What follows belongs to an exercise in optimizing a design on an open flow for small area; a production flow would make more cautious choices.
RTL that was checked went through simulation tests only; none was proved equivalent to the original.
Not every run is shown, and edits may drop behaviour that the tests do not exercise.
Function not checked in runs 2 and 4: the RTL went through the layout flow alone.

**flow/design.v**
```verilog
module IFU(
    input clock,reset,
    input [31:0] Instruction_In,
    output [31:0] PC_Out,
    output [31:0] Instruction_Code
);
reg [31:0] PC;
    assign PC_Out = PC;
    assign Instruction_Code = Instruction_In;
    always @(posedge clock, posedge reset)
    begin
        if(reset == 1)  
        PC <= 0;
        else
        PC <= PC+4;   
    end
endmodule
module CONTROL(
    input [6:0] funct7,
    input [2:0] funct3,
    input [6:0] opcode,
    output reg [3:0] alu_control,
    output reg regwrite_control
);
    always @(*) begin
        if (opcode == 7'b0110011) begin  
            regwrite_control = 1;
            case (funct3)
                0: begin
                    if(funct7 == 0)
                    alu_control = 4'b0010;  
                    else if(funct7 == 32)
                    alu_control = 4'b0100;  
                    else
                    alu_control = 4'b0000;  
                end
                1: alu_control = 4'b0011;  
                2: alu_control = 4'b1000;  
                3: alu_control = 4'b1001;  
		4: alu_control = 4'b0111;  
                5: begin
                    if (funct7 == 32) begin
                        alu_control = 4'b1010;  
                    end else if(funct7 == 0) begin
                        alu_control = 4'b0101;  
                    end else begin
                        alu_control = 4'b0000;  
                    end
                end   
                6: alu_control = 4'b0001;  
                7: alu_control = 4'b0000;  
                default: alu_control = 4'b0000;  
            endcase
        end else begin
            alu_control = 0;
            regwrite_control = 0;
        end
    end
endmodule
module REG_FILE(
    input [4:0] read_reg_num1,
    input [4:0] read_reg_num2,
    input [4:0] write_reg,
    input [31:0] write_data,
    output reg [31:0] read_data1,
    output reg [31:0] read_data2,
    input regwrite,
    input clock,
    input reset
);
    reg [31:0] reg_memory [31:0];
    integer i;
    wire [31:0]actual_read1;
    wire [31:0]actual_read2;
    assign actual_read1 = (regwrite && (write_reg == read_reg_num1)) ? write_data : reg_memory[read_reg_num1];
    assign actual_read2 = (regwrite && (write_reg == read_reg_num2)) ? write_data : reg_memory[read_reg_num2];
    always @(posedge clock or posedge reset)
    begin
        if (reset) begin
            for (i = 0; i < 32; i = i + 1) begin
                reg_memory[i] <= i*i;
            end
            read_data1 <= 0;
            read_data2 <= 0;
        end
        else begin
            if (regwrite && (write_reg !=0)) begin
                reg_memory[write_reg] <= write_data;
            end
            read_data1 <= (read_reg_num1 == 0) ? 0 : actual_read1;
            read_data2 <= (read_reg_num2 == 0) ? 0 : actual_read2;
        end
    end
endmodule
module ALU (
    input [31:0] in1,in2, 
    input[3:0] alu_control,
    output reg [31:0] alu_result,
    output reg zero_flag
);
    always @(*)
    begin
        case(alu_control)
        4'b0000: alu_result = in1&in2; 
        4'b0001: alu_result = in1|in2; 
        4'b0010: alu_result = in1+in2; 
        4'b0100: alu_result = in1-in2; 
        4'b1000: alu_result = ($signed(in1) < $signed(in2)) ? 1 : 0;  
        4'b1001: alu_result = (in1 < in2) ? 1 : 0; 
        4'b1010: alu_result = $signed(in1)>>>in2[4:0]; 
        4'b0011: alu_result = in1<<in2[4:0]; 
        4'b0101: alu_result = in1>>in2[4:0]; 
        4'b0111: alu_result = in1^in2; 
        default: alu_result = 0;
        endcase
        zero_flag = (alu_result == 0) ? 1'b1 : 1'b0;
    end
endmodule
module DATAPATH(
    input [4:0]read_reg_num1,
    input [4:0]read_reg_num2,
    input [4:0]write_reg,
    input [3:0]alu_control,
    input regwrite,
    input clock,
    input reset,
    output zero_flag,
    output [31:0] result,
    output result_valid
);
    wire [31:0]read_data1;
    wire [31:0]read_data2;
    wire [31:0]write_data;
    reg [3:0] alu_control_reg;  
    reg       regwrite_reg;       
    reg [4:0] write_reg_reg;    
    always @(posedge clock or posedge reset) begin
        if (reset) begin
            alu_control_reg <= 0;
            regwrite_reg <=0;
            write_reg_reg <=0;
        end else begin
            alu_control_reg <= alu_control;
            regwrite_reg <= regwrite;
            write_reg_reg <= write_reg;
        end
    end
    REG_FILE reg_file_module(
    .read_reg_num1(read_reg_num1),
    .read_reg_num2(read_reg_num2),
    .write_reg(write_reg_reg),  
    .write_data(write_data),
    .read_data1(read_data1),
    .read_data2(read_data2),
    .regwrite(regwrite_reg),  
    .clock(clock),
    .reset(reset)
    );
    ALU alu_module(
        .in1(read_data1), 
        .in2(read_data2), 
        .alu_control(alu_control_reg),  
        .alu_result(write_data), 
        .zero_flag(zero_flag)
    );
    assign result = write_data;
    assign result_valid = regwrite_reg;
endmodule
`timescale 1ns/1ns
module PROCESSOR( 
    input clock, 
    input reset,
    input [31:0] instruction,
    output [31:0] pc,
    output result_valid,
    output [31:0] result,
    output zero
);
    wire [31:0] instruction_code;
    wire [3:0] alu_control;
    wire regwrite;
    IFU IFU_module(
        .clock(clock), 
        .reset(reset), 
        .Instruction_In(instruction),
        .PC_Out(pc),
        .Instruction_Code(instruction_code)
        );
    CONTROL control_module(
        .funct7(instruction_code[31:25]), 
        .funct3(instruction_code[14:12]), 
        .opcode(instruction_code[6:0]), 
        .alu_control(alu_control), 
        .regwrite_control(regwrite) 
        );
    DATAPATH datapath_module(
        .read_reg_num1(instruction_code[19:15]), 
        .read_reg_num2(instruction_code[24:20]), 
        .write_reg(instruction_code[11:7]), 
        .alu_control(alu_control), 
        .regwrite(regwrite), 
        .clock(clock), 
        .reset(reset), 
        .zero_flag(zero),
        .result(result),
        .result_valid(result_valid)
        );
endmodule
```
**flow/run.sh**
```bash
#!/bin/bash
# synth_recipe.tcl (not shown) runs the flow's synth.tcl, then flattens the netlist and writes it again
# the make line also repeats each setting of config.mk as NAME=value (left out here)
make -C /OpenROAD-flow-scripts/flow DESIGN_CONFIG=/design/flow/config.mk WORK_HOME=/design/flow/orfs CLKGATE_MAP_FILE= SYNTH_SCRIPT=/design/flow/synth_recipe.tcl finish
```
**flow/config.mk**
```make
export PLATFORM = sky130hd
export DESIGN_NAME = PROCESSOR
export DESIGN_NICKNAME = PROCESSOR
export VERILOG_FILES = /design/flow/design.v
export SDC_FILE = /design/flow/constraint.sdc
export NUM_CORES = 4
export LEC_CHECK = 0
export CAP_MARGIN = 20
export CORE_MARGIN = 2
export CORE_UTILIZATION = 40
export SLEW_MARGIN = 20
```
**flow/constraint.sdc**
```tcl
create_clock -name core_clock -period 12.0 [get_ports {clock}]
set_input_delay 2.4000 -clock core_clock [delete_from_list [all_inputs] [get_ports {clock}]]
set_output_delay 2.4000 -clock core_clock [all_outputs]
set_load 0.01 [all_outputs]
```
run_1/gate_families.png
The bar under the picture is 100 um long.
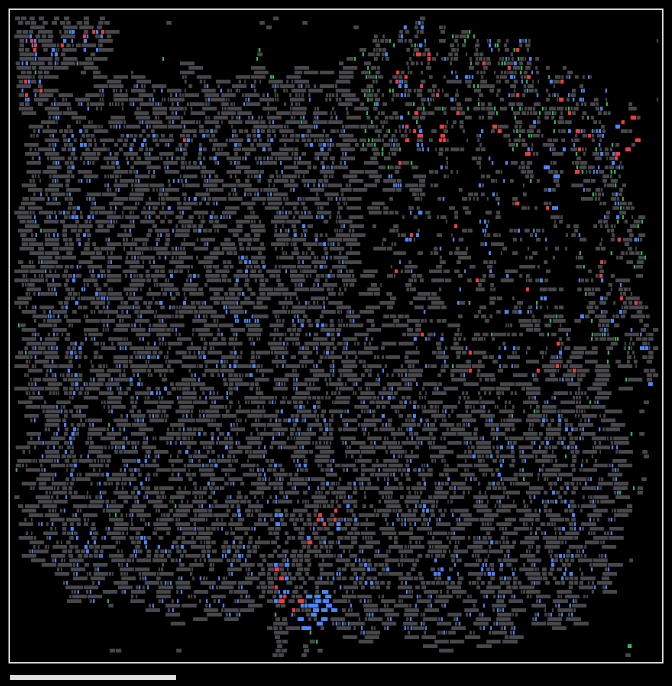
[AND and OR gates] red | cells: 83 | most used: and3_1 | where: widely spread
[NAND gates] blue | cells: 1045 | most used: nand2_1 | where: widely spread
[inverters] green | cells: 139 | most used: inv_1
fraction of area in multi-input gates: 45.1%
non-filler instance count after layout: 8603
most common cell after layout, fill and taps aside: dfrtp_1

run_1/registers.png
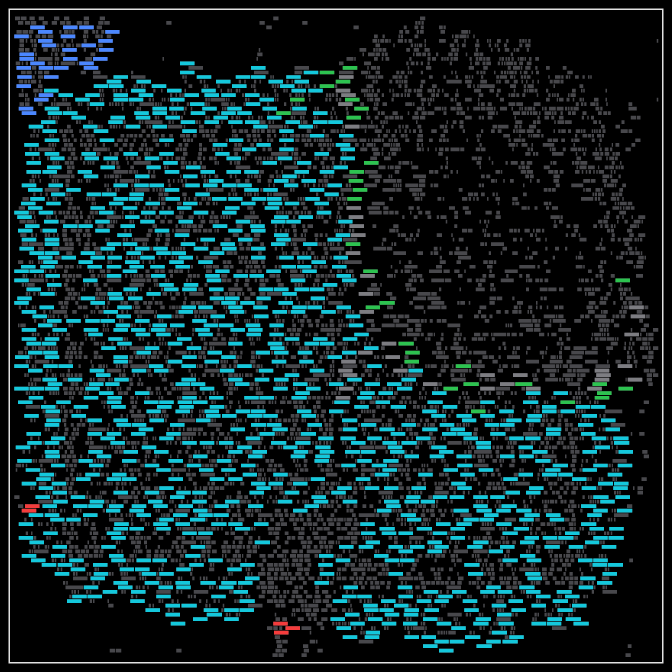
[datapath_module.reg_file_module.reg_memory] cyan | flops: 992 | where: widely spread
[IFU_module.PC] blue | flops: 30 | where: top left
[datapath_module.reg_file_module.read_data2] green | flops: 32
[datapath_module.write_reg_reg] red | flops: 5
final design utilization: 45.3%

==> impl_metrics.tcl, run 1 <==
set metrics [dict create \
    status "finished clean" \
    drive_gt1_share_pct 11.9 \
    seq_cell_count 1096 \
    nFillCells 14600 \
    reg2reg_slack_ns 5.85 \
    yosys.area_share.simple_pct 14.4 \
    postCtsSetupBuffers 0 \
    grt.overflow.total 0 \
    drv_slew 0 \
    via_per_inst 7.16 \
    synth_compound_area_share_pct 27.5 \
    finalSetupTns_ns 0 \
    layout_common_cells "dfrtp_1 (990), nand2_1 (703), o21ai_0 (635), a21oi_1 (630), nor2_1 (622)" \
    io_pins 100 \
    startpoint "datapath_module.reg_file_module.read_data2[0]" \
    clk_pin_slew_ns 0.06 \
    reg2reg_to "datapath_module.reg_file_module.read_data2[30]" \
    clkCellAreaFrac_pct 6.04 \
    grt_pass1_wl_um 453000 \
    synth_cell_types 103 \
    synth_fa_ha_area_share_pct 2.16 \
    core_area_um2 150000 \
    met1_usage_pct 52.7 \
    multi_input_area_um2 30600 \
    criticalPathCategory "reg2out" \
    start_util_pct 40.3 \
    syn_inst 6717 \
    clock_skew_ns 0.0872 \
    fp.dieH_um 393 \
    n_tap_cell 2016 \
    biggestCellCategory "multi-input combinational cells" \
    yosys_register_bits 1096 \
    largest_register_ffs 992 \
]
run_1/cts_layout.png
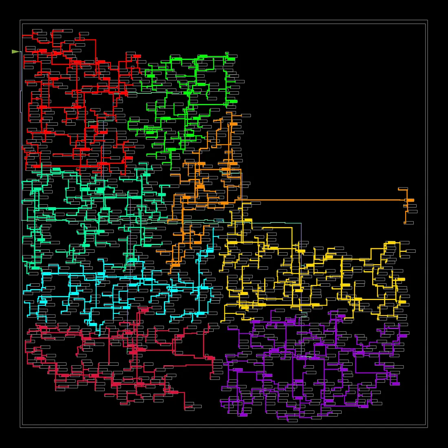
root buf cell: clkbuf_16
Num Clock Sinks: 1096
H-tree levels: 3

==> run 2: a larger rewrite; changed files in full <==
==> flow/design.v <==
module IFU(
    input clock,
    input reset,
    output [31:0] pc
);
    reg [31:2] pc_q;
    assign pc = {pc_q, 2'b00};
    always @(posedge clock or posedge reset) begin
        if (reset) pc_q <= 30'd0;
        else       pc_q <= pc_q + 30'd1;
    end
endmodule
module CONTROL(
    input [31:0] instruction,
    output is_rtype,
    output [2:0] op3,
    output alt
);
    wire [2:0] f3 = instruction[14:12];
    wire [6:0] f7 = instruction[31:25];
    wire f7_ok = (f7 == 7'b0000000) || (f7 == 7'b0100000);
    wire to_and = ((f3 == 3'd0) || (f3 == 3'd5)) && !f7_ok;
    assign is_rtype = (instruction[6:0] == 7'b0110011);
    assign op3 = to_and ? 3'd7 : f3;
    assign alt = instruction[30];
endmodule
module RF_AO22(input a1, input a2, input b1, input b2, output y);
    assign y = (a1 & a2) | (b1 & b2);
endmodule
module RF_AOI222(input a1, input a2, input b1, input b2, input c1, input c2, output y);
    assign y = ~((a1 & a2) | (b1 & b2) | (c1 & c2));
endmodule
module RF_NAND2(input a, input b, output y);
    assign y = ~(a & b);
endmodule
module RF_RDBIT(input [31:1] sel, input [31:1] d, output y);
    wire [10:0] p;
    genvar j;
    generate
        for (j = 0; j < 10; j = j + 1) begin : g
            RF_AOI222 c(.a1(sel[3*j+1]), .a2(d[3*j+1]), .b1(sel[3*j+2]), .b2(d[3*j+2]),
                        .c1(sel[3*j+3]), .c2(d[3*j+3]), .y(p[j]));
        end
    endgenerate
    RF_NAND2 c31(.a(sel[31]), .b(d[31]), .y(p[10]));
    assign y = ~(&p);
endmodule
module REG_FILE(
    input clock,
    input init,
    input we,
    input [4:0] wa,
    input [31:0] wd,
    input [4:0] ra1,
    input [4:0] ra2,
    output [31:0] rd1,
    output [31:0] rd2
);
    wire [31:0] wd0 = wd & {32{~init}};
    wire [31:0] wd1 = wd | {32{init}};
    wire [31:1] sel1, sel2;
    wire [31:0] q [1:31];
    genvar i, b;
    generate
        for (i = 1; i < 32; i = i + 1) begin : x
            localparam [31:0] RV = i * i;
            wire wsel = init | (we && (wa == i));
            wire nsel = ~wsel;
            reg [31:0] r;
            wire [31:0] d;
            for (b = 0; b < 32; b = b + 1) begin : bt
                RF_AO22 m(.a1(wsel), .a2(RV[b] ? wd1[b] : wd0[b]), .b1(nsel), .b2(r[b]), .y(d[b]));
            end
            always @(posedge clock) r <= d;
            assign q[i] = r;
            assign sel1[i] = (ra1 == i);
            assign sel2[i] = (ra2 == i);
        end
        for (b = 0; b < 32; b = b + 1) begin : rb
            wire [31:1] col;
            for (i = 1; i < 32; i = i + 1) begin : c
                assign col[i] = q[i][b];
            end
            RF_RDBIT p1(.sel(sel1), .d(col), .y(rd1[b]));
            RF_RDBIT p2(.sel(sel2), .d(col), .y(rd2[b]));
        end
    endgenerate
endmodule
module ALU(
    input [31:0] a,
    input [31:0] b,
    input [2:0] op3,
    input alt,
    output reg [31:0] y,
    output zero
);
    wire sub = alt | op3[1];
    wire [33:0] s = {1'b0, a, 1'b1} + {1'b0, b ^ {32{sub}}, sub};
    wire [31:0] sum = s[32:1];
    wire cout = s[33];
    wire slt = (a[31] ^ b[31]) ? a[31] : sum[31];
    wire sltu = ~cout;
    wire left = ~op3[2];
    reg [31:0] a_rev, sr_rev;
    integer k;
    always @(*) for (k = 0; k < 32; k = k + 1) a_rev[k] = a[31-k];
    wire [31:0] x = left ? a_rev : a;
    wire fill = alt & a[31] & ~left;
    wire [63:0] xs = {{32{fill}}, x} >> b[4:0];
    wire [31:0] sr = xs[31:0];
    always @(*) for (k = 0; k < 32; k = k + 1) sr_rev[k] = sr[31-k];
    always @(*) begin
        case (op3)
            3'd0: y = sum;
            3'd1: y = sr_rev;
            3'd2: y = {31'd0, slt};
            3'd3: y = {31'd0, sltu};
            3'd4: y = a ^ b;
            3'd5: y = sr;
            3'd6: y = a | b;
            default: y = a & b;
        endcase
    end
    assign zero = (y == 32'd0);
endmodule
module DATAPATH(
    input clock,
    input reset,
    input is_rtype,
    input [2:0] op3,
    input alt,
    input [4:0] rs1,
    input [4:0] rs2,
    input [4:0] rd,
    output [31:0] result,
    output result_valid,
    output zero
);
    reg valid_q;
    reg init_q;
    always @(posedge clock or posedge reset) begin
        if (reset) begin
            valid_q <= 1'b0;
            init_q  <= 1'b1;
        end else begin
            valid_q <= is_rtype;
            init_q  <= 1'b0;
        end
    end
    reg [4:0] rs1_q, rs2_q, rd_q;
    reg [2:0] op3_q;
    reg alt_q;
    always @(posedge clock) begin
        rs1_q <= rs1;
        rs2_q <= rs2;
        rd_q  <= rd;
        op3_q <= op3;
        alt_q <= alt;
    end
    wire [31:0] a, b;
    REG_FILE rf(
        .clock(clock), .init(init_q),
        .we(valid_q), .wa(rd_q), .wd(result),
        .ra1(rs1_q), .ra2(rs2_q), .rd1(a), .rd2(b)
    );
    ALU alu(.a(a), .b(b), .op3(op3_q), .alt(alt_q), .y(result), .zero(zero));
    assign result_valid = valid_q;
endmodule
`timescale 1ns/1ns
module PROCESSOR(
    input clock,
    input reset,
    input [31:0] instruction,
    output [31:0] pc,
    output result_valid,
    output [31:0] result,
    output zero
);
    wire is_rtype, alt;
    wire [2:0] op3;
    IFU ifu(.clock(clock), .reset(reset), .pc(pc));
    CONTROL ctl(.instruction(instruction), .is_rtype(is_rtype), .op3(op3), .alt(alt));
    DATAPATH dp(
        .clock(clock), .reset(reset),
        .is_rtype(is_rtype), .op3(op3), .alt(alt),
        .rs1(instruction[19:15]), .rs2(instruction[24:20]), .rd(instruction[11:7]),
        .result(result), .result_valid(result_valid), .zero(zero)
    );
endmodule
==> flow/config.mk <==
export PLATFORM = sky130hd
export DESIGN_NAME = PROCESSOR
export DESIGN_NICKNAME = PROCESSOR
export VERILOG_FILES = /design/flow/design.v
export SDC_FILE = /design/flow/constraint.sdc
export NUM_CORES = 4
export LEC_CHECK = 0
export CAP_MARGIN = 20
export CORE_MARGIN = 2
export CORE_UTILIZATION = 40
export SLEW_MARGIN = 20
export SYNTH_HIERARCHICAL = 1
export SYNTH_MINIMUM_KEEP_SIZE = 0
==> run 2 against run 1 <==
  * Hold slack worse by 0.0062 ns
  * Final cell count is 28% lower
  * Clock-buffer cell count is 20 lower
  * Sequential cell count is 53 lower
==> impl_metrics.tcl, run 2 <==
set metrics [dict create \
    status "finished clean" \
    crit_slowest_cell "nor2_4" \
    clock_sinks 1043 \
    clk_pin_slew_ns 0.06 \
    layout_common_cells "dfxtp_1 (1010), a22o_1 (1000), a222oi_1 (641), nand2_1 (171), buf_4 (160)" \
    firstDrtPassIters 14 \
    largest_register_ffs 992 \
    n_tap_cell 1536 \
    grt.overflow.total 0 \
    seq_cell_count 1043 \
    final_antenna_net_count 0 \
    postCtsSetupBuffers 0 \
    syn_inst 4322 \
    io_pins 100 \
    yosysTopAreaCell "dfxtp_1" \
    finalSetupTns_ns 0 \
    drv_slew 0 \
    clk_latency_ns 0.73 \
    drive_gt1_share_pct 12.3 \
    startpoint "dp.rs2_q[0]" \
    biggestCellCategory "multi-input combinational cells" \
    criticalPathCategory "reg2out" \
    critPathCaptureType "output port" \
    htree_levels 3 \
    yosys_register_bits 1043 \
    via_per_inst 7.67 \
    fin_crit_sh_pct 95.3 \
    start_util_pct 40.2 \
    reg2reg_to "dp.rf.x[6].r[31]" \
    multi_input_area_um2 26400 \
    nFillCells 10800 \
    fp.dieH_um 348 \
    synth_cell_types 100 \
    clkCellAreaFrac_pct 6.92 \
    grt_pass1_wl_um 330000 \
    clock_skew_ns 0.0548 \
    core_area_um2 118000 \
    final_core_util_pct 47.5 \
    cts-root-buf "clkbuf_16" \
    drcViolationCount 0 \
    yosys.area_share.simple_pct 9.02 \
]
run_2/gate_families.png
The bar under the picture is 100 um long.
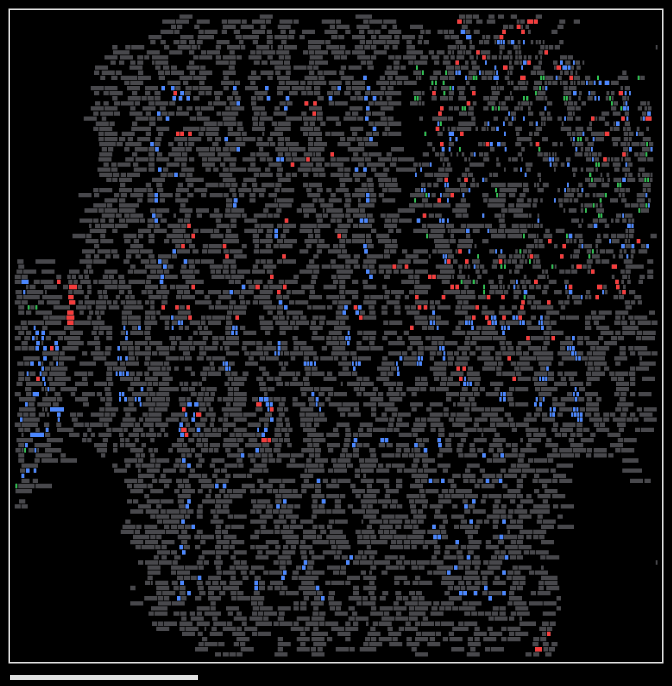
[NAND gates] blue | cells: 439 | most used: nand2_1
[AND and OR gates] red | cells: 135 | most used: or3_1
[inverters] green | cells: 77 | most used: inv_1 | where: top right
most common cell after layout, fill and taps aside: dfxtp_1
fraction of area in multi-input gates: 47.2%
non-filler instance count after layout: 6233

run_2/wire_density.png
35 x 35 tiles, from black (low) to pale yellow (high), scaled to the fullest tile. Values are wire area over tile area, all layers added.
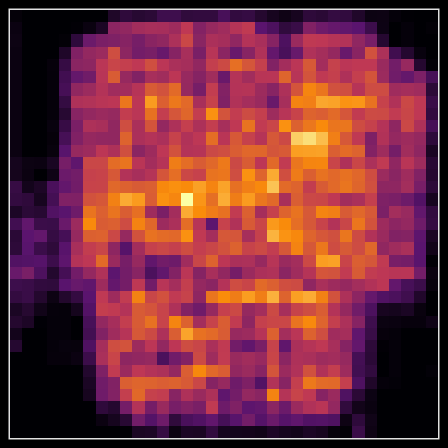
nearly empty tiles: 14%
emptiest ninth of the die: bottom left
densest ninth of the die: middle
Avg WL per Cell: 37.3 um
GRT Total Usage: 36.8%
routed wire length: 233000 um
routed vias: 47.8k

run_2/met4.png
The bar under the picture is 100 um long.
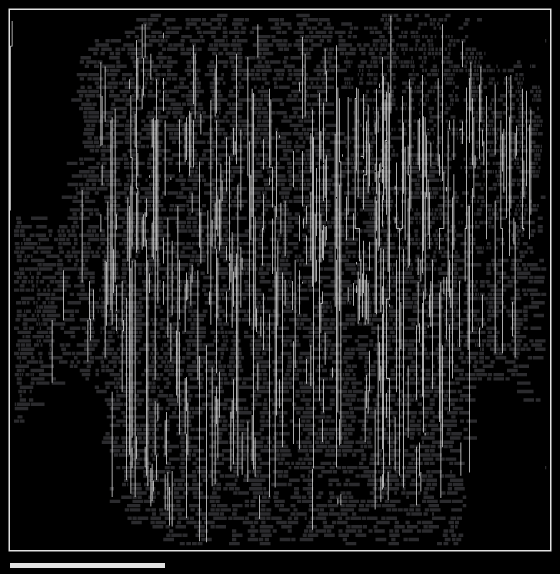
wire length on this layer: 18600 um
share of all routed wire: 8.0%

## Run 3: files that changed since run 2, shown whole
==> flow/design.v <==
module IFU(
    input clock,
    input reset,
    output [31:0] pc
);
    reg [31:2] pc_q;
    assign pc = {pc_q, 2'b00};
    wire [31:2] nxt;
    wire [31:3] t;             
    assign nxt[2] = ~pc_q[2];
    assign t[3] = pc_q[2];
    genvar i;
    generate
        for (i = 3; i < 31; i = i + 1) begin : inc
            C_HA h(.a(pc_q[i]), .b(t[i]), .s(nxt[i]), .c(t[i+1]));
        end
    endgenerate
    assign nxt[31] = pc_q[31] ^ t[31];
    always @(posedge clock or posedge reset) begin
        if (reset) pc_q <= 30'd0;
        else       pc_q <= nxt;
    end
endmodule
module CONTROL(
    input [31:0] instruction,
    output is_rtype,
    output reg sub,
    output reg [2:0] k
);
    wire [2:0] f3 = instruction[14:12];
    wire [6:0] f7 = instruction[31:25];
    wire f7_zero = (f7 == 7'b0000000);
    wire f7_alt  = (f7 == 7'b0100000);
    assign is_rtype = (instruction[6:0] == 7'b0110011);
    always @(*) begin
        sub = 1'b0;
        k = 3'd6;                                    
        case (f3)
            3'd0: if (f7_zero) k = 3'd0;             
                  else if (f7_alt) begin sub = 1'b1; k = 3'd0; end   
            3'd1: k = 3'd1;                          
            3'd2: begin sub = 1'b1; k = 3'd1; end    
            3'd3: begin sub = 1'b1; k = 3'd2; end    
            3'd4: k = 3'd4;                          
            3'd5: if (f7_zero) k = 3'd2;             
                  else if (f7_alt) k = 3'd3;         
            3'd6: k = 3'd5;                          
            default: k = 3'd6;                       
        endcase
    end
endmodule
module RF_AO22(input a1, input a2, input b1, input b2, output y);
    assign y = (a1 & a2) | (b1 & b2);
endmodule
module RF_AOI222(input a1, input a2, input b1, input b2, input c1, input c2, output y);
    assign y = ~((a1 & a2) | (b1 & b2) | (c1 & c2));
endmodule
module RF_NAND2(input a, input b, output y);
    assign y = ~(a & b);
endmodule
module RF_RDBIT(input [31:1] sel, input [31:1] d, output y);
    wire [10:0] p;
    genvar j;
    generate
        for (j = 0; j < 10; j = j + 1) begin : g
            RF_AOI222 c(.a1(sel[3*j+1]), .a2(d[3*j+1]), .b1(sel[3*j+2]), .b2(d[3*j+2]),
                        .c1(sel[3*j+3]), .c2(d[3*j+3]), .y(p[j]));
        end
    endgenerate
    RF_NAND2 c31(.a(sel[31]), .b(d[31]), .y(p[10]));
    assign y = ~(&p);
endmodule
module REG_FILE(
    input clock,
    input init,
    input we,
    input [4:0] wa,
    input [31:0] wd,
    input [4:0] ra1,
    input [4:0] ra2,
    output [31:0] rd1,
    output [31:0] rd2
);
    wire [31:0] wd0 = wd & {32{~init}};
    wire [31:0] wd1 = wd | {32{init}};
    wire [31:1] sel1, sel2;
    wire [31:0] q [1:31];
    genvar i, b;
    generate
        for (i = 1; i < 32; i = i + 1) begin : x
            localparam [31:0] RV = i * i;
            wire wsel = init | (we && (wa == i));
            wire nsel = ~wsel;
            reg [31:0] r;
            wire [31:0] d;
            for (b = 0; b < 32; b = b + 1) begin : bt
                RF_AO22 m(.a1(wsel), .a2(RV[b] ? wd1[b] : wd0[b]), .b1(nsel), .b2(r[b]), .y(d[b]));
            end
            always @(posedge clock) r <= d;
            assign q[i] = r;
            assign sel1[i] = (ra1 == i);
            assign sel2[i] = (ra2 == i);
        end
        for (b = 0; b < 32; b = b + 1) begin : rb
            wire [31:1] col;
            for (i = 1; i < 32; i = i + 1) begin : c
                assign col[i] = q[i][b];
            end
            RF_RDBIT p1(.sel(sel1), .d(col), .y(rd1[b]));
            RF_RDBIT p2(.sel(sel2), .d(col), .y(rd2[b]));
        end
    endgenerate
endmodule
module C_HA(input a, input b, output s, output c);       
    assign s = a ^ b;
    assign c = a & b;
endmodule
module C_XOR2(input a, input b, output y);   assign y = a ^ b;       endmodule
module C_XNOR2(input a, input b, output y);  assign y = ~(a ^ b);    endmodule
module C_NAND2(input a, input b, output y);  assign y = ~(a & b);    endmodule
module C_NAND2B(input an, input b, output y); assign y = an | ~b;    endmodule
module C_A21OI(input a1, input a2, input b1, output y); assign y = ~((a1 & a2) | b1); endmodule
module C_O21AI(input a1, input a2, input b1, output y); assign y = ~((a1 | a2) & b1); endmodule
module C_A22OI(input a1, input a2, input b1, input b2, output y); assign y = ~((a1 & a2) | (b1 & b2)); endmodule
module C_O22AI(input a1, input a2, input b1, input b2, output y); assign y = ~((a1 | a2) & (b1 | b2)); endmodule
module C_A222OI(input a1, input a2, input b1, input b2, input c1, input c2, output y);
    assign y = ~((a1 & a2) | (b1 & b2) | (c1 & c2));
endmodule
module C_INV(input a, output y);          assign y = ~a;          endmodule
module C_NOR2(input a, input b, output y); assign y = ~(a | b);    endmodule
module C_AO22(input a1, input a2, input b1, input b2, output y); assign y = (a1 & a2) | (b1 & b2); endmodule
module C_MUX2I(input a0, input a1, input s, output y); assign y = ~(s ? a1 : a0); endmodule
module ALU(
    input [31:0] a,
    input [31:0] b,
    input sub,
    input [2:0] k,
    output [31:0] y,
    output zero
);
    wire en_sum  = (k == 3'd0);
    wire en_sl   = ~sub & (k == 3'd1);
    wire en_sr   = ~sub & (k[2:1] == 2'b01);
    wire sra     = ~sub & (k == 3'd3);
    wire en_slt  = sub & (k == 3'd1);
    wire en_sltu = sub & (k == 3'd2);
    wire cP      = ~sub & ((k == 3'd4) | (k == 3'd5));   
    wire cG      = ~sub & ((k == 3'd5) | (k == 3'd6));   
    wire cPn = ~cP, cGn = ~cG;
    wire [31:0] bx;
    wire [31:0] pp, gg;         
    wire [16:0] c;              
    wire [32:17] c0, c1;        
    wire [31:0] s;
    wire [31:16] s0, s1;
    assign c[0] = sub;
    wire nc16 = ~c[16];
    genvar i;
    generate
        for (i = 0; i < 32; i = i + 1) begin : ad
            C_XOR2 xb(.a(b[i]), .b(sub), .y(bx[i]));
            if (i % 2 == 0) begin : ev
                C_HA h(.a(a[i]), .b(bx[i]), .s(pp[i]), .c(gg[i]));
            end else begin : od
                C_XNOR2 hp(.a(a[i]), .b(bx[i]), .y(pp[i]));
                C_NAND2 hg(.a(a[i]), .b(bx[i]), .y(gg[i]));
            end
            if (i < 16) begin : lo
                if (i % 2 == 0) begin : ev
                    C_A21OI cc(.a1(pp[i]), .a2(c[i]), .b1(gg[i]), .y(c[i+1]));
                end else begin : od
                    C_O21AI cc(.a1(pp[i]), .a2(c[i]), .b1(gg[i]), .y(c[i+1]));
                end
                C_XOR2 sx(.a(pp[i]), .b(c[i]), .y(s[i]));
            end else if (i == 16) begin : b16
                C_INV  k0(.a(gg[16]), .y(c0[17]));
                C_NOR2 k1(.a(pp[16]), .b(gg[16]), .y(c1[17]));
                C_XOR2 sx(.a(pp[16]), .b(c[16]), .y(s[16]));
            end else begin : hi
                if (i % 2 == 0) begin : ev
                    C_A21OI k0(.a1(pp[i]), .a2(c0[i]), .b1(gg[i]), .y(c0[i+1]));
                    C_A21OI k1(.a1(pp[i]), .a2(c1[i]), .b1(gg[i]), .y(c1[i+1]));
                end else begin : od
                    C_O21AI k0(.a1(pp[i]), .a2(c0[i]), .b1(gg[i]), .y(c0[i+1]));
                    C_O21AI k1(.a1(pp[i]), .a2(c1[i]), .b1(gg[i]), .y(c1[i+1]));
                end
                C_XOR2 x0(.a(pp[i]), .b(c0[i]), .y(s0[i]));
                C_XOR2 x1(.a(pp[i]), .b(c1[i]), .y(s1[i]));
                C_AO22 sl(.a1(c[16]), .a2(s1[i]), .b1(nc16), .b2(s0[i]), .y(s[i]));
            end
        end
    endgenerate
    wire cout = c[16] ? c1[32] : c0[32];
    wire lt = en_slt ? ((a[31] ^ b[31]) ? a[31] : s[31]) : ~cout;
    wire fill = sra & a[31];
    wire [31:0] r0, r1, r2, r3, r4, r5;
    generate
        for (i = 0; i < 32; i = i + 1) begin : sh
            C_MUX2I m0(.a0(a[i]), .a1(a[31-i]), .s(en_sl), .y(r0[i]));     
            C_MUX2I m1(.a0(r0[i]), .a1(i + 1  < 32 ? r0[i+1]  : ~fill), .s(b[0]), .y(r1[i]));  
            C_MUX2I m2(.a0(r1[i]), .a1(i + 2  < 32 ? r1[i+2]  :  fill), .s(b[1]), .y(r2[i]));  
            C_MUX2I m3(.a0(r2[i]), .a1(i + 4  < 32 ? r2[i+4]  : ~fill), .s(b[2]), .y(r3[i]));  
            C_MUX2I m4(.a0(r3[i]), .a1(i + 8  < 32 ? r3[i+8]  :  fill), .s(b[3]), .y(r4[i]));  
            C_MUX2I m5(.a0(r4[i]), .a1(i + 16 < 32 ? r4[i+16] : ~fill), .s(b[4]), .y(r5[i]));  
        end
    endgenerate
    wire [31:0] z, w;
    generate
        for (i = 0; i < 32; i = i + 1) begin : rs
            C_A222OI t(.a1(en_sum), .a2(s[i]), .b1(en_sr), .b2(r5[i]), .c1(en_sl), .c2(r5[31-i]), .y(z[i]));
            if (i == 0) begin : b0
                assign y[0] = ~z[0] | (cP & pp[0]) | (cG & gg[0]) | ((en_slt | en_sltu) & lt);
            end else if (i % 2 == 0) begin : ev
                C_A22OI l(.a1(cP), .a2(pp[i]), .b1(cG), .b2(gg[i]), .y(w[i]));    
                C_NAND2 o(.a(z[i]), .b(w[i]), .y(y[i]));
            end else begin : od
                C_O22AI l(.a1(cPn), .a2(pp[i]), .b1(cGn), .b2(gg[i]), .y(w[i]));  
                C_NAND2B o(.an(w[i]), .b(z[i]), .y(y[i]));
            end
        end
    endgenerate
    assign w[0] = 1'b0;
    assign zero = ~|y;
endmodule
module DATAPATH(
    input clock,
    input reset,
    input is_rtype,
    input sub,
    input [2:0] k,
    input [4:0] rs1,
    input [4:0] rs2,
    input [4:0] rd,
    output [31:0] result,
    output result_valid,
    output zero
);
    reg valid_q;
    reg init_q;
    always @(posedge clock or posedge reset) begin
        if (reset) begin
            valid_q <= 1'b0;
            init_q  <= 1'b1;
        end else begin
            valid_q <= is_rtype;
            init_q  <= 1'b0;
        end
    end
    reg [4:0] rs1_q, rs2_q, rd_q;
    reg sub_q;
    reg [2:0] k_q;
    always @(posedge clock) begin
        rs1_q <= rs1;
        rs2_q <= rs2;
        rd_q  <= rd;
        sub_q <= sub;
        k_q   <= k;
    end
    wire [31:0] a, b;
    REG_FILE rf(
        .clock(clock), .init(init_q),
        .we(valid_q), .wa(rd_q), .wd(result),
        .ra1(rs1_q), .ra2(rs2_q), .rd1(a), .rd2(b)
    );
    ALU alu(.a(a), .b(b), .sub(sub_q), .k(k_q), .y(result), .zero(zero));
    assign result_valid = valid_q;
endmodule
`timescale 1ns/1ns
module PROCESSOR(
    input clock,
    input reset,
    input [31:0] instruction,
    output [31:0] pc,
    output result_valid,
    output [31:0] result,
    output zero
);
    wire is_rtype, sub;
    wire [2:0] k;
    IFU ifu(.clock(clock), .reset(reset), .pc(pc));
    CONTROL ctl(.instruction(instruction), .is_rtype(is_rtype), .sub(sub), .k(k));
    DATAPATH dp(
        .clock(clock), .reset(reset),
        .is_rtype(is_rtype), .sub(sub), .k(k),
        .rs1(instruction[19:15]), .rs2(instruction[24:20]), .rd(instruction[11:7]),
        .result(result), .result_valid(result_valid), .zero(zero)
    );
endmodule
==> flow/config.mk <==
export PLATFORM = sky130hd
export DESIGN_NAME = PROCESSOR
export DESIGN_NICKNAME = PROCESSOR
export VERILOG_FILES = /design/flow/design.v
export SDC_FILE = /design/flow/constraint.sdc
export NUM_CORES = 4
export LEC_CHECK = 0
export CAP_MARGIN = 0
export CORE_MARGIN = 2
export CORE_UTILIZATION = 45
export CTS_BUF_LIST = sky130_fd_sc_hd__clkbuf_4
export CTS_CLUSTER_DIAMETER = 40
export CTS_CLUSTER_SIZE = 8
export SLEW_MARGIN = 0
export SYNTH_HIERARCHICAL = 1
export SYNTH_MINIMUM_KEEP_SIZE = 0
==> run 3 against run 2 <==
  * Final cell count down 10%
  * Hold slack lost 0.032 ns
  * Highest routed layer unchanged
  * Critical path type unchanged
  * Clock skew rose by 0.051 ns
  * Sequential share of layout area up 3.5 points
  * Area after synthesis is 6.4% lower
==> impl_metrics.tcl, run 3 <==
set metrics [dict create \
    clock_sinks 1043 \
    fin_crit_sh_pct 98.2 \
    clk_pin_slew_ns 0.09 \
    startpoint "dp.rs2_q[0]" \
    drcViolationCount 0 \
    fp.dieArea_um2 101000 \
    htree_levels 4 \
    reg2reg_to "dp.rf.x[21].r[0]" \
    whs_endpoint "ifu.pc_q[2]" \
    multi_input_area_share_pct 46.9 \
    yosysTopAreaCell "dfxtp_1" \
    final_core_util_pct 52.7 \
    drt_wl_total_um 215000 \
    n_tap_cell 1276 \
    drv_slew 0 \
    clkCellAreaFrac_pct 3.88 \
    layout_common_cells "a22o_1 (1007), dfxtp_1 (1004), a222oi_1 (672), clkbuf_4 (195), mux2i_1 (192)" \
    nFillCells 8618 \
    firstDrtPassIters 17 \
    criticalPathCategory "reg2out" \
    grt_use_met3_pct 13.9 \
    core_area_um2 97000 \
    grt.overflow.total 0 \
    multi_input_area_um2 24000 \
    status "finished clean" \
    drive_gt1_share_pct 15.1 \
    postCtsHoldBufs 0 \
    drt-wirelength-per-cell_um 38.6 \
    final_common_cell "a22o_1" \
    syn_inst 3796 \
    fp.dieH_um 317 \
    io_pins 100 \
    grt_use_total_pct 40.6 \
    largest_register_ffs 992 \
    grt_pass1_wl_um 303000 \
    synth_cell_types 55 \
    routed-via-count 44700 \
    postCtsSetupBuffers 3 \
    finalSetupTns_ns 0 \
    yosys_register_bits 1043 \
    start_util_pct 45.6 \
    final_antenna_net_count 0 \
    crit_slowest_cell "or3_2" \
]
run_3/gate_families.png
The bar under the picture is 100 um long.
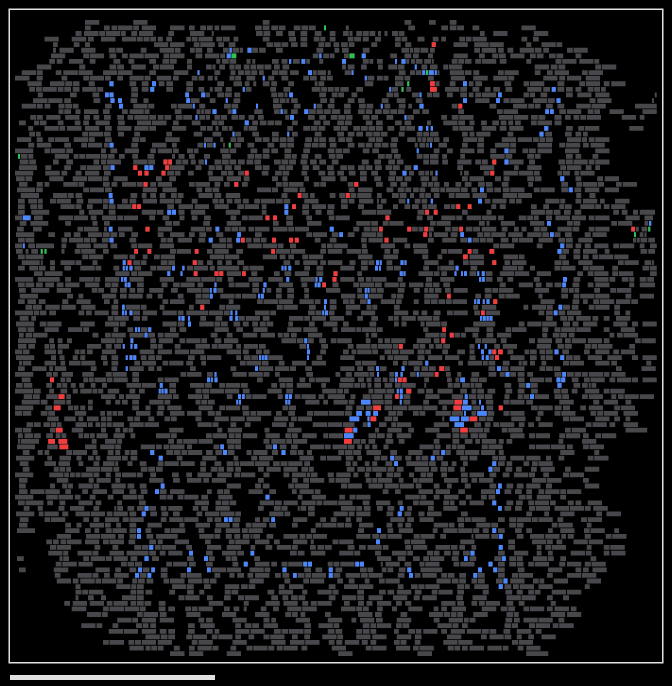
[inverters] green | cells: 12 | most used: inv_1
[AND and OR gates] red | cells: 91 | most used: or3_1
[NAND gates] blue | cells: 330 | most used: nand4_1

run_3/wire_density.png
32 x 32 tiles, from black (low) to pale yellow (high), scaled to the fullest tile. Values are wire area over tile area, all layers added.
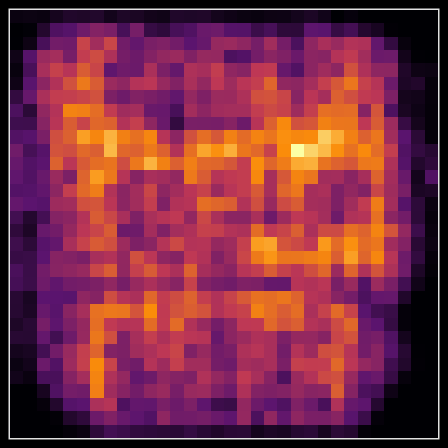
emptiest ninth of the die: bottom right
mean over tiles: 0.40
fullest tile: 1.1
densest ninth of the die: middle
nearly empty tiles: 7.5%

run_3/cts_layout.png
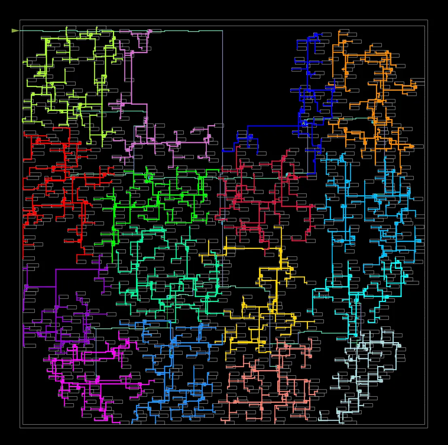
seq_cells: 1043
total CTS buffers: 166
root buf cell: clkbuf_4

## Run 4: files that changed since run 3, shown whole
removed: flow/run.sh
==> flow/design.v <==
module IFU(
    input clock,
    input reset,
    output [31:0] pc
);
    reg [31:2] pc_q;
    assign pc = {pc_q, 2'b00};
    wire [31:2] nxt;
    wire [31:3] t;             
    assign nxt[2] = ~pc_q[2];
    assign t[3] = pc_q[2];
    genvar i;
    generate
        for (i = 3; i < 31; i = i + 1) begin : inc
            C_HA h(.a(pc_q[i]), .b(t[i]), .s(nxt[i]), .c(t[i+1]));
        end
    endgenerate
    assign nxt[31] = pc_q[31] ^ t[31];
    always @(posedge clock or posedge reset) begin
        if (reset) pc_q <= 30'd0;
        else       pc_q <= nxt;
    end
endmodule
module CONTROL(
    input [31:0] instruction,
    output is_rtype,
    output reg sub,
    output reg [2:0] k
);
    wire [2:0] f3 = instruction[14:12];
    wire [6:0] f7 = instruction[31:25];
    wire f7_zero = (f7 == 7'b0000000);
    wire f7_alt  = (f7 == 7'b0100000);
    assign is_rtype = (instruction[6:0] == 7'b0110011);
    always @(*) begin
        sub = 1'b0;
        k = 3'd6;                                    
        case (f3)
            3'd0: if (f7_zero) k = 3'd0;             
                  else if (f7_alt) begin sub = 1'b1; k = 3'd0; end   
            3'd1: k = 3'd1;                          
            3'd2: begin sub = 1'b1; k = 3'd1; end    
            3'd3: begin sub = 1'b1; k = 3'd2; end    
            3'd4: k = 3'd4;                          
            3'd5: if (f7_zero) k = 3'd2;             
                  else if (f7_alt) k = 3'd3;         
            3'd6: k = 3'd5;                          
            default: k = 3'd6;                       
        endcase
    end
endmodule
module RF_AO22(input a1, input a2, input b1, input b2, output y);
    assign y = (a1 & a2) | (b1 & b2);
endmodule
module RF_AOI22(input a1, input a2, input b1, input b2, output y);
    assign y = ~((a1 & a2) | (b1 & b2));
endmodule
module RF_AOI222(input a1, input a2, input b1, input b2, input c1, input c2, output y);
    assign y = ~((a1 & a2) | (b1 & b2) | (c1 & c2));
endmodule
module RF_NAND2(input a, input b, output y);
    assign y = ~(a & b);
endmodule
module RF_NOR2(input a, input b, output y);
    assign y = ~(a | b);
endmodule
module RF_A21OI(input a1, input a2, input b1, output y);
    assign y = ~((a1 & a2) | b1);
endmodule
module RF_O21AI(input a1, input a2, input b1, output y);
    assign y = ~((a1 | a2) & b1);
endmodule
module RF_RDBIT(input [31:1] sel, input [31:1] d, output y);
    wire [10:0] p;
    genvar j;
    generate
        for (j = 0; j < 10; j = j + 1) begin : g
            RF_AOI222 c(.a1(sel[3*j+1]), .a2(d[3*j+1]), .b1(sel[3*j+2]), .b2(d[3*j+2]),
                        .c1(sel[3*j+3]), .c2(d[3*j+3]), .y(p[j]));
        end
    endgenerate
    RF_NAND2 c31(.a(sel[31]), .b(d[31]), .y(p[10]));
    assign y = ~(&p);
endmodule
module REG_FILE(
    input clock,
    input init,
    input we,
    input [4:0] wa,
    input [31:0] wd,
    input [4:0] ra1,
    input [4:0] ra2,
    output [31:0] rd1,
    output [31:0] rd2_raw,
    output pb
);
    function has_rv;
        input integer b, h, v;
        integer k;
        begin
            has_rv = 0;
            for (k = (h ? 16 : 1); k < (h ? 32 : 16); k = k + 1)
                if (((k * k) >> b) % 2 == v) has_rv = 1;
        end
    endfunction
    reg par;
    always @(posedge clock) par <= ~(par | init);
    wire ninit = ~init;
    wire [31:0] nwp = ~(wd ^ {32{par}});
    wire [31:0] wa0 [0:1];      
    wire [31:0] wa1 [0:1];      
    wire [3:0] pa1n, pa2n, wpa, wpan;
    wire [7:0] pb1n, pb2n, wpb, wpbn;
    genvar i, b, h;
    generate
        for (i = 0; i < 4; i = i + 1) begin : pda
            assign pa1n[i] = ~(ra1[1:0] == i);
            assign pa2n[i] = ~(ra2[1:0] == i);
            assign wpa[i]  = we & (wa[1:0] == i);
            assign wpan[i] = ~wpa[i];
        end
        for (i = 0; i < 8; i = i + 1) begin : pdb
            assign pb1n[i] = ~(ra1[4:2] == i);
            assign pb2n[i] = ~(ra2[4:2] == i);
            assign wpb[i]  = (wa[4:2] == i);
            assign wpbn[i] = ~wpb[i];
        end
        for (h = 0; h < 2; h = h + 1) begin : wh
            for (b = 0; b < 32; b = b + 1) begin : wb
                if (has_rv(b, h, 0)) begin : z
                    RF_NAND2 c(.a(nwp[b]), .b(ninit), .y(wa0[h][b]));
                end else begin : zn
                    assign wa0[h][b] = 1'b0;
                end
                if (has_rv(b, h, 1)) begin : o
                    RF_NOR2 c(.a(nwp[b]), .b(init), .y(wa1[h][b]));
                end else begin : on
                    assign wa1[h][b] = 1'b0;
                end
            end
        end
    endgenerate
    wire [31:1] sel1 [0:1];
    wire [31:1] sel2 [0:1];
    wire [31:0] q [1:31];
    generate
        for (i = 1; i < 32; i = i + 1) begin : x
            localparam [31:0] RV = i * i;
            localparam integer H = i / 16;
            reg [31:0] r;
            wire [31:0] d;
            for (h = 0; h < 2; h = h + 1) begin : hf
                wire wsel, nsel;
                RF_O21AI ws(.a1(wpan[i % 4]), .a2(wpbn[i / 4]), .b1(ninit), .y(wsel));
                RF_A21OI ns(.a1(wpa[i % 4]), .a2(wpb[i / 4]), .b1(init), .y(nsel));
                RF_NOR2 s1(.a(pa1n[i % 4]), .b(pb1n[i / 4]), .y(sel1[h][i]));
                RF_NOR2 s2(.a(pa2n[i % 4]), .b(pb2n[i / 4]), .y(sel2[h][i]));
                for (b = 16 * h; b < 16 * h + 16; b = b + 1) begin : bt
                    RF_AOI22 m(.a1(wsel), .a2(RV[b] ? wa1[H][b] : wa0[H][b]), .b1(nsel), .b2(r[b]), .y(d[b]));
                end
            end
            always @(posedge clock) r <= d;
            assign q[i] = r;
        end
    endgenerate
    wire [31:0] raw1;
    generate
        for (b = 0; b < 32; b = b + 1) begin : rb
            wire [31:1] col;
            for (i = 1; i < 32; i = i + 1) begin : c
                assign col[i] = q[i][b];
            end
            RF_RDBIT p1(.sel(sel1[b / 16]), .d(col), .y(raw1[b]));
            RF_RDBIT p2(.sel(sel2[b / 16]), .d(col), .y(rd2_raw[b]));
        end
    endgenerate
    wire pa = par & (ra1 != 5'd0);
    assign pb = par & (ra2 != 5'd0);
    assign rd1 = raw1 ^ {32{pa}};
endmodule
module C_HA(input a, input b, output s, output c);       
    assign s = a ^ b;
    assign c = a & b;
endmodule
module C_XOR2(input a, input b, output y);   assign y = a ^ b;       endmodule
module C_XNOR2(input a, input b, output y);  assign y = ~(a ^ b);    endmodule
module C_NAND2(input a, input b, output y);  assign y = ~(a & b);    endmodule
module C_NAND2B(input an, input b, output y); assign y = an | ~b;    endmodule
module C_A21OI(input a1, input a2, input b1, output y); assign y = ~((a1 & a2) | b1); endmodule
module C_O21AI(input a1, input a2, input b1, output y); assign y = ~((a1 | a2) & b1); endmodule
module C_A22OI(input a1, input a2, input b1, input b2, output y); assign y = ~((a1 & a2) | (b1 & b2)); endmodule
module C_O22AI(input a1, input a2, input b1, input b2, output y); assign y = ~((a1 | a2) & (b1 | b2)); endmodule
module C_A222OI(input a1, input a2, input b1, input b2, input c1, input c2, output y);
    assign y = ~((a1 & a2) | (b1 & b2) | (c1 & c2));
endmodule
module C_INV(input a, output y);          assign y = ~a;          endmodule
module C_NOR2(input a, input b, output y); assign y = ~(a | b);    endmodule
module C_AO22(input a1, input a2, input b1, input b2, output y); assign y = (a1 & a2) | (b1 & b2); endmodule
module C_O21A(input a1, input a2, input b1, output y); assign y = (a1 | a2) & b1; endmodule
module C_AOI22(input a1, input a2, input b1, input b2, output y); assign y = ~((a1 & a2) | (b1 & b2)); endmodule
module C_MUX2I(input a0, input a1, input s, output y); assign y = ~(s ? a1 : a0); endmodule
module ALU(
    input [31:0] a,
    input [31:0] b_raw,      
    input pb,
    input sub,
    input [2:0] k,
    output [31:0] y,
    output zero
);
    wire en_sum  = (k == 3'd0);
    wire en_sl   = ~sub & (k == 3'd1);
    wire en_sr   = ~sub & (k[2:1] == 2'b01);
    wire sra     = ~sub & (k == 3'd3);
    wire en_slt  = sub & (k == 3'd1);
    wire en_sltu = sub & (k == 3'd2);
    wire cP      = ~sub & ((k == 3'd4) | (k == 3'd5));   
    wire cG      = ~sub & ((k == 3'd5) | (k == 3'd6));   
    wire cPn = ~cP, cGn = ~cG;
    wire subx = sub ^ pb;
    wire [4:0] shamt = b_raw[4:0] ^ {5{pb}};
    wire b31 = b_raw[31] ^ pb;
    wire [31:0] bx;
    wire [31:0] pp, gg;         
    wire [32:0] c;              
    wire [32:0] c0, c1;         
    wire [31:0] s, s0, s1;
    wire [3:1] ncb;             
    assign c[0] = sub;
    genvar i;
    generate
        for (i = 0; i < 32; i = i + 1) begin : ad
            C_XOR2 xb(.a(b_raw[i]), .b(subx), .y(bx[i]));
            if (i % 2 == 0) begin : ev
                C_HA h(.a(a[i]), .b(bx[i]), .s(pp[i]), .c(gg[i]));
            end else begin : od
                C_XNOR2 hp(.a(a[i]), .b(bx[i]), .y(pp[i]));
                C_NAND2 hg(.a(a[i]), .b(bx[i]), .y(gg[i]));
            end
            if (i < 8) begin : lo
                if (i % 2 == 0) begin : ev
                    C_A21OI cc(.a1(pp[i]), .a2(c[i]), .b1(gg[i]), .y(c[i+1]));
                end else begin : od
                    C_O21AI cc(.a1(pp[i]), .a2(c[i]), .b1(gg[i]), .y(c[i+1]));
                end
                C_XOR2 sx(.a(pp[i]), .b(c[i]), .y(s[i]));
                if (i == 7) begin : nx
                    C_O21A ns(.a1(pp[i]), .a2(c[i]), .b1(gg[i]), .y(ncb[1]));
                end
            end else if (i % 8 == 0) begin : bk
                C_INV  k0(.a(gg[i]), .y(c0[i+1]));
                C_NOR2 k1(.a(pp[i]), .b(gg[i]), .y(c1[i+1]));
                C_XOR2 sx(.a(pp[i]), .b(c[i]), .y(s[i]));
            end else begin : hi
                if (i % 2 == 0) begin : ev
                    C_A21OI k0(.a1(pp[i]), .a2(c0[i]), .b1(gg[i]), .y(c0[i+1]));
                    C_A21OI k1(.a1(pp[i]), .a2(c1[i]), .b1(gg[i]), .y(c1[i+1]));
                end else begin : od
                    C_O21AI k0(.a1(pp[i]), .a2(c0[i]), .b1(gg[i]), .y(c0[i+1]));
                    C_O21AI k1(.a1(pp[i]), .a2(c1[i]), .b1(gg[i]), .y(c1[i+1]));
                end
                C_XOR2 x0(.a(pp[i]), .b(c0[i]), .y(s0[i]));
                C_XOR2 x1(.a(pp[i]), .b(c1[i]), .y(s1[i]));
                C_AO22 sl(.a1(c[i - i % 8]), .a2(s1[i]), .b1(ncb[i/8]), .b2(s0[i]), .y(s[i]));
                if (i % 8 == 7) begin : co
                    C_AO22 cs(.a1(c[i-7]), .a2(c1[i+1]), .b1(ncb[i/8]), .b2(c0[i+1]), .y(c[i+1]));
                    if (i < 31) begin : nx
                        C_AOI22 ns(.a1(c[i-7]), .a2(c1[i+1]), .b1(ncb[i/8]), .b2(c0[i+1]), .y(ncb[i/8+1]));
                    end
                end
            end
        end
    endgenerate
    wire cout = c[32];
    wire lt = en_slt ? ((a[31] ^ b31) ? a[31] : s[31]) : ~cout;
    wire fill = sra & a[31];
    wire [31:0] r0, r1, r2, r3, r4, r5;
    generate
        for (i = 0; i < 32; i = i + 1) begin : sh
            C_MUX2I m0(.a0(a[i]), .a1(a[31-i]), .s(en_sl), .y(r0[i]));     
            C_MUX2I m1(.a0(r0[i]), .a1(i + 1  < 32 ? r0[i+1]  : ~fill), .s(shamt[0]), .y(r1[i]));  
            C_MUX2I m2(.a0(r1[i]), .a1(i + 2  < 32 ? r1[i+2]  :  fill), .s(shamt[1]), .y(r2[i]));  
            C_MUX2I m3(.a0(r2[i]), .a1(i + 4  < 32 ? r2[i+4]  : ~fill), .s(shamt[2]), .y(r3[i]));  
            C_MUX2I m4(.a0(r3[i]), .a1(i + 8  < 32 ? r3[i+8]  :  fill), .s(shamt[3]), .y(r4[i]));  
            C_MUX2I m5(.a0(r4[i]), .a1(i + 16 < 32 ? r4[i+16] : ~fill), .s(shamt[4]), .y(r5[i]));  
        end
    endgenerate
    wire [31:0] z, w;
    generate
        for (i = 0; i < 32; i = i + 1) begin : rs
            C_A222OI t(.a1(en_sum), .a2(s[i]), .b1(en_sr), .b2(r5[i]), .c1(en_sl), .c2(r5[31-i]), .y(z[i]));
            if (i == 0) begin : b0
                assign y[0] = ~z[0] | (cP & pp[0]) | (cG & gg[0]) | ((en_slt | en_sltu) & lt);
            end else if (i % 2 == 0) begin : ev
                C_A22OI l(.a1(cP), .a2(pp[i]), .b1(cG), .b2(gg[i]), .y(w[i]));    
                C_NAND2 o(.a(z[i]), .b(w[i]), .y(y[i]));
            end else begin : od
                C_O22AI l(.a1(cPn), .a2(pp[i]), .b1(cGn), .b2(gg[i]), .y(w[i]));  
                C_NAND2B o(.an(w[i]), .b(z[i]), .y(y[i]));
            end
        end
    endgenerate
    assign w[0] = 1'b0;
    assign zero = ~|y;
endmodule
module DATAPATH(
    input clock,
    input reset,
    input is_rtype,
    input sub,
    input [2:0] k,
    input [4:0] rs1,
    input [4:0] rs2,
    input [4:0] rd,
    output [31:0] result,
    output result_valid,
    output zero
);
    reg valid_q;
    reg init_q;
    always @(posedge clock or posedge reset) begin
        if (reset) begin
            valid_q <= 1'b0;
            init_q  <= 1'b1;
        end else begin
            valid_q <= is_rtype;
            init_q  <= 1'b0;
        end
    end
    reg [4:0] rs1_q, rs2_q, rd_q;
    reg sub_q;
    reg [2:0] k_q;
    always @(posedge clock) begin
        rs1_q <= rs1;
        rs2_q <= rs2;
        rd_q  <= rd;
        sub_q <= sub;
        k_q   <= k;
    end
    wire [31:0] a, b_raw;
    wire pb;
    REG_FILE rf(
        .clock(clock), .init(init_q),
        .we(valid_q), .wa(rd_q), .wd(result),
        .ra1(rs1_q), .ra2(rs2_q), .rd1(a), .rd2_raw(b_raw), .pb(pb)
    );
    ALU alu(.a(a), .b_raw(b_raw), .pb(pb), .sub(sub_q), .k(k_q), .y(result), .zero(zero));
    assign result_valid = valid_q;
endmodule
`timescale 1ns/1ns
module PROCESSOR(
    input clock,
    input reset,
    input [31:0] instruction,
    output [31:0] pc,
    output result_valid,
    output [31:0] result,
    output zero
);
    wire is_rtype, sub;
    wire [2:0] k;
    IFU ifu(.clock(clock), .reset(reset), .pc(pc));
    CONTROL ctl(.instruction(instruction), .is_rtype(is_rtype), .sub(sub), .k(k));
    DATAPATH dp(
        .clock(clock), .reset(reset),
        .is_rtype(is_rtype), .sub(sub), .k(k),
        .rs1(instruction[19:15]), .rs2(instruction[24:20]), .rd(instruction[11:7]),
        .result(result), .result_valid(result_valid), .zero(zero)
    );
endmodule
==> flow/flow/run.sh <==
#!/bin/bash
# The standard layout (standard.sh), with these changes:
#  - after the standard synthesis, every combinational cell is given its
#    smallest-area drive strength (downsize.py); the later repair steps size up
#    what timing, slew and load need;
#  - ports are buffered with buf_1 cells;
#  - the clock tree uses a clkbuf_16 root and clkbuf_4 cells, clusters of up
#    to 8 flip-flops, and no dummy loads.
set -euo pipefail
here=$(pwd)
export BUFFER_PORTS_ARGS="-buffer_cell sky130_fd_sc_hd__buf_1"
export CTS_ARGS="-sink_clustering_enable -repair_clock_nets -dont_use_dummy_load -buf_list sky130_fd_sc_hd__clkbuf_4 -root_buf sky130_fd_sc_hd__clkbuf_16 -sink_clustering_size 8 -sink_clustering_max_diameter 40"
bash standard.sh synth > "$here/synth.log" 2>&1
results="$here/orfs/results/$FLOW_PLATFORM/PROCESSOR/base"
lib="$FLOW_HOME/platforms/$FLOW_PLATFORM/lib/sky130_fd_sc_hd__tt_025C_1v80.lib"
python3 "$here/flow/downsize.py" "$lib" "$results/1_2_yosys.v" > "$here/downsize.log" 2>&1
touch "$results/1_2_yosys.v"
bash standard.sh > "$here/layout.log" 2>&1
==> flow/flow/downsize.py <==
#!/usr/bin/env python3
"""Give every combinational cell of a synthesized netlist the smallest-area
variant of its function (same cell name but for the drive-strength suffix).
Flip-flops and tie cells are left as they are. Later repair steps resize the
cells that timing or slew need stronger. Usage: downsize.py LIB NETLIST"""
import re, sys, collections

lib_path, net_path = sys.argv[1], sys.argv[2]
lib = open(lib_path).read()
area = {}
for m in re.finditer(r'cell\s*\(\s*"?(\w+)"?\s*\)\s*\{.*?area\s*:\s*([\d.]+)', lib, re.S):
    area[m.group(1)] = float(m.group(2))
dont_use = re.compile(r'(probe|lpflow|df|dl|edf|sdf|sedf|conb|tap|fill|decap|diode)')

variants = collections.defaultdict(list)
for name, a in area.items():
    m = re.match(r'(sky130_fd_sc_hd__\w+?)_(\d+)$', name)
    if m and not dont_use.search(m.group(1)):
        variants[m.group(1)].append((a, int(m.group(2)), name))

text = open(net_path).read()
changed = collections.Counter()

out = []
for line in text.split('\n'):
    m = re.match(r'^(\s*)(sky130_fd_sc_hd__\w+)(\s+\S+\s*\(.*)$', line)
    if m:
        cell = m.group(2)
        mm = re.match(r'(sky130_fd_sc_hd__\w+?)_(\d+)$', cell)
        if mm and mm.group(1) in variants:
            best = min(variants[mm.group(1)])[2]
            if best != cell and area[best] < area[cell]:
                changed[(cell, best)] += 1
                line = m.group(1) + best + m.group(3)
    out.append(line)
open(net_path, 'w').write('\n'.join(out))
saved = 0.0
for (a, b), n in sorted(changed.items()):
    saved += n * (area[a] - area[b])
    print(f'{n:5d}  {a} -> {b}')
print(f'area saved: {saved:.1f} um2')
==> flow/standard.sh <==
#!/bin/bash
# synth_recipe.tcl (not shown) runs the flow's synth.tcl, then flattens the netlist and writes it again
# the make line also repeats each setting of config.mk as NAME=value (left out here)
make -C /OpenROAD-flow-scripts/flow DESIGN_CONFIG=/design/flow/config.mk WORK_HOME=/design/flow/orfs CLKGATE_MAP_FILE= SYNTH_SCRIPT=/design/flow/synth_recipe.tcl "${@:-finish}"
==> flow/config.mk <==
export PLATFORM = sky130hd
export DESIGN_NAME = PROCESSOR
export DESIGN_NICKNAME = PROCESSOR
export VERILOG_FILES = /design/flow/design.v
export SDC_FILE = /design/flow/constraint.sdc
export NUM_CORES = 4
export LEC_CHECK = 0
export CAP_MARGIN = 0
export CORE_MARGIN = 2
export CORE_UTILIZATION = 45
export GPL_TIMING_DRIVEN = 0
export SLEW_MARGIN = 0
export SYNTH_HIERARCHICAL = 1
export SYNTH_MINIMUM_KEEP_SIZE = 0
==> run 4 against run 3 <==
  * The layout now fails its checks (max-capacitance violations, max-slew violations)
  * Worst setup slack better by 0.093 ns
  * Sequential share of layout area is 2.3 points higher
  * Area after synthesis fell by 0.52%
  * Die area down 0.52%
  * Clock skew up 0.027 ns
  * Final cell count up 0.97%
  * Via count rose by 0.10%
  * Clock-buffer cell count shrank 32
  * Utilization down 2.6 points
  * Sequential cell count rose by 1
  * Routed wire length is 0.53% lower
  * Highest routed layer unchanged
==> impl_metrics.tcl, run 4 <==
set metrics [dict create \
    status "failed layout checks" \
    so_faults "max-capacitance violations, max-slew violations" \
    crit_fanout 16 \
    criticalPathCategory "reg2out" \
    start_util_pct 45.5 \
    nFillCells 9121 \
    syn_inst 4048 \
    whs_endpoint "ifu.pc_q[31]" \
    multi_input_area_share_pct 48.2 \
    route.met3.wl_um 29000 \
    worst_pin_slew_ns 1.60 \
    drcViolationCount 0 \
    grt_use_met3_pct 13.6 \
    reg2reg_slack_ns 2.63 \
    grt.overflow.total 0 \
    final-setup-viol-count 0 \
    io_pins 100 \
    drt_wl_total_um 214000 \
    crit_path_frequent_cell "a21oi_1" \
    n_tap_cell 1276 \
    largest_register_ffs 992 \
    multi_input_area_um2 23400 \
    grt_pass1_wl_um 296000 \
    routabilityCongestion 1.08 \
    post_cts_resized 4 \
    drv_slew 66 \
    postCtsSetupBuffers 0 \
    clk_pin_slew_ns 0.08 \
    fp.dieArea_um2 100000 \
    postCtsHoldBufs 0 \
    final_common_cell "dfxtp_1" \
    startpoint "dp.rs1_q[2]" \
    cap_violations 8 \
    hold_path.class "reg2reg" \
    dr_wl_met2_um 87800 \
    drive_gt1_share_pct 8.08 \
    layout_common_cells "dfxtp_1 (1012), a22oi_1 (1008), a222oi_1 (672), mux2i_1 (192), nand2_1 (165)" \
    clkCellAreaFrac_pct 2.56 \
    core_area_um2 96700 \
    fin_crit_sh_pct 97.4 \
    finalSetupTns_ns 0 \
    path_cells "nand3_1 > nor2_2 > a222oi_1 > nand4_1 > or3_1 > xnor2_1 > ha_1 > a21oi_1 > o21ai_1 > a21oi_1 > o21ai_1 > a21oi_1 > o21ai_1 > a21oi_1 > o21ai_2 > a22oi_2 > a22oi_1 > a22o_1 > a222oi_1 > nand2b_1 > nor4_1 > nand4_1 > nor3_1 > buf_1" \
    firstDrtPassIters 11 \
    reg2reg_to "dp.rf.x[31].r[0]" \
    fp.dieH_um 317 \
    drt-wirelength-per-cell_um 38.0 \
    routed-via-count 44700 \
    final_antenna_net_count 0 \
    numCtsBuffers 163 \
    grt_use_total_pct 40.9 \
]
run_4/cts_layout.png
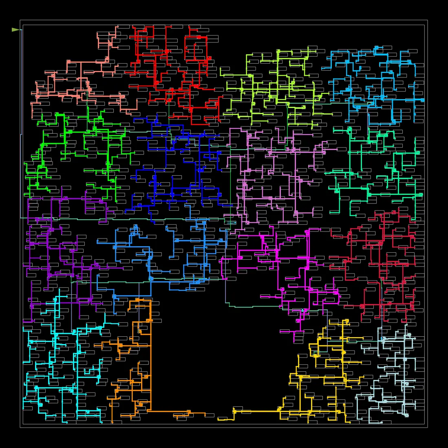
Num Clock Sinks: 1044
H-tree levels: 4
seq_cells: 1044
root buf cell: clkbuf_16

run_4/met4.png
The bar under the picture is 100 um long.
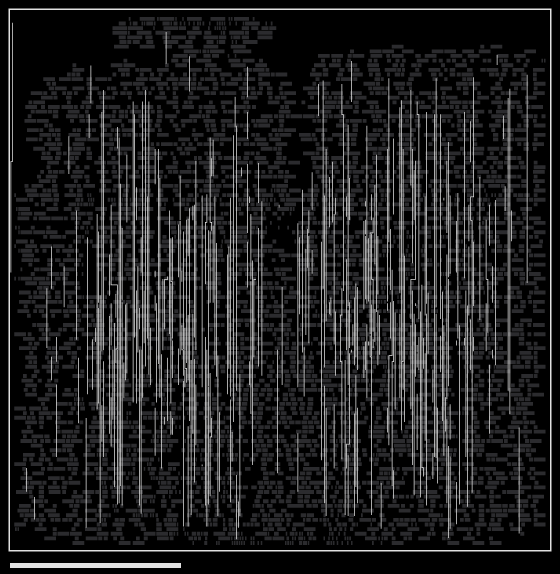
wire length on this layer: 17600 um
share of all routed wire: 8.2%
main direction: vertical
longest straight run: 214 um

run_4/registers.png
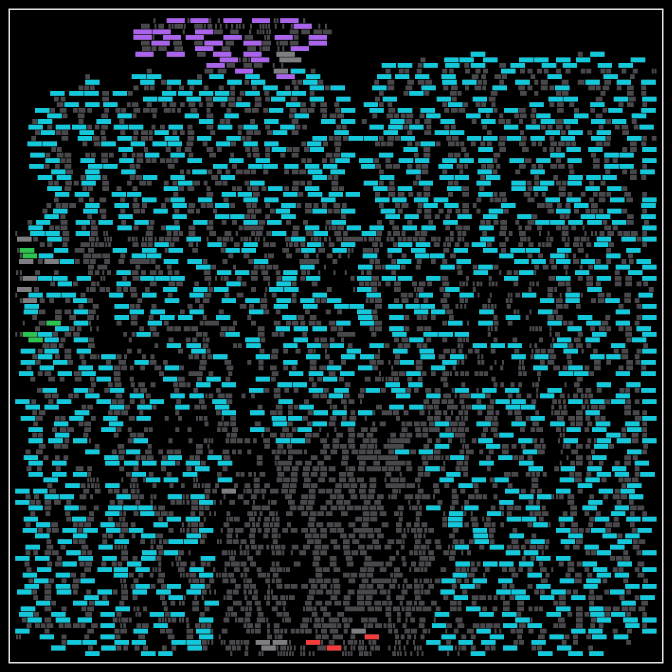
[dp.rf.x.r] cyan | flops: 992 | where: widely spread
[ifu.pc_q] purple | flops: 30
[dp.rs1_q] green | flops: 5 | where: left middle
[dp.k_q] red | flops: 3
not colored: 14
final design utilization: 50.1%
sequential share of cell area: 43.5%
Reg area: 21100 um^2

==> inputs of run 5 (changes only) <==
--- a/flow/design.v
+++ b/flow/design.v
@@ -116,13 +116,13 @@
         for (i = 0; i < 4; i = i + 1) begin : pda
             assign pa1n[i] = ~(ra1[1:0] == i);
             assign pa2n[i] = ~(ra2[1:0] == i);
-            assign wpa[i]  = we & (wa[1:0] == i);
+            assign wpa[i]  = init | (we & (wa[1:0] == i));
             assign wpan[i] = ~wpa[i];
         end
         for (i = 0; i < 8; i = i + 1) begin : pdb
             assign pb1n[i] = ~(ra1[4:2] == i);
             assign pb2n[i] = ~(ra2[4:2] == i);
-            assign wpb[i]  = (wa[4:2] == i);
+            assign wpb[i]  = init | (wa[4:2] == i);
             assign wpbn[i] = ~wpb[i];
         end
         for (h = 0; h < 2; h = h + 1) begin : wh
@@ -151,8 +151,8 @@
             wire [31:0] d;
             for (h = 0; h < 2; h = h + 1) begin : hf
                 wire wsel, nsel;
-                RF_O21AI ws(.a1(wpan[i % 4]), .a2(wpbn[i / 4]), .b1(ninit), .y(wsel));
-                RF_A21OI ns(.a1(wpa[i % 4]), .a2(wpb[i / 4]), .b1(init), .y(nsel));
+                RF_NOR2  ws(.a(wpan[i % 4]), .b(wpbn[i / 4]), .y(wsel));
+                RF_NAND2 ns(.a(wpa[i % 4]), .b(wpb[i / 4]), .y(nsel));
                 RF_NOR2 s1(.a(pa1n[i % 4]), .b(pb1n[i / 4]), .y(sel1[h][i]));
                 RF_NOR2 s2(.a(pa2n[i % 4]), .b(pb2n[i / 4]), .y(sel2[h][i]));
                 for (b = 16 * h; b < 16 * h + 16; b = b + 1) begin : bt
@@ -198,6 +198,7 @@
 module C_AO22(input a1, input a2, input b1, input b2, output y); assign y = (a1 & a2) | (b1 & b2); endmodule
 module C_O21A(input a1, input a2, input b1, output y); assign y = (a1 | a2) & b1; endmodule
 module C_AOI22(input a1, input a2, input b1, input b2, output y); assign y = ~((a1 & a2) | (b1 & b2)); endmodule
+module C_ENSL(input sub, input [2:0] k, output y); assign y = ~sub & (k == 3'd1); endmodule
 module C_MUX2I(input a0, input a1, input s, output y); assign y = ~(s ? a1 : a0); endmodule
 module ALU(
     input [31:0] a,
@@ -209,7 +210,9 @@
     output zero
 );
     wire en_sum  = (k == 3'd0);
-    wire en_sl   = ~sub & (k == 3'd1);
+    wire en_sl, en_sl_r;       
+    C_ENSL esl0(.sub(sub), .k(k), .y(en_sl));
+    C_ENSL esl1(.sub(sub), .k(k), .y(en_sl_r));
     wire en_sr   = ~sub & (k[2:1] == 2'b01);
     wire sra     = ~sub & (k == 3'd3);
     wire en_slt  = sub & (k == 3'd1);
@@ -218,7 +221,7 @@
     wire cG      = ~sub & ((k == 3'd5) | (k == 3'd6));   
     wire cPn = ~cP, cGn = ~cG;
     wire subx = sub ^ pb;
-    wire [4:0] shamt = b_raw[4:0] ^ {5{pb}};
+    wire [4:0] shamt [0:1];
     wire b31 = b_raw[31] ^ pb;
     wire [31:0] bx;
     wire [31:0] pp, gg;         
@@ -227,7 +230,7 @@
     wire [31:0] s, s0, s1;
     wire [3:1] ncb;             
     assign c[0] = sub;
-    genvar i;
+    genvar i, j;
     generate
         for (i = 0; i < 32; i = i + 1) begin : ad
             C_XOR2 xb(.a(b_raw[i]), .b(subx), .y(bx[i]));
@@ -273,22 +276,29 @@
     endgenerate
     wire cout = c[32];
     wire lt = en_slt ? ((a[31] ^ b31) ? a[31] : s[31]) : ~cout;
+    generate
+        for (i = 0; i < 2; i = i + 1) begin : sa
+            for (j = 0; j < 5; j = j + 1) begin : sb
+                C_XOR2 x(.a(b_raw[j]), .b(pb), .y(shamt[i][j]));
+            end
+        end
+    endgenerate
     wire fill = sra & a[31];
     wire [31:0] r0, r1, r2, r3, r4, r5;
     generate
         for (i = 0; i < 32; i = i + 1) begin : sh
             C_MUX2I m0(.a0(a[i]), .a1(a[31-i]), .s(en_sl), .y(r0[i]));     
-            C_MUX2I m1(.a0(r0[i]), .a1(i + 1  < 32 ? r0[i+1]  : ~fill), .s(shamt[0]), .y(r1[i]));  
-            C_MUX2I m2(.a0(r1[i]), .a1(i + 2  < 32 ? r1[i+2]  :  fill), .s(shamt[1]), .y(r2[i]));  
-            C_MUX2I m3(.a0(r2[i]), .a1(i + 4  < 32 ? r2[i+4]  : ~fill), .s(shamt[2]), .y(r3[i]));  
-            C_MUX2I m4(.a0(r3[i]), .a1(i + 8  < 32 ? r3[i+8]  :  fill), .s(shamt[3]), .y(r4[i]));  
-            C_MUX2I m5(.a0(r4[i]), .a1(i + 16 < 32 ? r4[i+16] : ~fill), .s(shamt[4]), .y(r5[i]));  
+            C_MUX2I m1(.a0(r0[i]), .a1(i + 1  < 32 ? r0[i+1]  : ~fill), .s(shamt[i / 16][0]), .y(r1[i]));  
+            C_MUX2I m2(.a0(r1[i]), .a1(i + 2  < 32 ? r1[i+2]  :  fill), .s(shamt[i / 16][1]), .y(r2[i]));  
+            C_MUX2I m3(.a0(r2[i]), .a1(i + 4  < 32 ? r2[i+4]  : ~fill), .s(shamt[i / 16][2]), .y(r3[i]));  
+            C_MUX2I m4(.a0(r3[i]), .a1(i + 8  < 32 ? r3[i+8]  :  fill), .s(shamt[i / 16][3]), .y(r4[i]));  
+            C_MUX2I m5(.a0(r4[i]), .a1(i + 16 < 32 ? r4[i+16] : ~fill), .s(shamt[i / 16][4]), .y(r5[i]));  
         end
     endgenerate
     wire [31:0] z, w;
     generate
         for (i = 0; i < 32; i = i + 1) begin : rs
-            C_A222OI t(.a1(en_sum), .a2(s[i]), .b1(en_sr), .b2(r5[i]), .c1(en_sl), .c2(r5[31-i]), .y(z[i]));
+            C_A222OI t(.a1(en_sum), .a2(s[i]), .b1(en_sr), .b2(r5[i]), .c1(en_sl_r), .c2(r5[31-i]), .y(z[i]));
             if (i == 0) begin : b0
                 assign y[0] = ~z[0] | (cP & pp[0]) | (cG & gg[0]) | ((en_slt | en_sltu) & lt);
             end else if (i % 2 == 0) begin : ev
==> run 5 against run 4 <==
  * Still fails the layout checks on max-capacitance violations, max-slew violations
  * Die area about the same
  * Hold slack worse by 0.0030 ns
  * Register-to-register slack better by 0.33 ns
  * Clock skew up 0.0067 ns
  * Clock-buffer cell count up 3
  * Fmax up 0.70%
  * Sequential share of layout area up 0.38 points
  * Via count down 0.31%
  * Global-route usage down 1.0 points
==> impl_metrics.tcl, run 5 <==
set metrics [dict create \
    status "failed layout checks" \
    fp.dieH_um 316 \
    final_common_cell "dfxtp_1" \
    reg2reg_slack_ns 2.96 \
    whs_endpoint "ifu.pc_q[2]" \
    cap_violations 10 \
    buffers_excl_clock 142 \
    seq_share_pct 43.8 \
    reg2reg_to "dp.rf.x[7].r[0]" \
    largest_register_ffs 992 \
    clk_pin_slew_ns 0.09 \
    nFillCells 9108 \
    path_cells "nand2_2 > nor2_1 > a222oi_1 > nand4_1 > or3_1 > xor2_1 > ha_1 > a21oi_1 > o21ai_1 > a21oi_1 > o21ai_1 > a21oi_1 > o21ai_1 > a21oi_1 > o21ai_2 > a22oi_2 > a22oi_1 > a22o_1 > a222oi_1 > nand2b_1 > nor4_1 > nand4_1 > a2111oi_0 > buf_1" \
    core_area_um2 96700 \
    multi_input_area_share_pct 48.1 \
    fp.dieArea_um2 100000 \
    routabilityCongestion 1.12 \
    drv_slew 152 \
    crit_fanout 16 \
    drive_gt1_share_pct 6.73 \
    grt_pass1_wl_um 289000 \
    hold_path.class "reg2reg" \
    grt.overflow.total 0 \
    layout_common_cells "dfxtp_1 (1012), a22oi_1 (1008), a222oi_1 (672), nand2_1 (229), mux2i_1 (192)" \
    syn_inst 4067 \
    cts-root-buf "clkbuf_16" \
    crit_path_frequent_cell "a21oi_1" \
    clk_latency_ns 0.82 \
    htree_levels 4 \
    startpoint "dp.rs2_q[0]" \
    clock_sinks 1044 \
    dr_wl_met2_um 85900 \
    worst_pin_slew_ns 1.58 \
    numCtsBuffers 166 \
    n_all_inverters 25 \
    final_core_util_pct 49.7 \
    seq_cell_count 1044 \
    io_pins 100 \
    so_faults "max-capacitance violations, max-slew violations" \
    nClkBuffers 166 \
    n_tap_cell 1276 \
    postCtsSetupBuffers 3 \
    route.met3.wl_um 29100 \
    grt_use_met3_pct 13.5 \
    finalSetupTns_ns 0 \
    firstDrtPassIters 17 \
    final-setup-viol-count 0 \
    ff_latch_area_um2 21100 \
    post_cts_resized 9 \
    criticalPathCategory "reg2out" \
    multi_input_area_um2 23100 \
    fin_crit_sh_pct 96.7 \
    clkCellAreaFrac_pct 2.63 \
]
run_5/wire_density.png
32 x 32 tiles, from black (low) to pale yellow (high), scaled to the fullest tile. Values are wire area over tile area, all layers added.
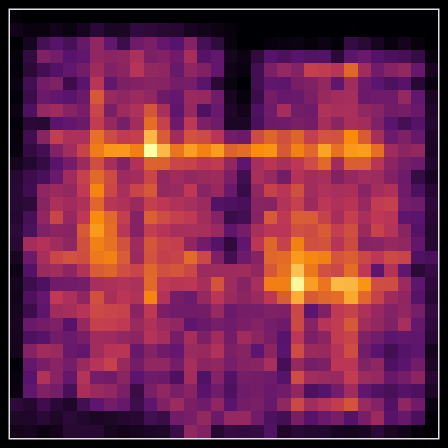
nearly empty tiles: 6.3%
tiles over half the peak: 19%
fullest tile: 1.1
mean over tiles: 0.38
routed vias: 44.6k
Avg WL per Cell: 37.1 um
GRT Total Usage: 39.9%
routed wire length: 210000 um

run_5/cts_layout.png
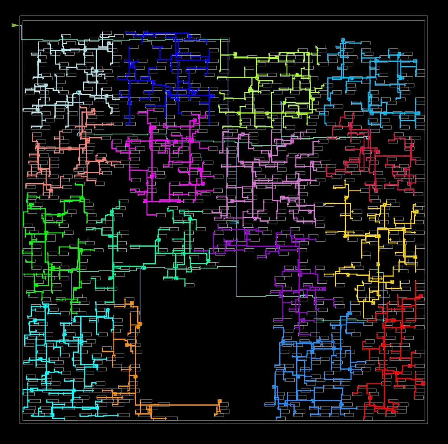

run_5/met4.png
The bar under the picture is 100 um long.
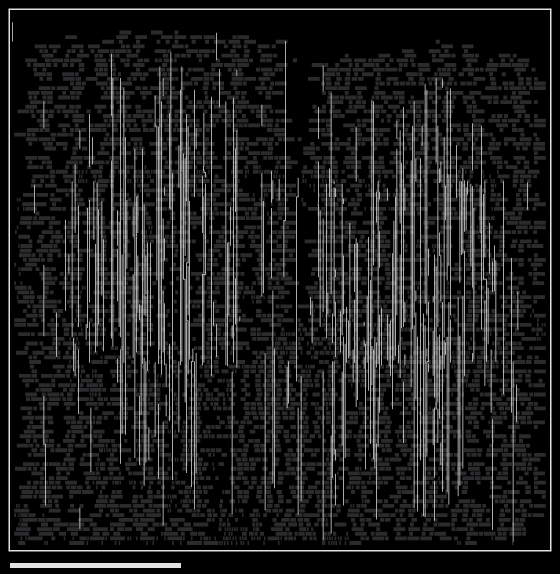
wire length on this layer: 16500 um
longest straight run: 181 um
nets with wire on the layer: 220
share of all routed wire: 7.9%

==> inputs of run 6 (changes only) <==
--- a/flow/config.mk
+++ b/flow/config.mk
@@ -5,10 +5,10 @@
 export SDC_FILE = /design/flow/constraint.sdc
 export NUM_CORES = 4
 export LEC_CHECK = 0
-export CAP_MARGIN = 0
+export CAP_MARGIN = 20
 export CORE_MARGIN = 2
 export CORE_UTILIZATION = 45
 export GPL_TIMING_DRIVEN = 0
-export SLEW_MARGIN = 0
+export SLEW_MARGIN = 20
 export SYNTH_HIERARCHICAL = 1
 export SYNTH_MINIMUM_KEEP_SIZE = 0
==> run 6 against run 5 <==
  * Now clean on timing, DRC and antenna
  * Die area stayed put
  * Fmax is 1.6% lower
  * Clock-buffer cell count is 2 lower
  * Routed wire length hardly changed
  * Critical endpoint unchanged
  * Synthesized cell count stayed put
  * Largest cell class unchanged
  * Utilization is 0.55 points higher
  * Highest routed layer unchanged
  * Worst setup slack worse by 0.19 ns
  * Non-clock buffer count is 14 higher
==> impl_metrics.tcl, run 6 <==
set metrics [dict create \
    n_antenna_cell 14 \
    firstDrtPassIters 12 \
    clkCellAreaFrac_pct 2.57 \
    drt_wl_total_um 210000 \
    hold_depth 1 \
    clk_pin_slew_ns 0.08 \
    dr_wl_met2_um 85600 \
    n_all_inverters 25 \
    grt_use_total_pct 39.8 \
    postCtsSetupBuffers 2 \
    critPathCaptureType "output port" \
    drv_slew 0 \
    clk_latency_ns 0.84 \
    largest_register_ffs 992 \
    htree_levels 4 \
    final_core_util_pct 50.2 \
    startpoint "dp.rs1_q[4]" \
    drt-wirelength-per-cell_um 37.0 \
    seq_share_pct 43.4 \
    grt.overflow.total 0 \
    final-setup-viol-count 0 \
    cts-root-buf "clkbuf_16" \
    routabilityCongestion 1.12 \
    reg2reg_slack_ns 2.76 \
    post_cts_resized 3 \
    syn_inst 4067 \
    finalSetupTns_ns 0 \
    grt_pass1_wl_um 289000 \
    multi_input_area_um2 23500 \
    clock_sinks 1044 \
    fp.dieArea_um2 100000 \
    layout_common_cells "dfxtp_1 (1012), a22oi_1 (1008), a222oi_1 (672), nand2_1 (227), mux2i_1 (192)" \
    n_tap_cell 1276 \
    ff_latch_area_um2 21100 \
    grt_max_degree 40 \
    fin_crit_sh_pct 98.3 \
    crit_fanout 16 \
    cap_violations 0 \
    route.met3.wl_um 28700 \
    hold_path.class "reg2reg" \
    path_delay_family "compound AO/OA/AOI/OAI gates" \
    worst_pin_slew_ns 1.26 \
    fp.dieH_um 316 \
    criticalPathCategory "reg2out" \
    drive_gt1_share_pct 10.4 \
    routed-via-count 44600 \
    grt_antenna_before_repair 11 \
    io_pins 100 \
    status "finished clean" \
    whs_endpoint "ifu.pc_q[2]" \
    nFillCells 9030 \
]
run_6/registers.png
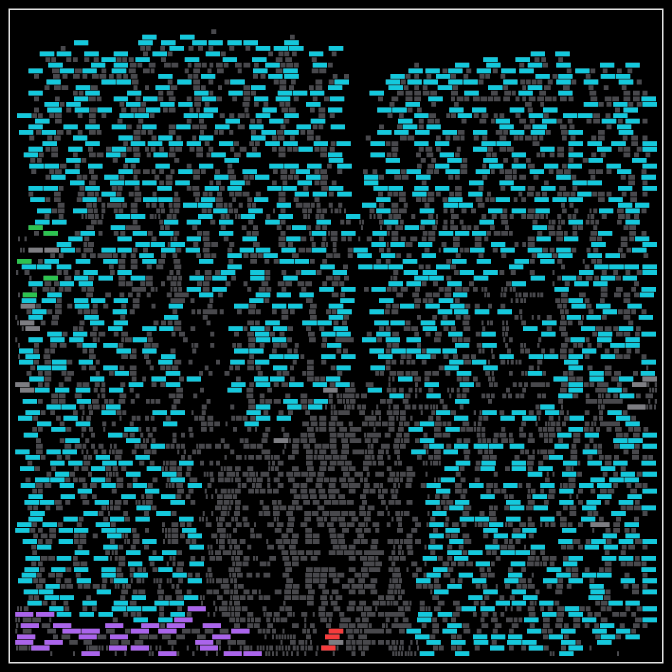
[dp.k_q] red | flops: 3
[dp.rs1_q] green | flops: 5 | where: left middle
[dp.rf.x.r] cyan | flops: 992 | where: widely spread
[ifu.pc_q] purple | flops: 30 | where: bottom left
not colored: 14

run_6/cts_layout.png
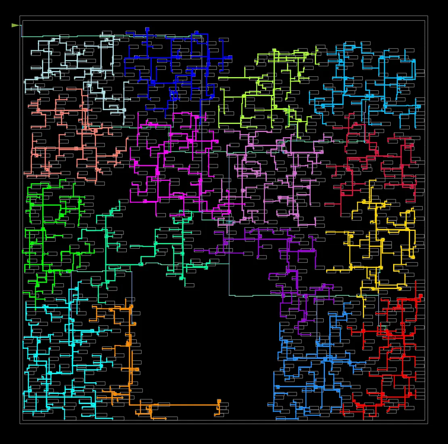
total CTS buffers: 164

run_6/gate_families.png
The bar under the picture is 100 um long.
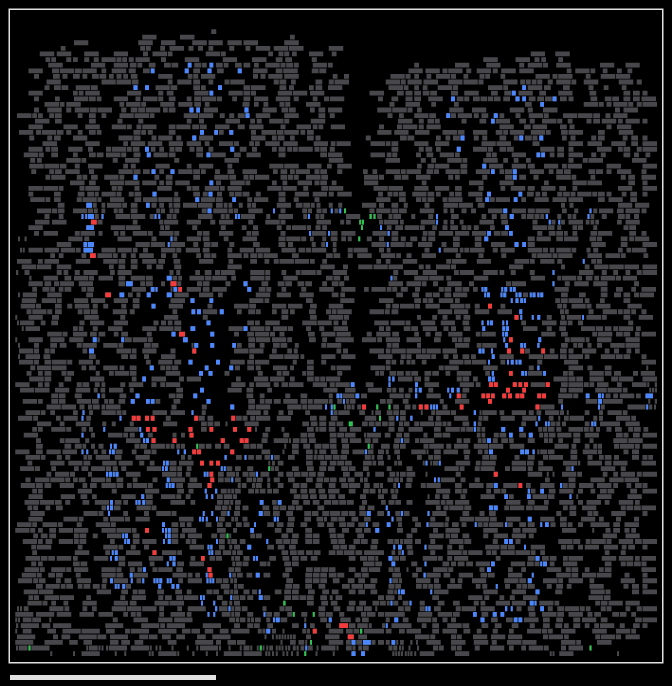
[AND and OR gates] red | cells: 75 | most used: or3_1
[inverters] green | cells: 25 | most used: inv_1
[NAND gates] blue | cells: 466 | most used: nand2_1 | where: widely spread
non-filler instance count after layout: 5668
fraction of area in multi-input gates: 48.4%

==> inputs of run 7 (changes only) <==
--- a/flow/design.v
+++ b/flow/design.v
@@ -199,6 +199,8 @@
 module C_O21A(input a1, input a2, input b1, output y); assign y = (a1 | a2) & b1; endmodule
 module C_AOI22(input a1, input a2, input b1, input b2, output y); assign y = ~((a1 & a2) | (b1 & b2)); endmodule
 module C_ENSL(input sub, input [2:0] k, output y); assign y = ~sub & (k == 3'd1); endmodule
+module C_NOR4(input a, input b, input c, input d, output y); assign y = ~(a | b | c | d); endmodule
+module C_AND3(input a, input b, input c, output y); assign y = a & b & c; endmodule
 module C_MUX2I(input a0, input a1, input s, output y); assign y = ~(s ? a1 : a0); endmodule
 module ALU(
     input [31:0] a,
@@ -311,7 +313,12 @@
         end
     endgenerate
     assign w[0] = 1'b0;
-    assign zero = ~|y;
+    wire nz_mid = |y[23:1];
+    wire [2:0] z_hi;
+    C_NOR4 zh0(.a(y[24]), .b(y[25]), .c(y[26]), .d(y[27]), .y(z_hi[0]));
+    C_NOR4 zh1(.a(y[28]), .b(y[29]), .c(y[30]), .d(y[31]), .y(z_hi[1]));
+    C_NOR2 zh2(.a(y[0]), .b(nz_mid), .y(z_hi[2]));
+    C_AND3 zf(.a(z_hi[0]), .b(z_hi[1]), .c(z_hi[2]), .y(zero));
 endmodule
 module DATAPATH(
     input clock,
==> run 7 against run 6 <==
  * First-iteration DRC count rose by 3.9%
  * Via count rose by 0.33%
  * Largest cell class unchanged
  * Critical path type unchanged
  * Still clean
  * Routed wire length rose by 1.1%
  * Final cell count barely moved
  * Synthesized cell count barely moved
  * Register-to-register slack got worse by 0.42 ns
  * Global-route usage rose by 0.72 points
  * Utilization barely moved
  * Clock-buffer cell count rose by 3
==> impl_metrics.tcl, run 7 <==
set metrics [dict create \
    grt.overflow.total 0 \
    dr_wl_met2_um 87500 \
    clk_pin_slew_ns 0.08 \
    route.met3.wl_um 28700 \
    final_core_util_pct 50.2 \
    n_antenna_cell 17 \
    hold_depth 1 \
    status "finished clean" \
    grt_antenna_before_repair 15 \
    worst_pin_slew_ns 1.25 \
    n_all_inverters 24 \
    cap_violations 0 \
    multi_input_area_share_pct 48.4 \
    routabilityCongestion 1.10 \
    grt_pass1_wl_um 294000 \
    whs_endpoint "ifu.pc_q[2]" \
    cts-root-buf "clkbuf_16" \
    path_delay_family "compound AO/OA/AOI/OAI gates" \
    crit_fanout 16 \
    syn_inst 4066 \
    finalSetupTns_ns 0 \
    htree_levels 4 \
    postCtsSetupBuffers 0 \
    largest_register_ffs 992 \
    nFillCells 9049 \
    final-setup-viol-count 0 \
    clk_latency_ns 0.84 \
    reg2reg_slack_ns 2.34 \
    post_cts_resized 0 \
    critPathCaptureType "output port" \
    seq_share_pct 43.4 \
    fp.dieArea_um2 100000 \
    drv_slew 0 \
    hold_path.class "reg2reg" \
    layout_common_cells "dfxtp_1 (1012), a22oi_1 (1009), a222oi_1 (672), nand2_1 (228), mux2i_1 (192)" \
    firstDrtPassIters 15 \
    n_tap_cell 1276 \
    startpoint "dp.rs1_q[3]" \
    criticalPathCategory "reg2out" \
    fp.dieH_um 316 \
    fin_crit_sh_pct 97.4 \
]
run_7/wire_density.png
32 x 32 tiles, from black (low) to pale yellow (high), scaled to the fullest tile. Values are wire area over tile area, all layers added.
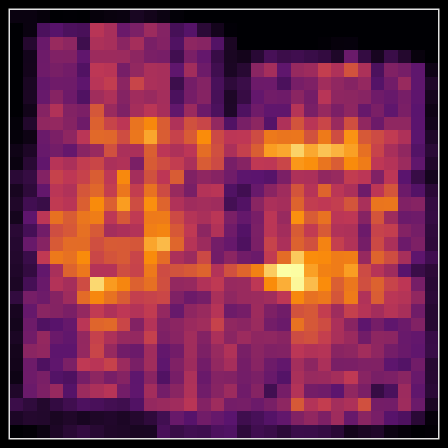
fullest tile: 1.1
tiles over half the peak: 23%
mean over tiles: 0.39
nearly empty tiles: 7.0%
routed wire length: 212000 um
Avg WL per Cell: 37.4 um
GRT Total Usage: 40.6%

run_7/cts_layout.png
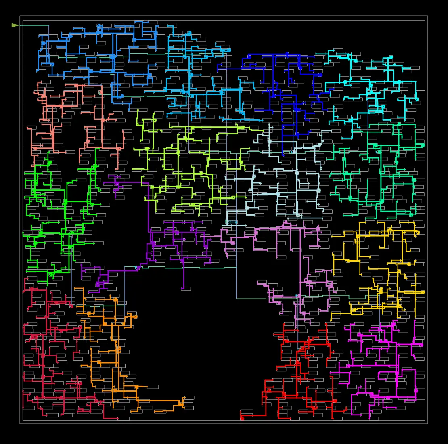
total CTS buffers: 167

run_7/met4.png
The bar under the picture is 100 um long.
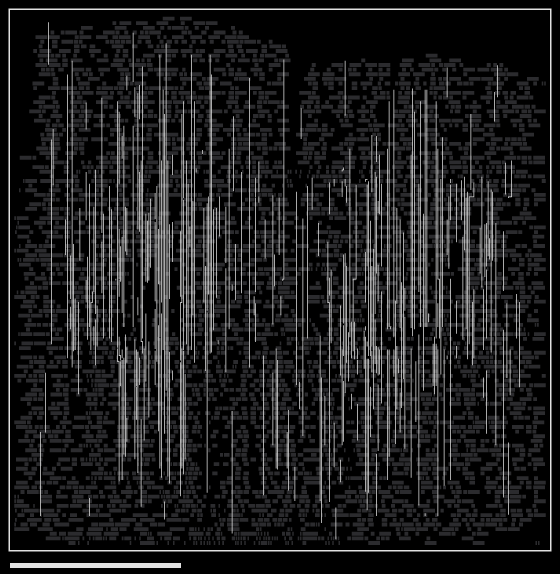
nets with wire on the layer: 230
longest straight run: 203 um
wire length on this layer: 16200 um
routed vias: 44.7k

==> inputs of run 8 (changes only) <==
--- a/flow/flow/run.sh
+++ b/flow/flow/run.sh
@@ -5,11 +5,11 @@
 #    what timing, slew and load need;
 #  - ports are buffered with buf_1 cells;
 #  - the clock tree uses a clkbuf_16 root and clkbuf_4 cells, clusters of up
-#    to 8 flip-flops, and no dummy loads.
+#    to 9 flip-flops, and no dummy loads.
 set -euo pipefail
 here=$(pwd)
 export BUFFER_PORTS_ARGS="-buffer_cell sky130_fd_sc_hd__buf_1"
-export CTS_ARGS="-sink_clustering_enable -repair_clock_nets -dont_use_dummy_load -buf_list sky130_fd_sc_hd__clkbuf_4 -root_buf sky130_fd_sc_hd__clkbuf_16 -sink_clustering_size 8 -sink_clustering_max_diameter 40"
+export CTS_ARGS="-sink_clustering_enable -repair_clock_nets -dont_use_dummy_load -buf_list sky130_fd_sc_hd__clkbuf_4 -root_buf sky130_fd_sc_hd__clkbuf_16 -sink_clustering_size 9 -sink_clustering_max_diameter 40"
 bash standard.sh synth > "$here/synth.log" 2>&1
 results="$here/orfs/results/$FLOW_PLATFORM/PROCESSOR/base"
 lib="$FLOW_HOME/platforms/$FLOW_PLATFORM/lib/sky130_fd_sc_hd__tt_025C_1v80.lib"
==> run 8 against run 7 <==
  * Non-clock buffer count shrank 1
  * Critical endpoint unchanged
  * Global-route usage shrank 0.073 points
  * Synthesized cell count is the same
  * Still clean on timing, DRC and antenna
  * Fmax grew 0.42%
  * Clock skew grew 0.0042 ns
  * Area after synthesis is the same
  * Critical path type unchanged
  * Sequential cell count is the same
==> impl_metrics.tcl, run 8 <==
set metrics [dict create \
    clk_pin_slew_ns 0.09 \
    grt_pass1_wl_um 294000 \
    multi_input_area_share_pct 48.4 \
    syn_inst 4066 \
    maxUsedRoutingLayer "met5" \
    grt_antenna_before_repair 11 \
    drt_wl_total_um 212000 \
    drv_slew 0 \
    grt_use_total_pct 40.5 \
    firstDrtPassIters 13 \
    criticalPathCategory "reg2out" \
    drt-wirelength-per-cell_um 37.5 \
    grt.overflow.total 0 \
    n_antenna_cell 10 \
    largest_register_ffs 992 \
    nFillCells 9050 \
    path_delay_family "compound AO/OA/AOI/OAI gates" \
    whs_endpoint "ifu.pc_q[2]" \
    fin_ws_ns 0.363 \
    post_cts_resized 0 \
    dr_wl_met2_um 87300 \
    cap_violations 0 \
    fp.dieArea_um2 100000 \
    layout_common_cells "dfxtp_1 (1012), a22oi_1 (1008), a222oi_1 (672), nand2_1 (228), mux2i_1 (192)" \
    status "finished clean" \
    htree_levels 4 \
    route.met3.wl_um 29800 \
    routabilityCongestion 1.10 \
    startpoint "dp.rs2_q[0]" \
    crit_fanout 16 \
    n_all_inverters 24 \
    cts-root-buf "clkbuf_16" \
    postCtsSetupBuffers 0 \
    worst_pin_slew_ns 1.29 \
    hold_depth 1 \
    final-setup-viol-count 0 \
    n_tap_cell 1276 \
    routed-via-count 44600 \
    fin_crit_sh_pct 97.0 \
    critPathCaptureType "output port" \
]
run_8/cts_layout.png
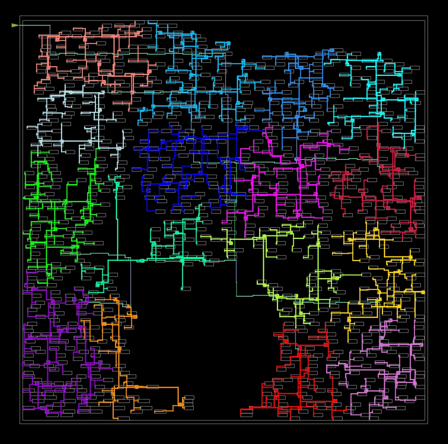
total CTS buffers: 160

run_8/registers.png
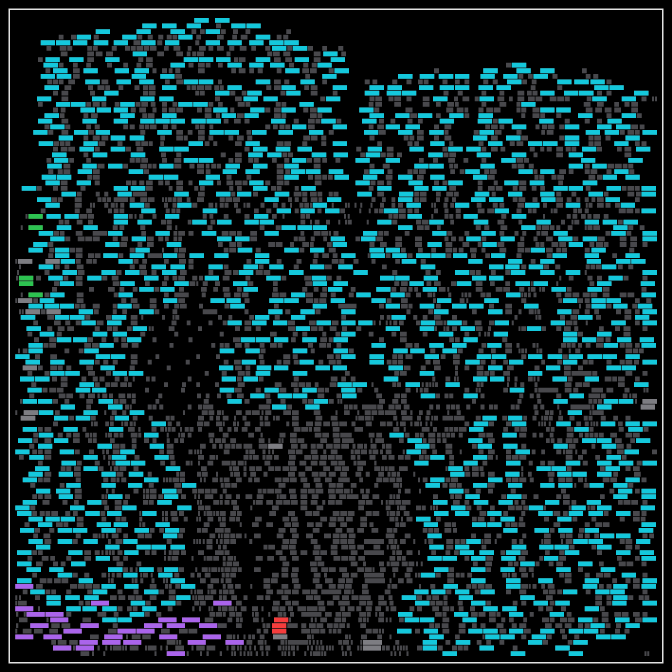
[ifu.pc_q] purple | flops: 30 | where: bottom left
[dp.rs1_q] green | flops: 5 | where: left middle
[dp.k_q] red | flops: 3
[dp.rf.x.r] cyan | flops: 992 | where: widely spread
not colored: 14
sequential share of cell area: 43.4%
Reg area: 21100 um^2
final design utilization: 50.1%

run_8/wire_density.png
32 x 32 tiles, from black (low) to pale yellow (high), scaled to the fullest tile. Values are wire area over tile area, all layers added.
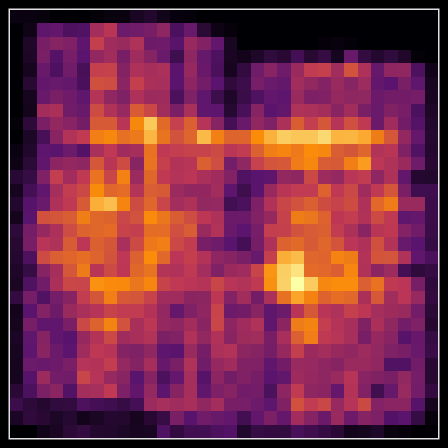
tiles over half the peak: 26%
mean over tiles: 0.39
fullest tile: 1.0
nearly empty tiles: 7.0%

==> inputs of run 9 (changes only) <==
--- a/flow/flow/run.sh
+++ b/flow/flow/run.sh
@@ -5,11 +5,11 @@
 #    what timing, slew and load need;
 #  - ports are buffered with buf_1 cells;
 #  - the clock tree uses a clkbuf_16 root and clkbuf_4 cells, clusters of up
-#    to 9 flip-flops, and no dummy loads.
+#    to 10 flip-flops, and no dummy loads.
 set -euo pipefail
 here=$(pwd)
 export BUFFER_PORTS_ARGS="-buffer_cell sky130_fd_sc_hd__buf_1"
-export CTS_ARGS="-sink_clustering_enable -repair_clock_nets -dont_use_dummy_load -buf_list sky130_fd_sc_hd__clkbuf_4 -root_buf sky130_fd_sc_hd__clkbuf_16 -sink_clustering_size 9 -sink_clustering_max_diameter 40"
+export CTS_ARGS="-sink_clustering_enable -repair_clock_nets -dont_use_dummy_load -buf_list sky130_fd_sc_hd__clkbuf_4 -root_buf sky130_fd_sc_hd__clkbuf_16 -sink_clustering_size 10 -sink_clustering_max_diameter 40"
 bash standard.sh synth > "$here/synth.log" 2>&1
 results="$here/orfs/results/$FLOW_PLATFORM/PROCESSOR/base"
 lib="$FLOW_HOME/platforms/$FLOW_PLATFORM/lib/sky130_fd_sc_hd__tt_025C_1v80.lib"
==> run 9 against run 8 <==
  * Routed wire length decreased by 0.16%
  * Via count decreased by 0.17%
  * Global-route usage decreased by 0.080 points
==> impl_metrics.tcl, run 9 <==
set metrics [dict create \
    status "finished clean" \
    fp.dieArea_um2 100000 \
    maxUsedRoutingLayer "met5" \
    syn_inst 4066 \
    htree_levels 4 \
    multi_input_area_share_pct 48.5 \
    n_all_inverters 24 \
    grt_use_total_pct 40.4 \
    post_cts_resized 0 \
    drt_wl_total_um 212000 \
    crit_fanout 16 \
    layout_common_cells "dfxtp_1 (1012), a22oi_1 (1009), a222oi_1 (672), nand2_1 (228), mux2i_1 (192)" \
    nFillCells 9061 \
    path_delay_family "compound AO/OA/AOI/OAI gates" \
    critPathCaptureType "output port" \
    hold_depth 1 \
    fin_crit_sh_pct 97.7 \
    startpoint "dp.rs2_q[0]" \
    cap_violations 0 \
    n_tap_cell 1276 \
    largest_register_ffs 992 \
    firstDrtPassIters 14 \
    grt_pass1_wl_um 293000 \
]
run_9/met4.png
The bar under the picture is 100 um long.
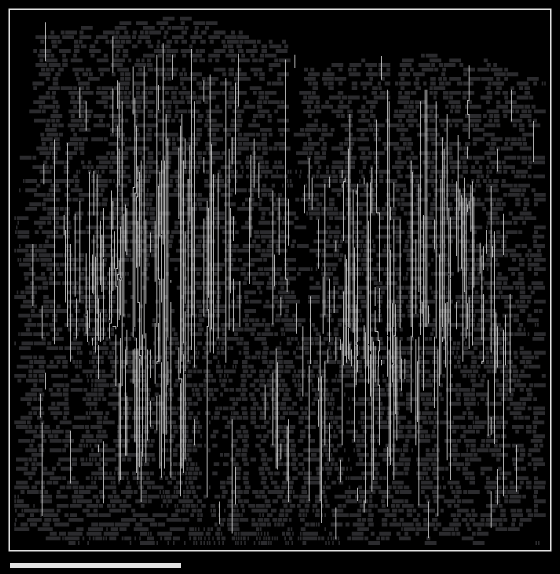
longest straight run: 188 um
main direction: vertical
wire length on this layer: 16000 um

run_9/cts_layout.png
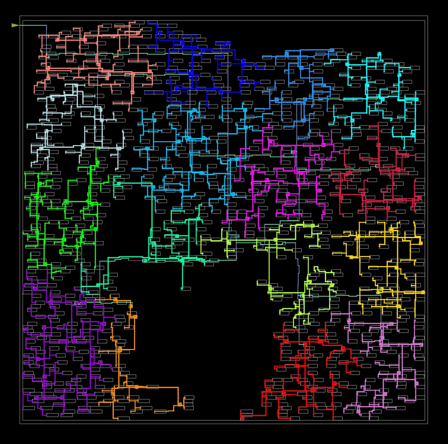
total CTS buffers: 152

run_9/wire_density.png
32 x 32 tiles, from black (low) to pale yellow (high), scaled to the fullest tile. Values are wire area over tile area, all layers added.
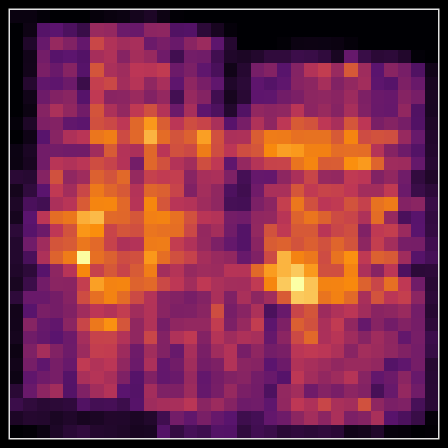
mean over tiles: 0.38
nearly empty tiles: 6.7%
tiles over half the peak: 25%
emptiest ninth of the die: top right

[separate check: timing with driven ports]
The flow's constraints put no driver on any port. The routed layouts listed below were extracted and timed again, unchanged, in two steps. Step 1: set_driving_cell puts a clkbuf_16 on clock and a buf_2 on each other input, an assumption about the parent block. Step 2 moves the port delays by t, midway between the first and last clock arrival at a register: inputs arrive t later, outputs are due t later. That takes back most of the time a late clock gives input paths. Three values: no drivers, after step 1, after step 2; two values: the first two.
| run | shift t [ns] | slack for setup (ns) | pins driven straight from the clock port |
|---|---|---|---|
| run 1 | 0.845 | 2.196 / 2.117 / 2.962 | 1 |
| run 2 | 0.780 | 0.561 / 0.487 / 1.266 | 1 |
| run 3 | 1.262 | 0.217 / 0.143 / 1.405 | 1 |
| run 4 | 0.804 | 0.311 / 0.240 / 1.044 | 1 |
| run 5 | 0.827 | 0.391 / 0.319 / 1.146 | 1 |
| run 6 | 0.852 | 0.202 / 0.128 / 0.979 | 1 |
| run 7 | 0.845 | 0.314 / 0.235 / 1.080 | 1 |
| run 8 | 0.828 | 0.363 / 0.289 / 1.117 | 1 |
| run 9 | 0.851 | 0.277 / 0.198 / 1.048 | 1 |
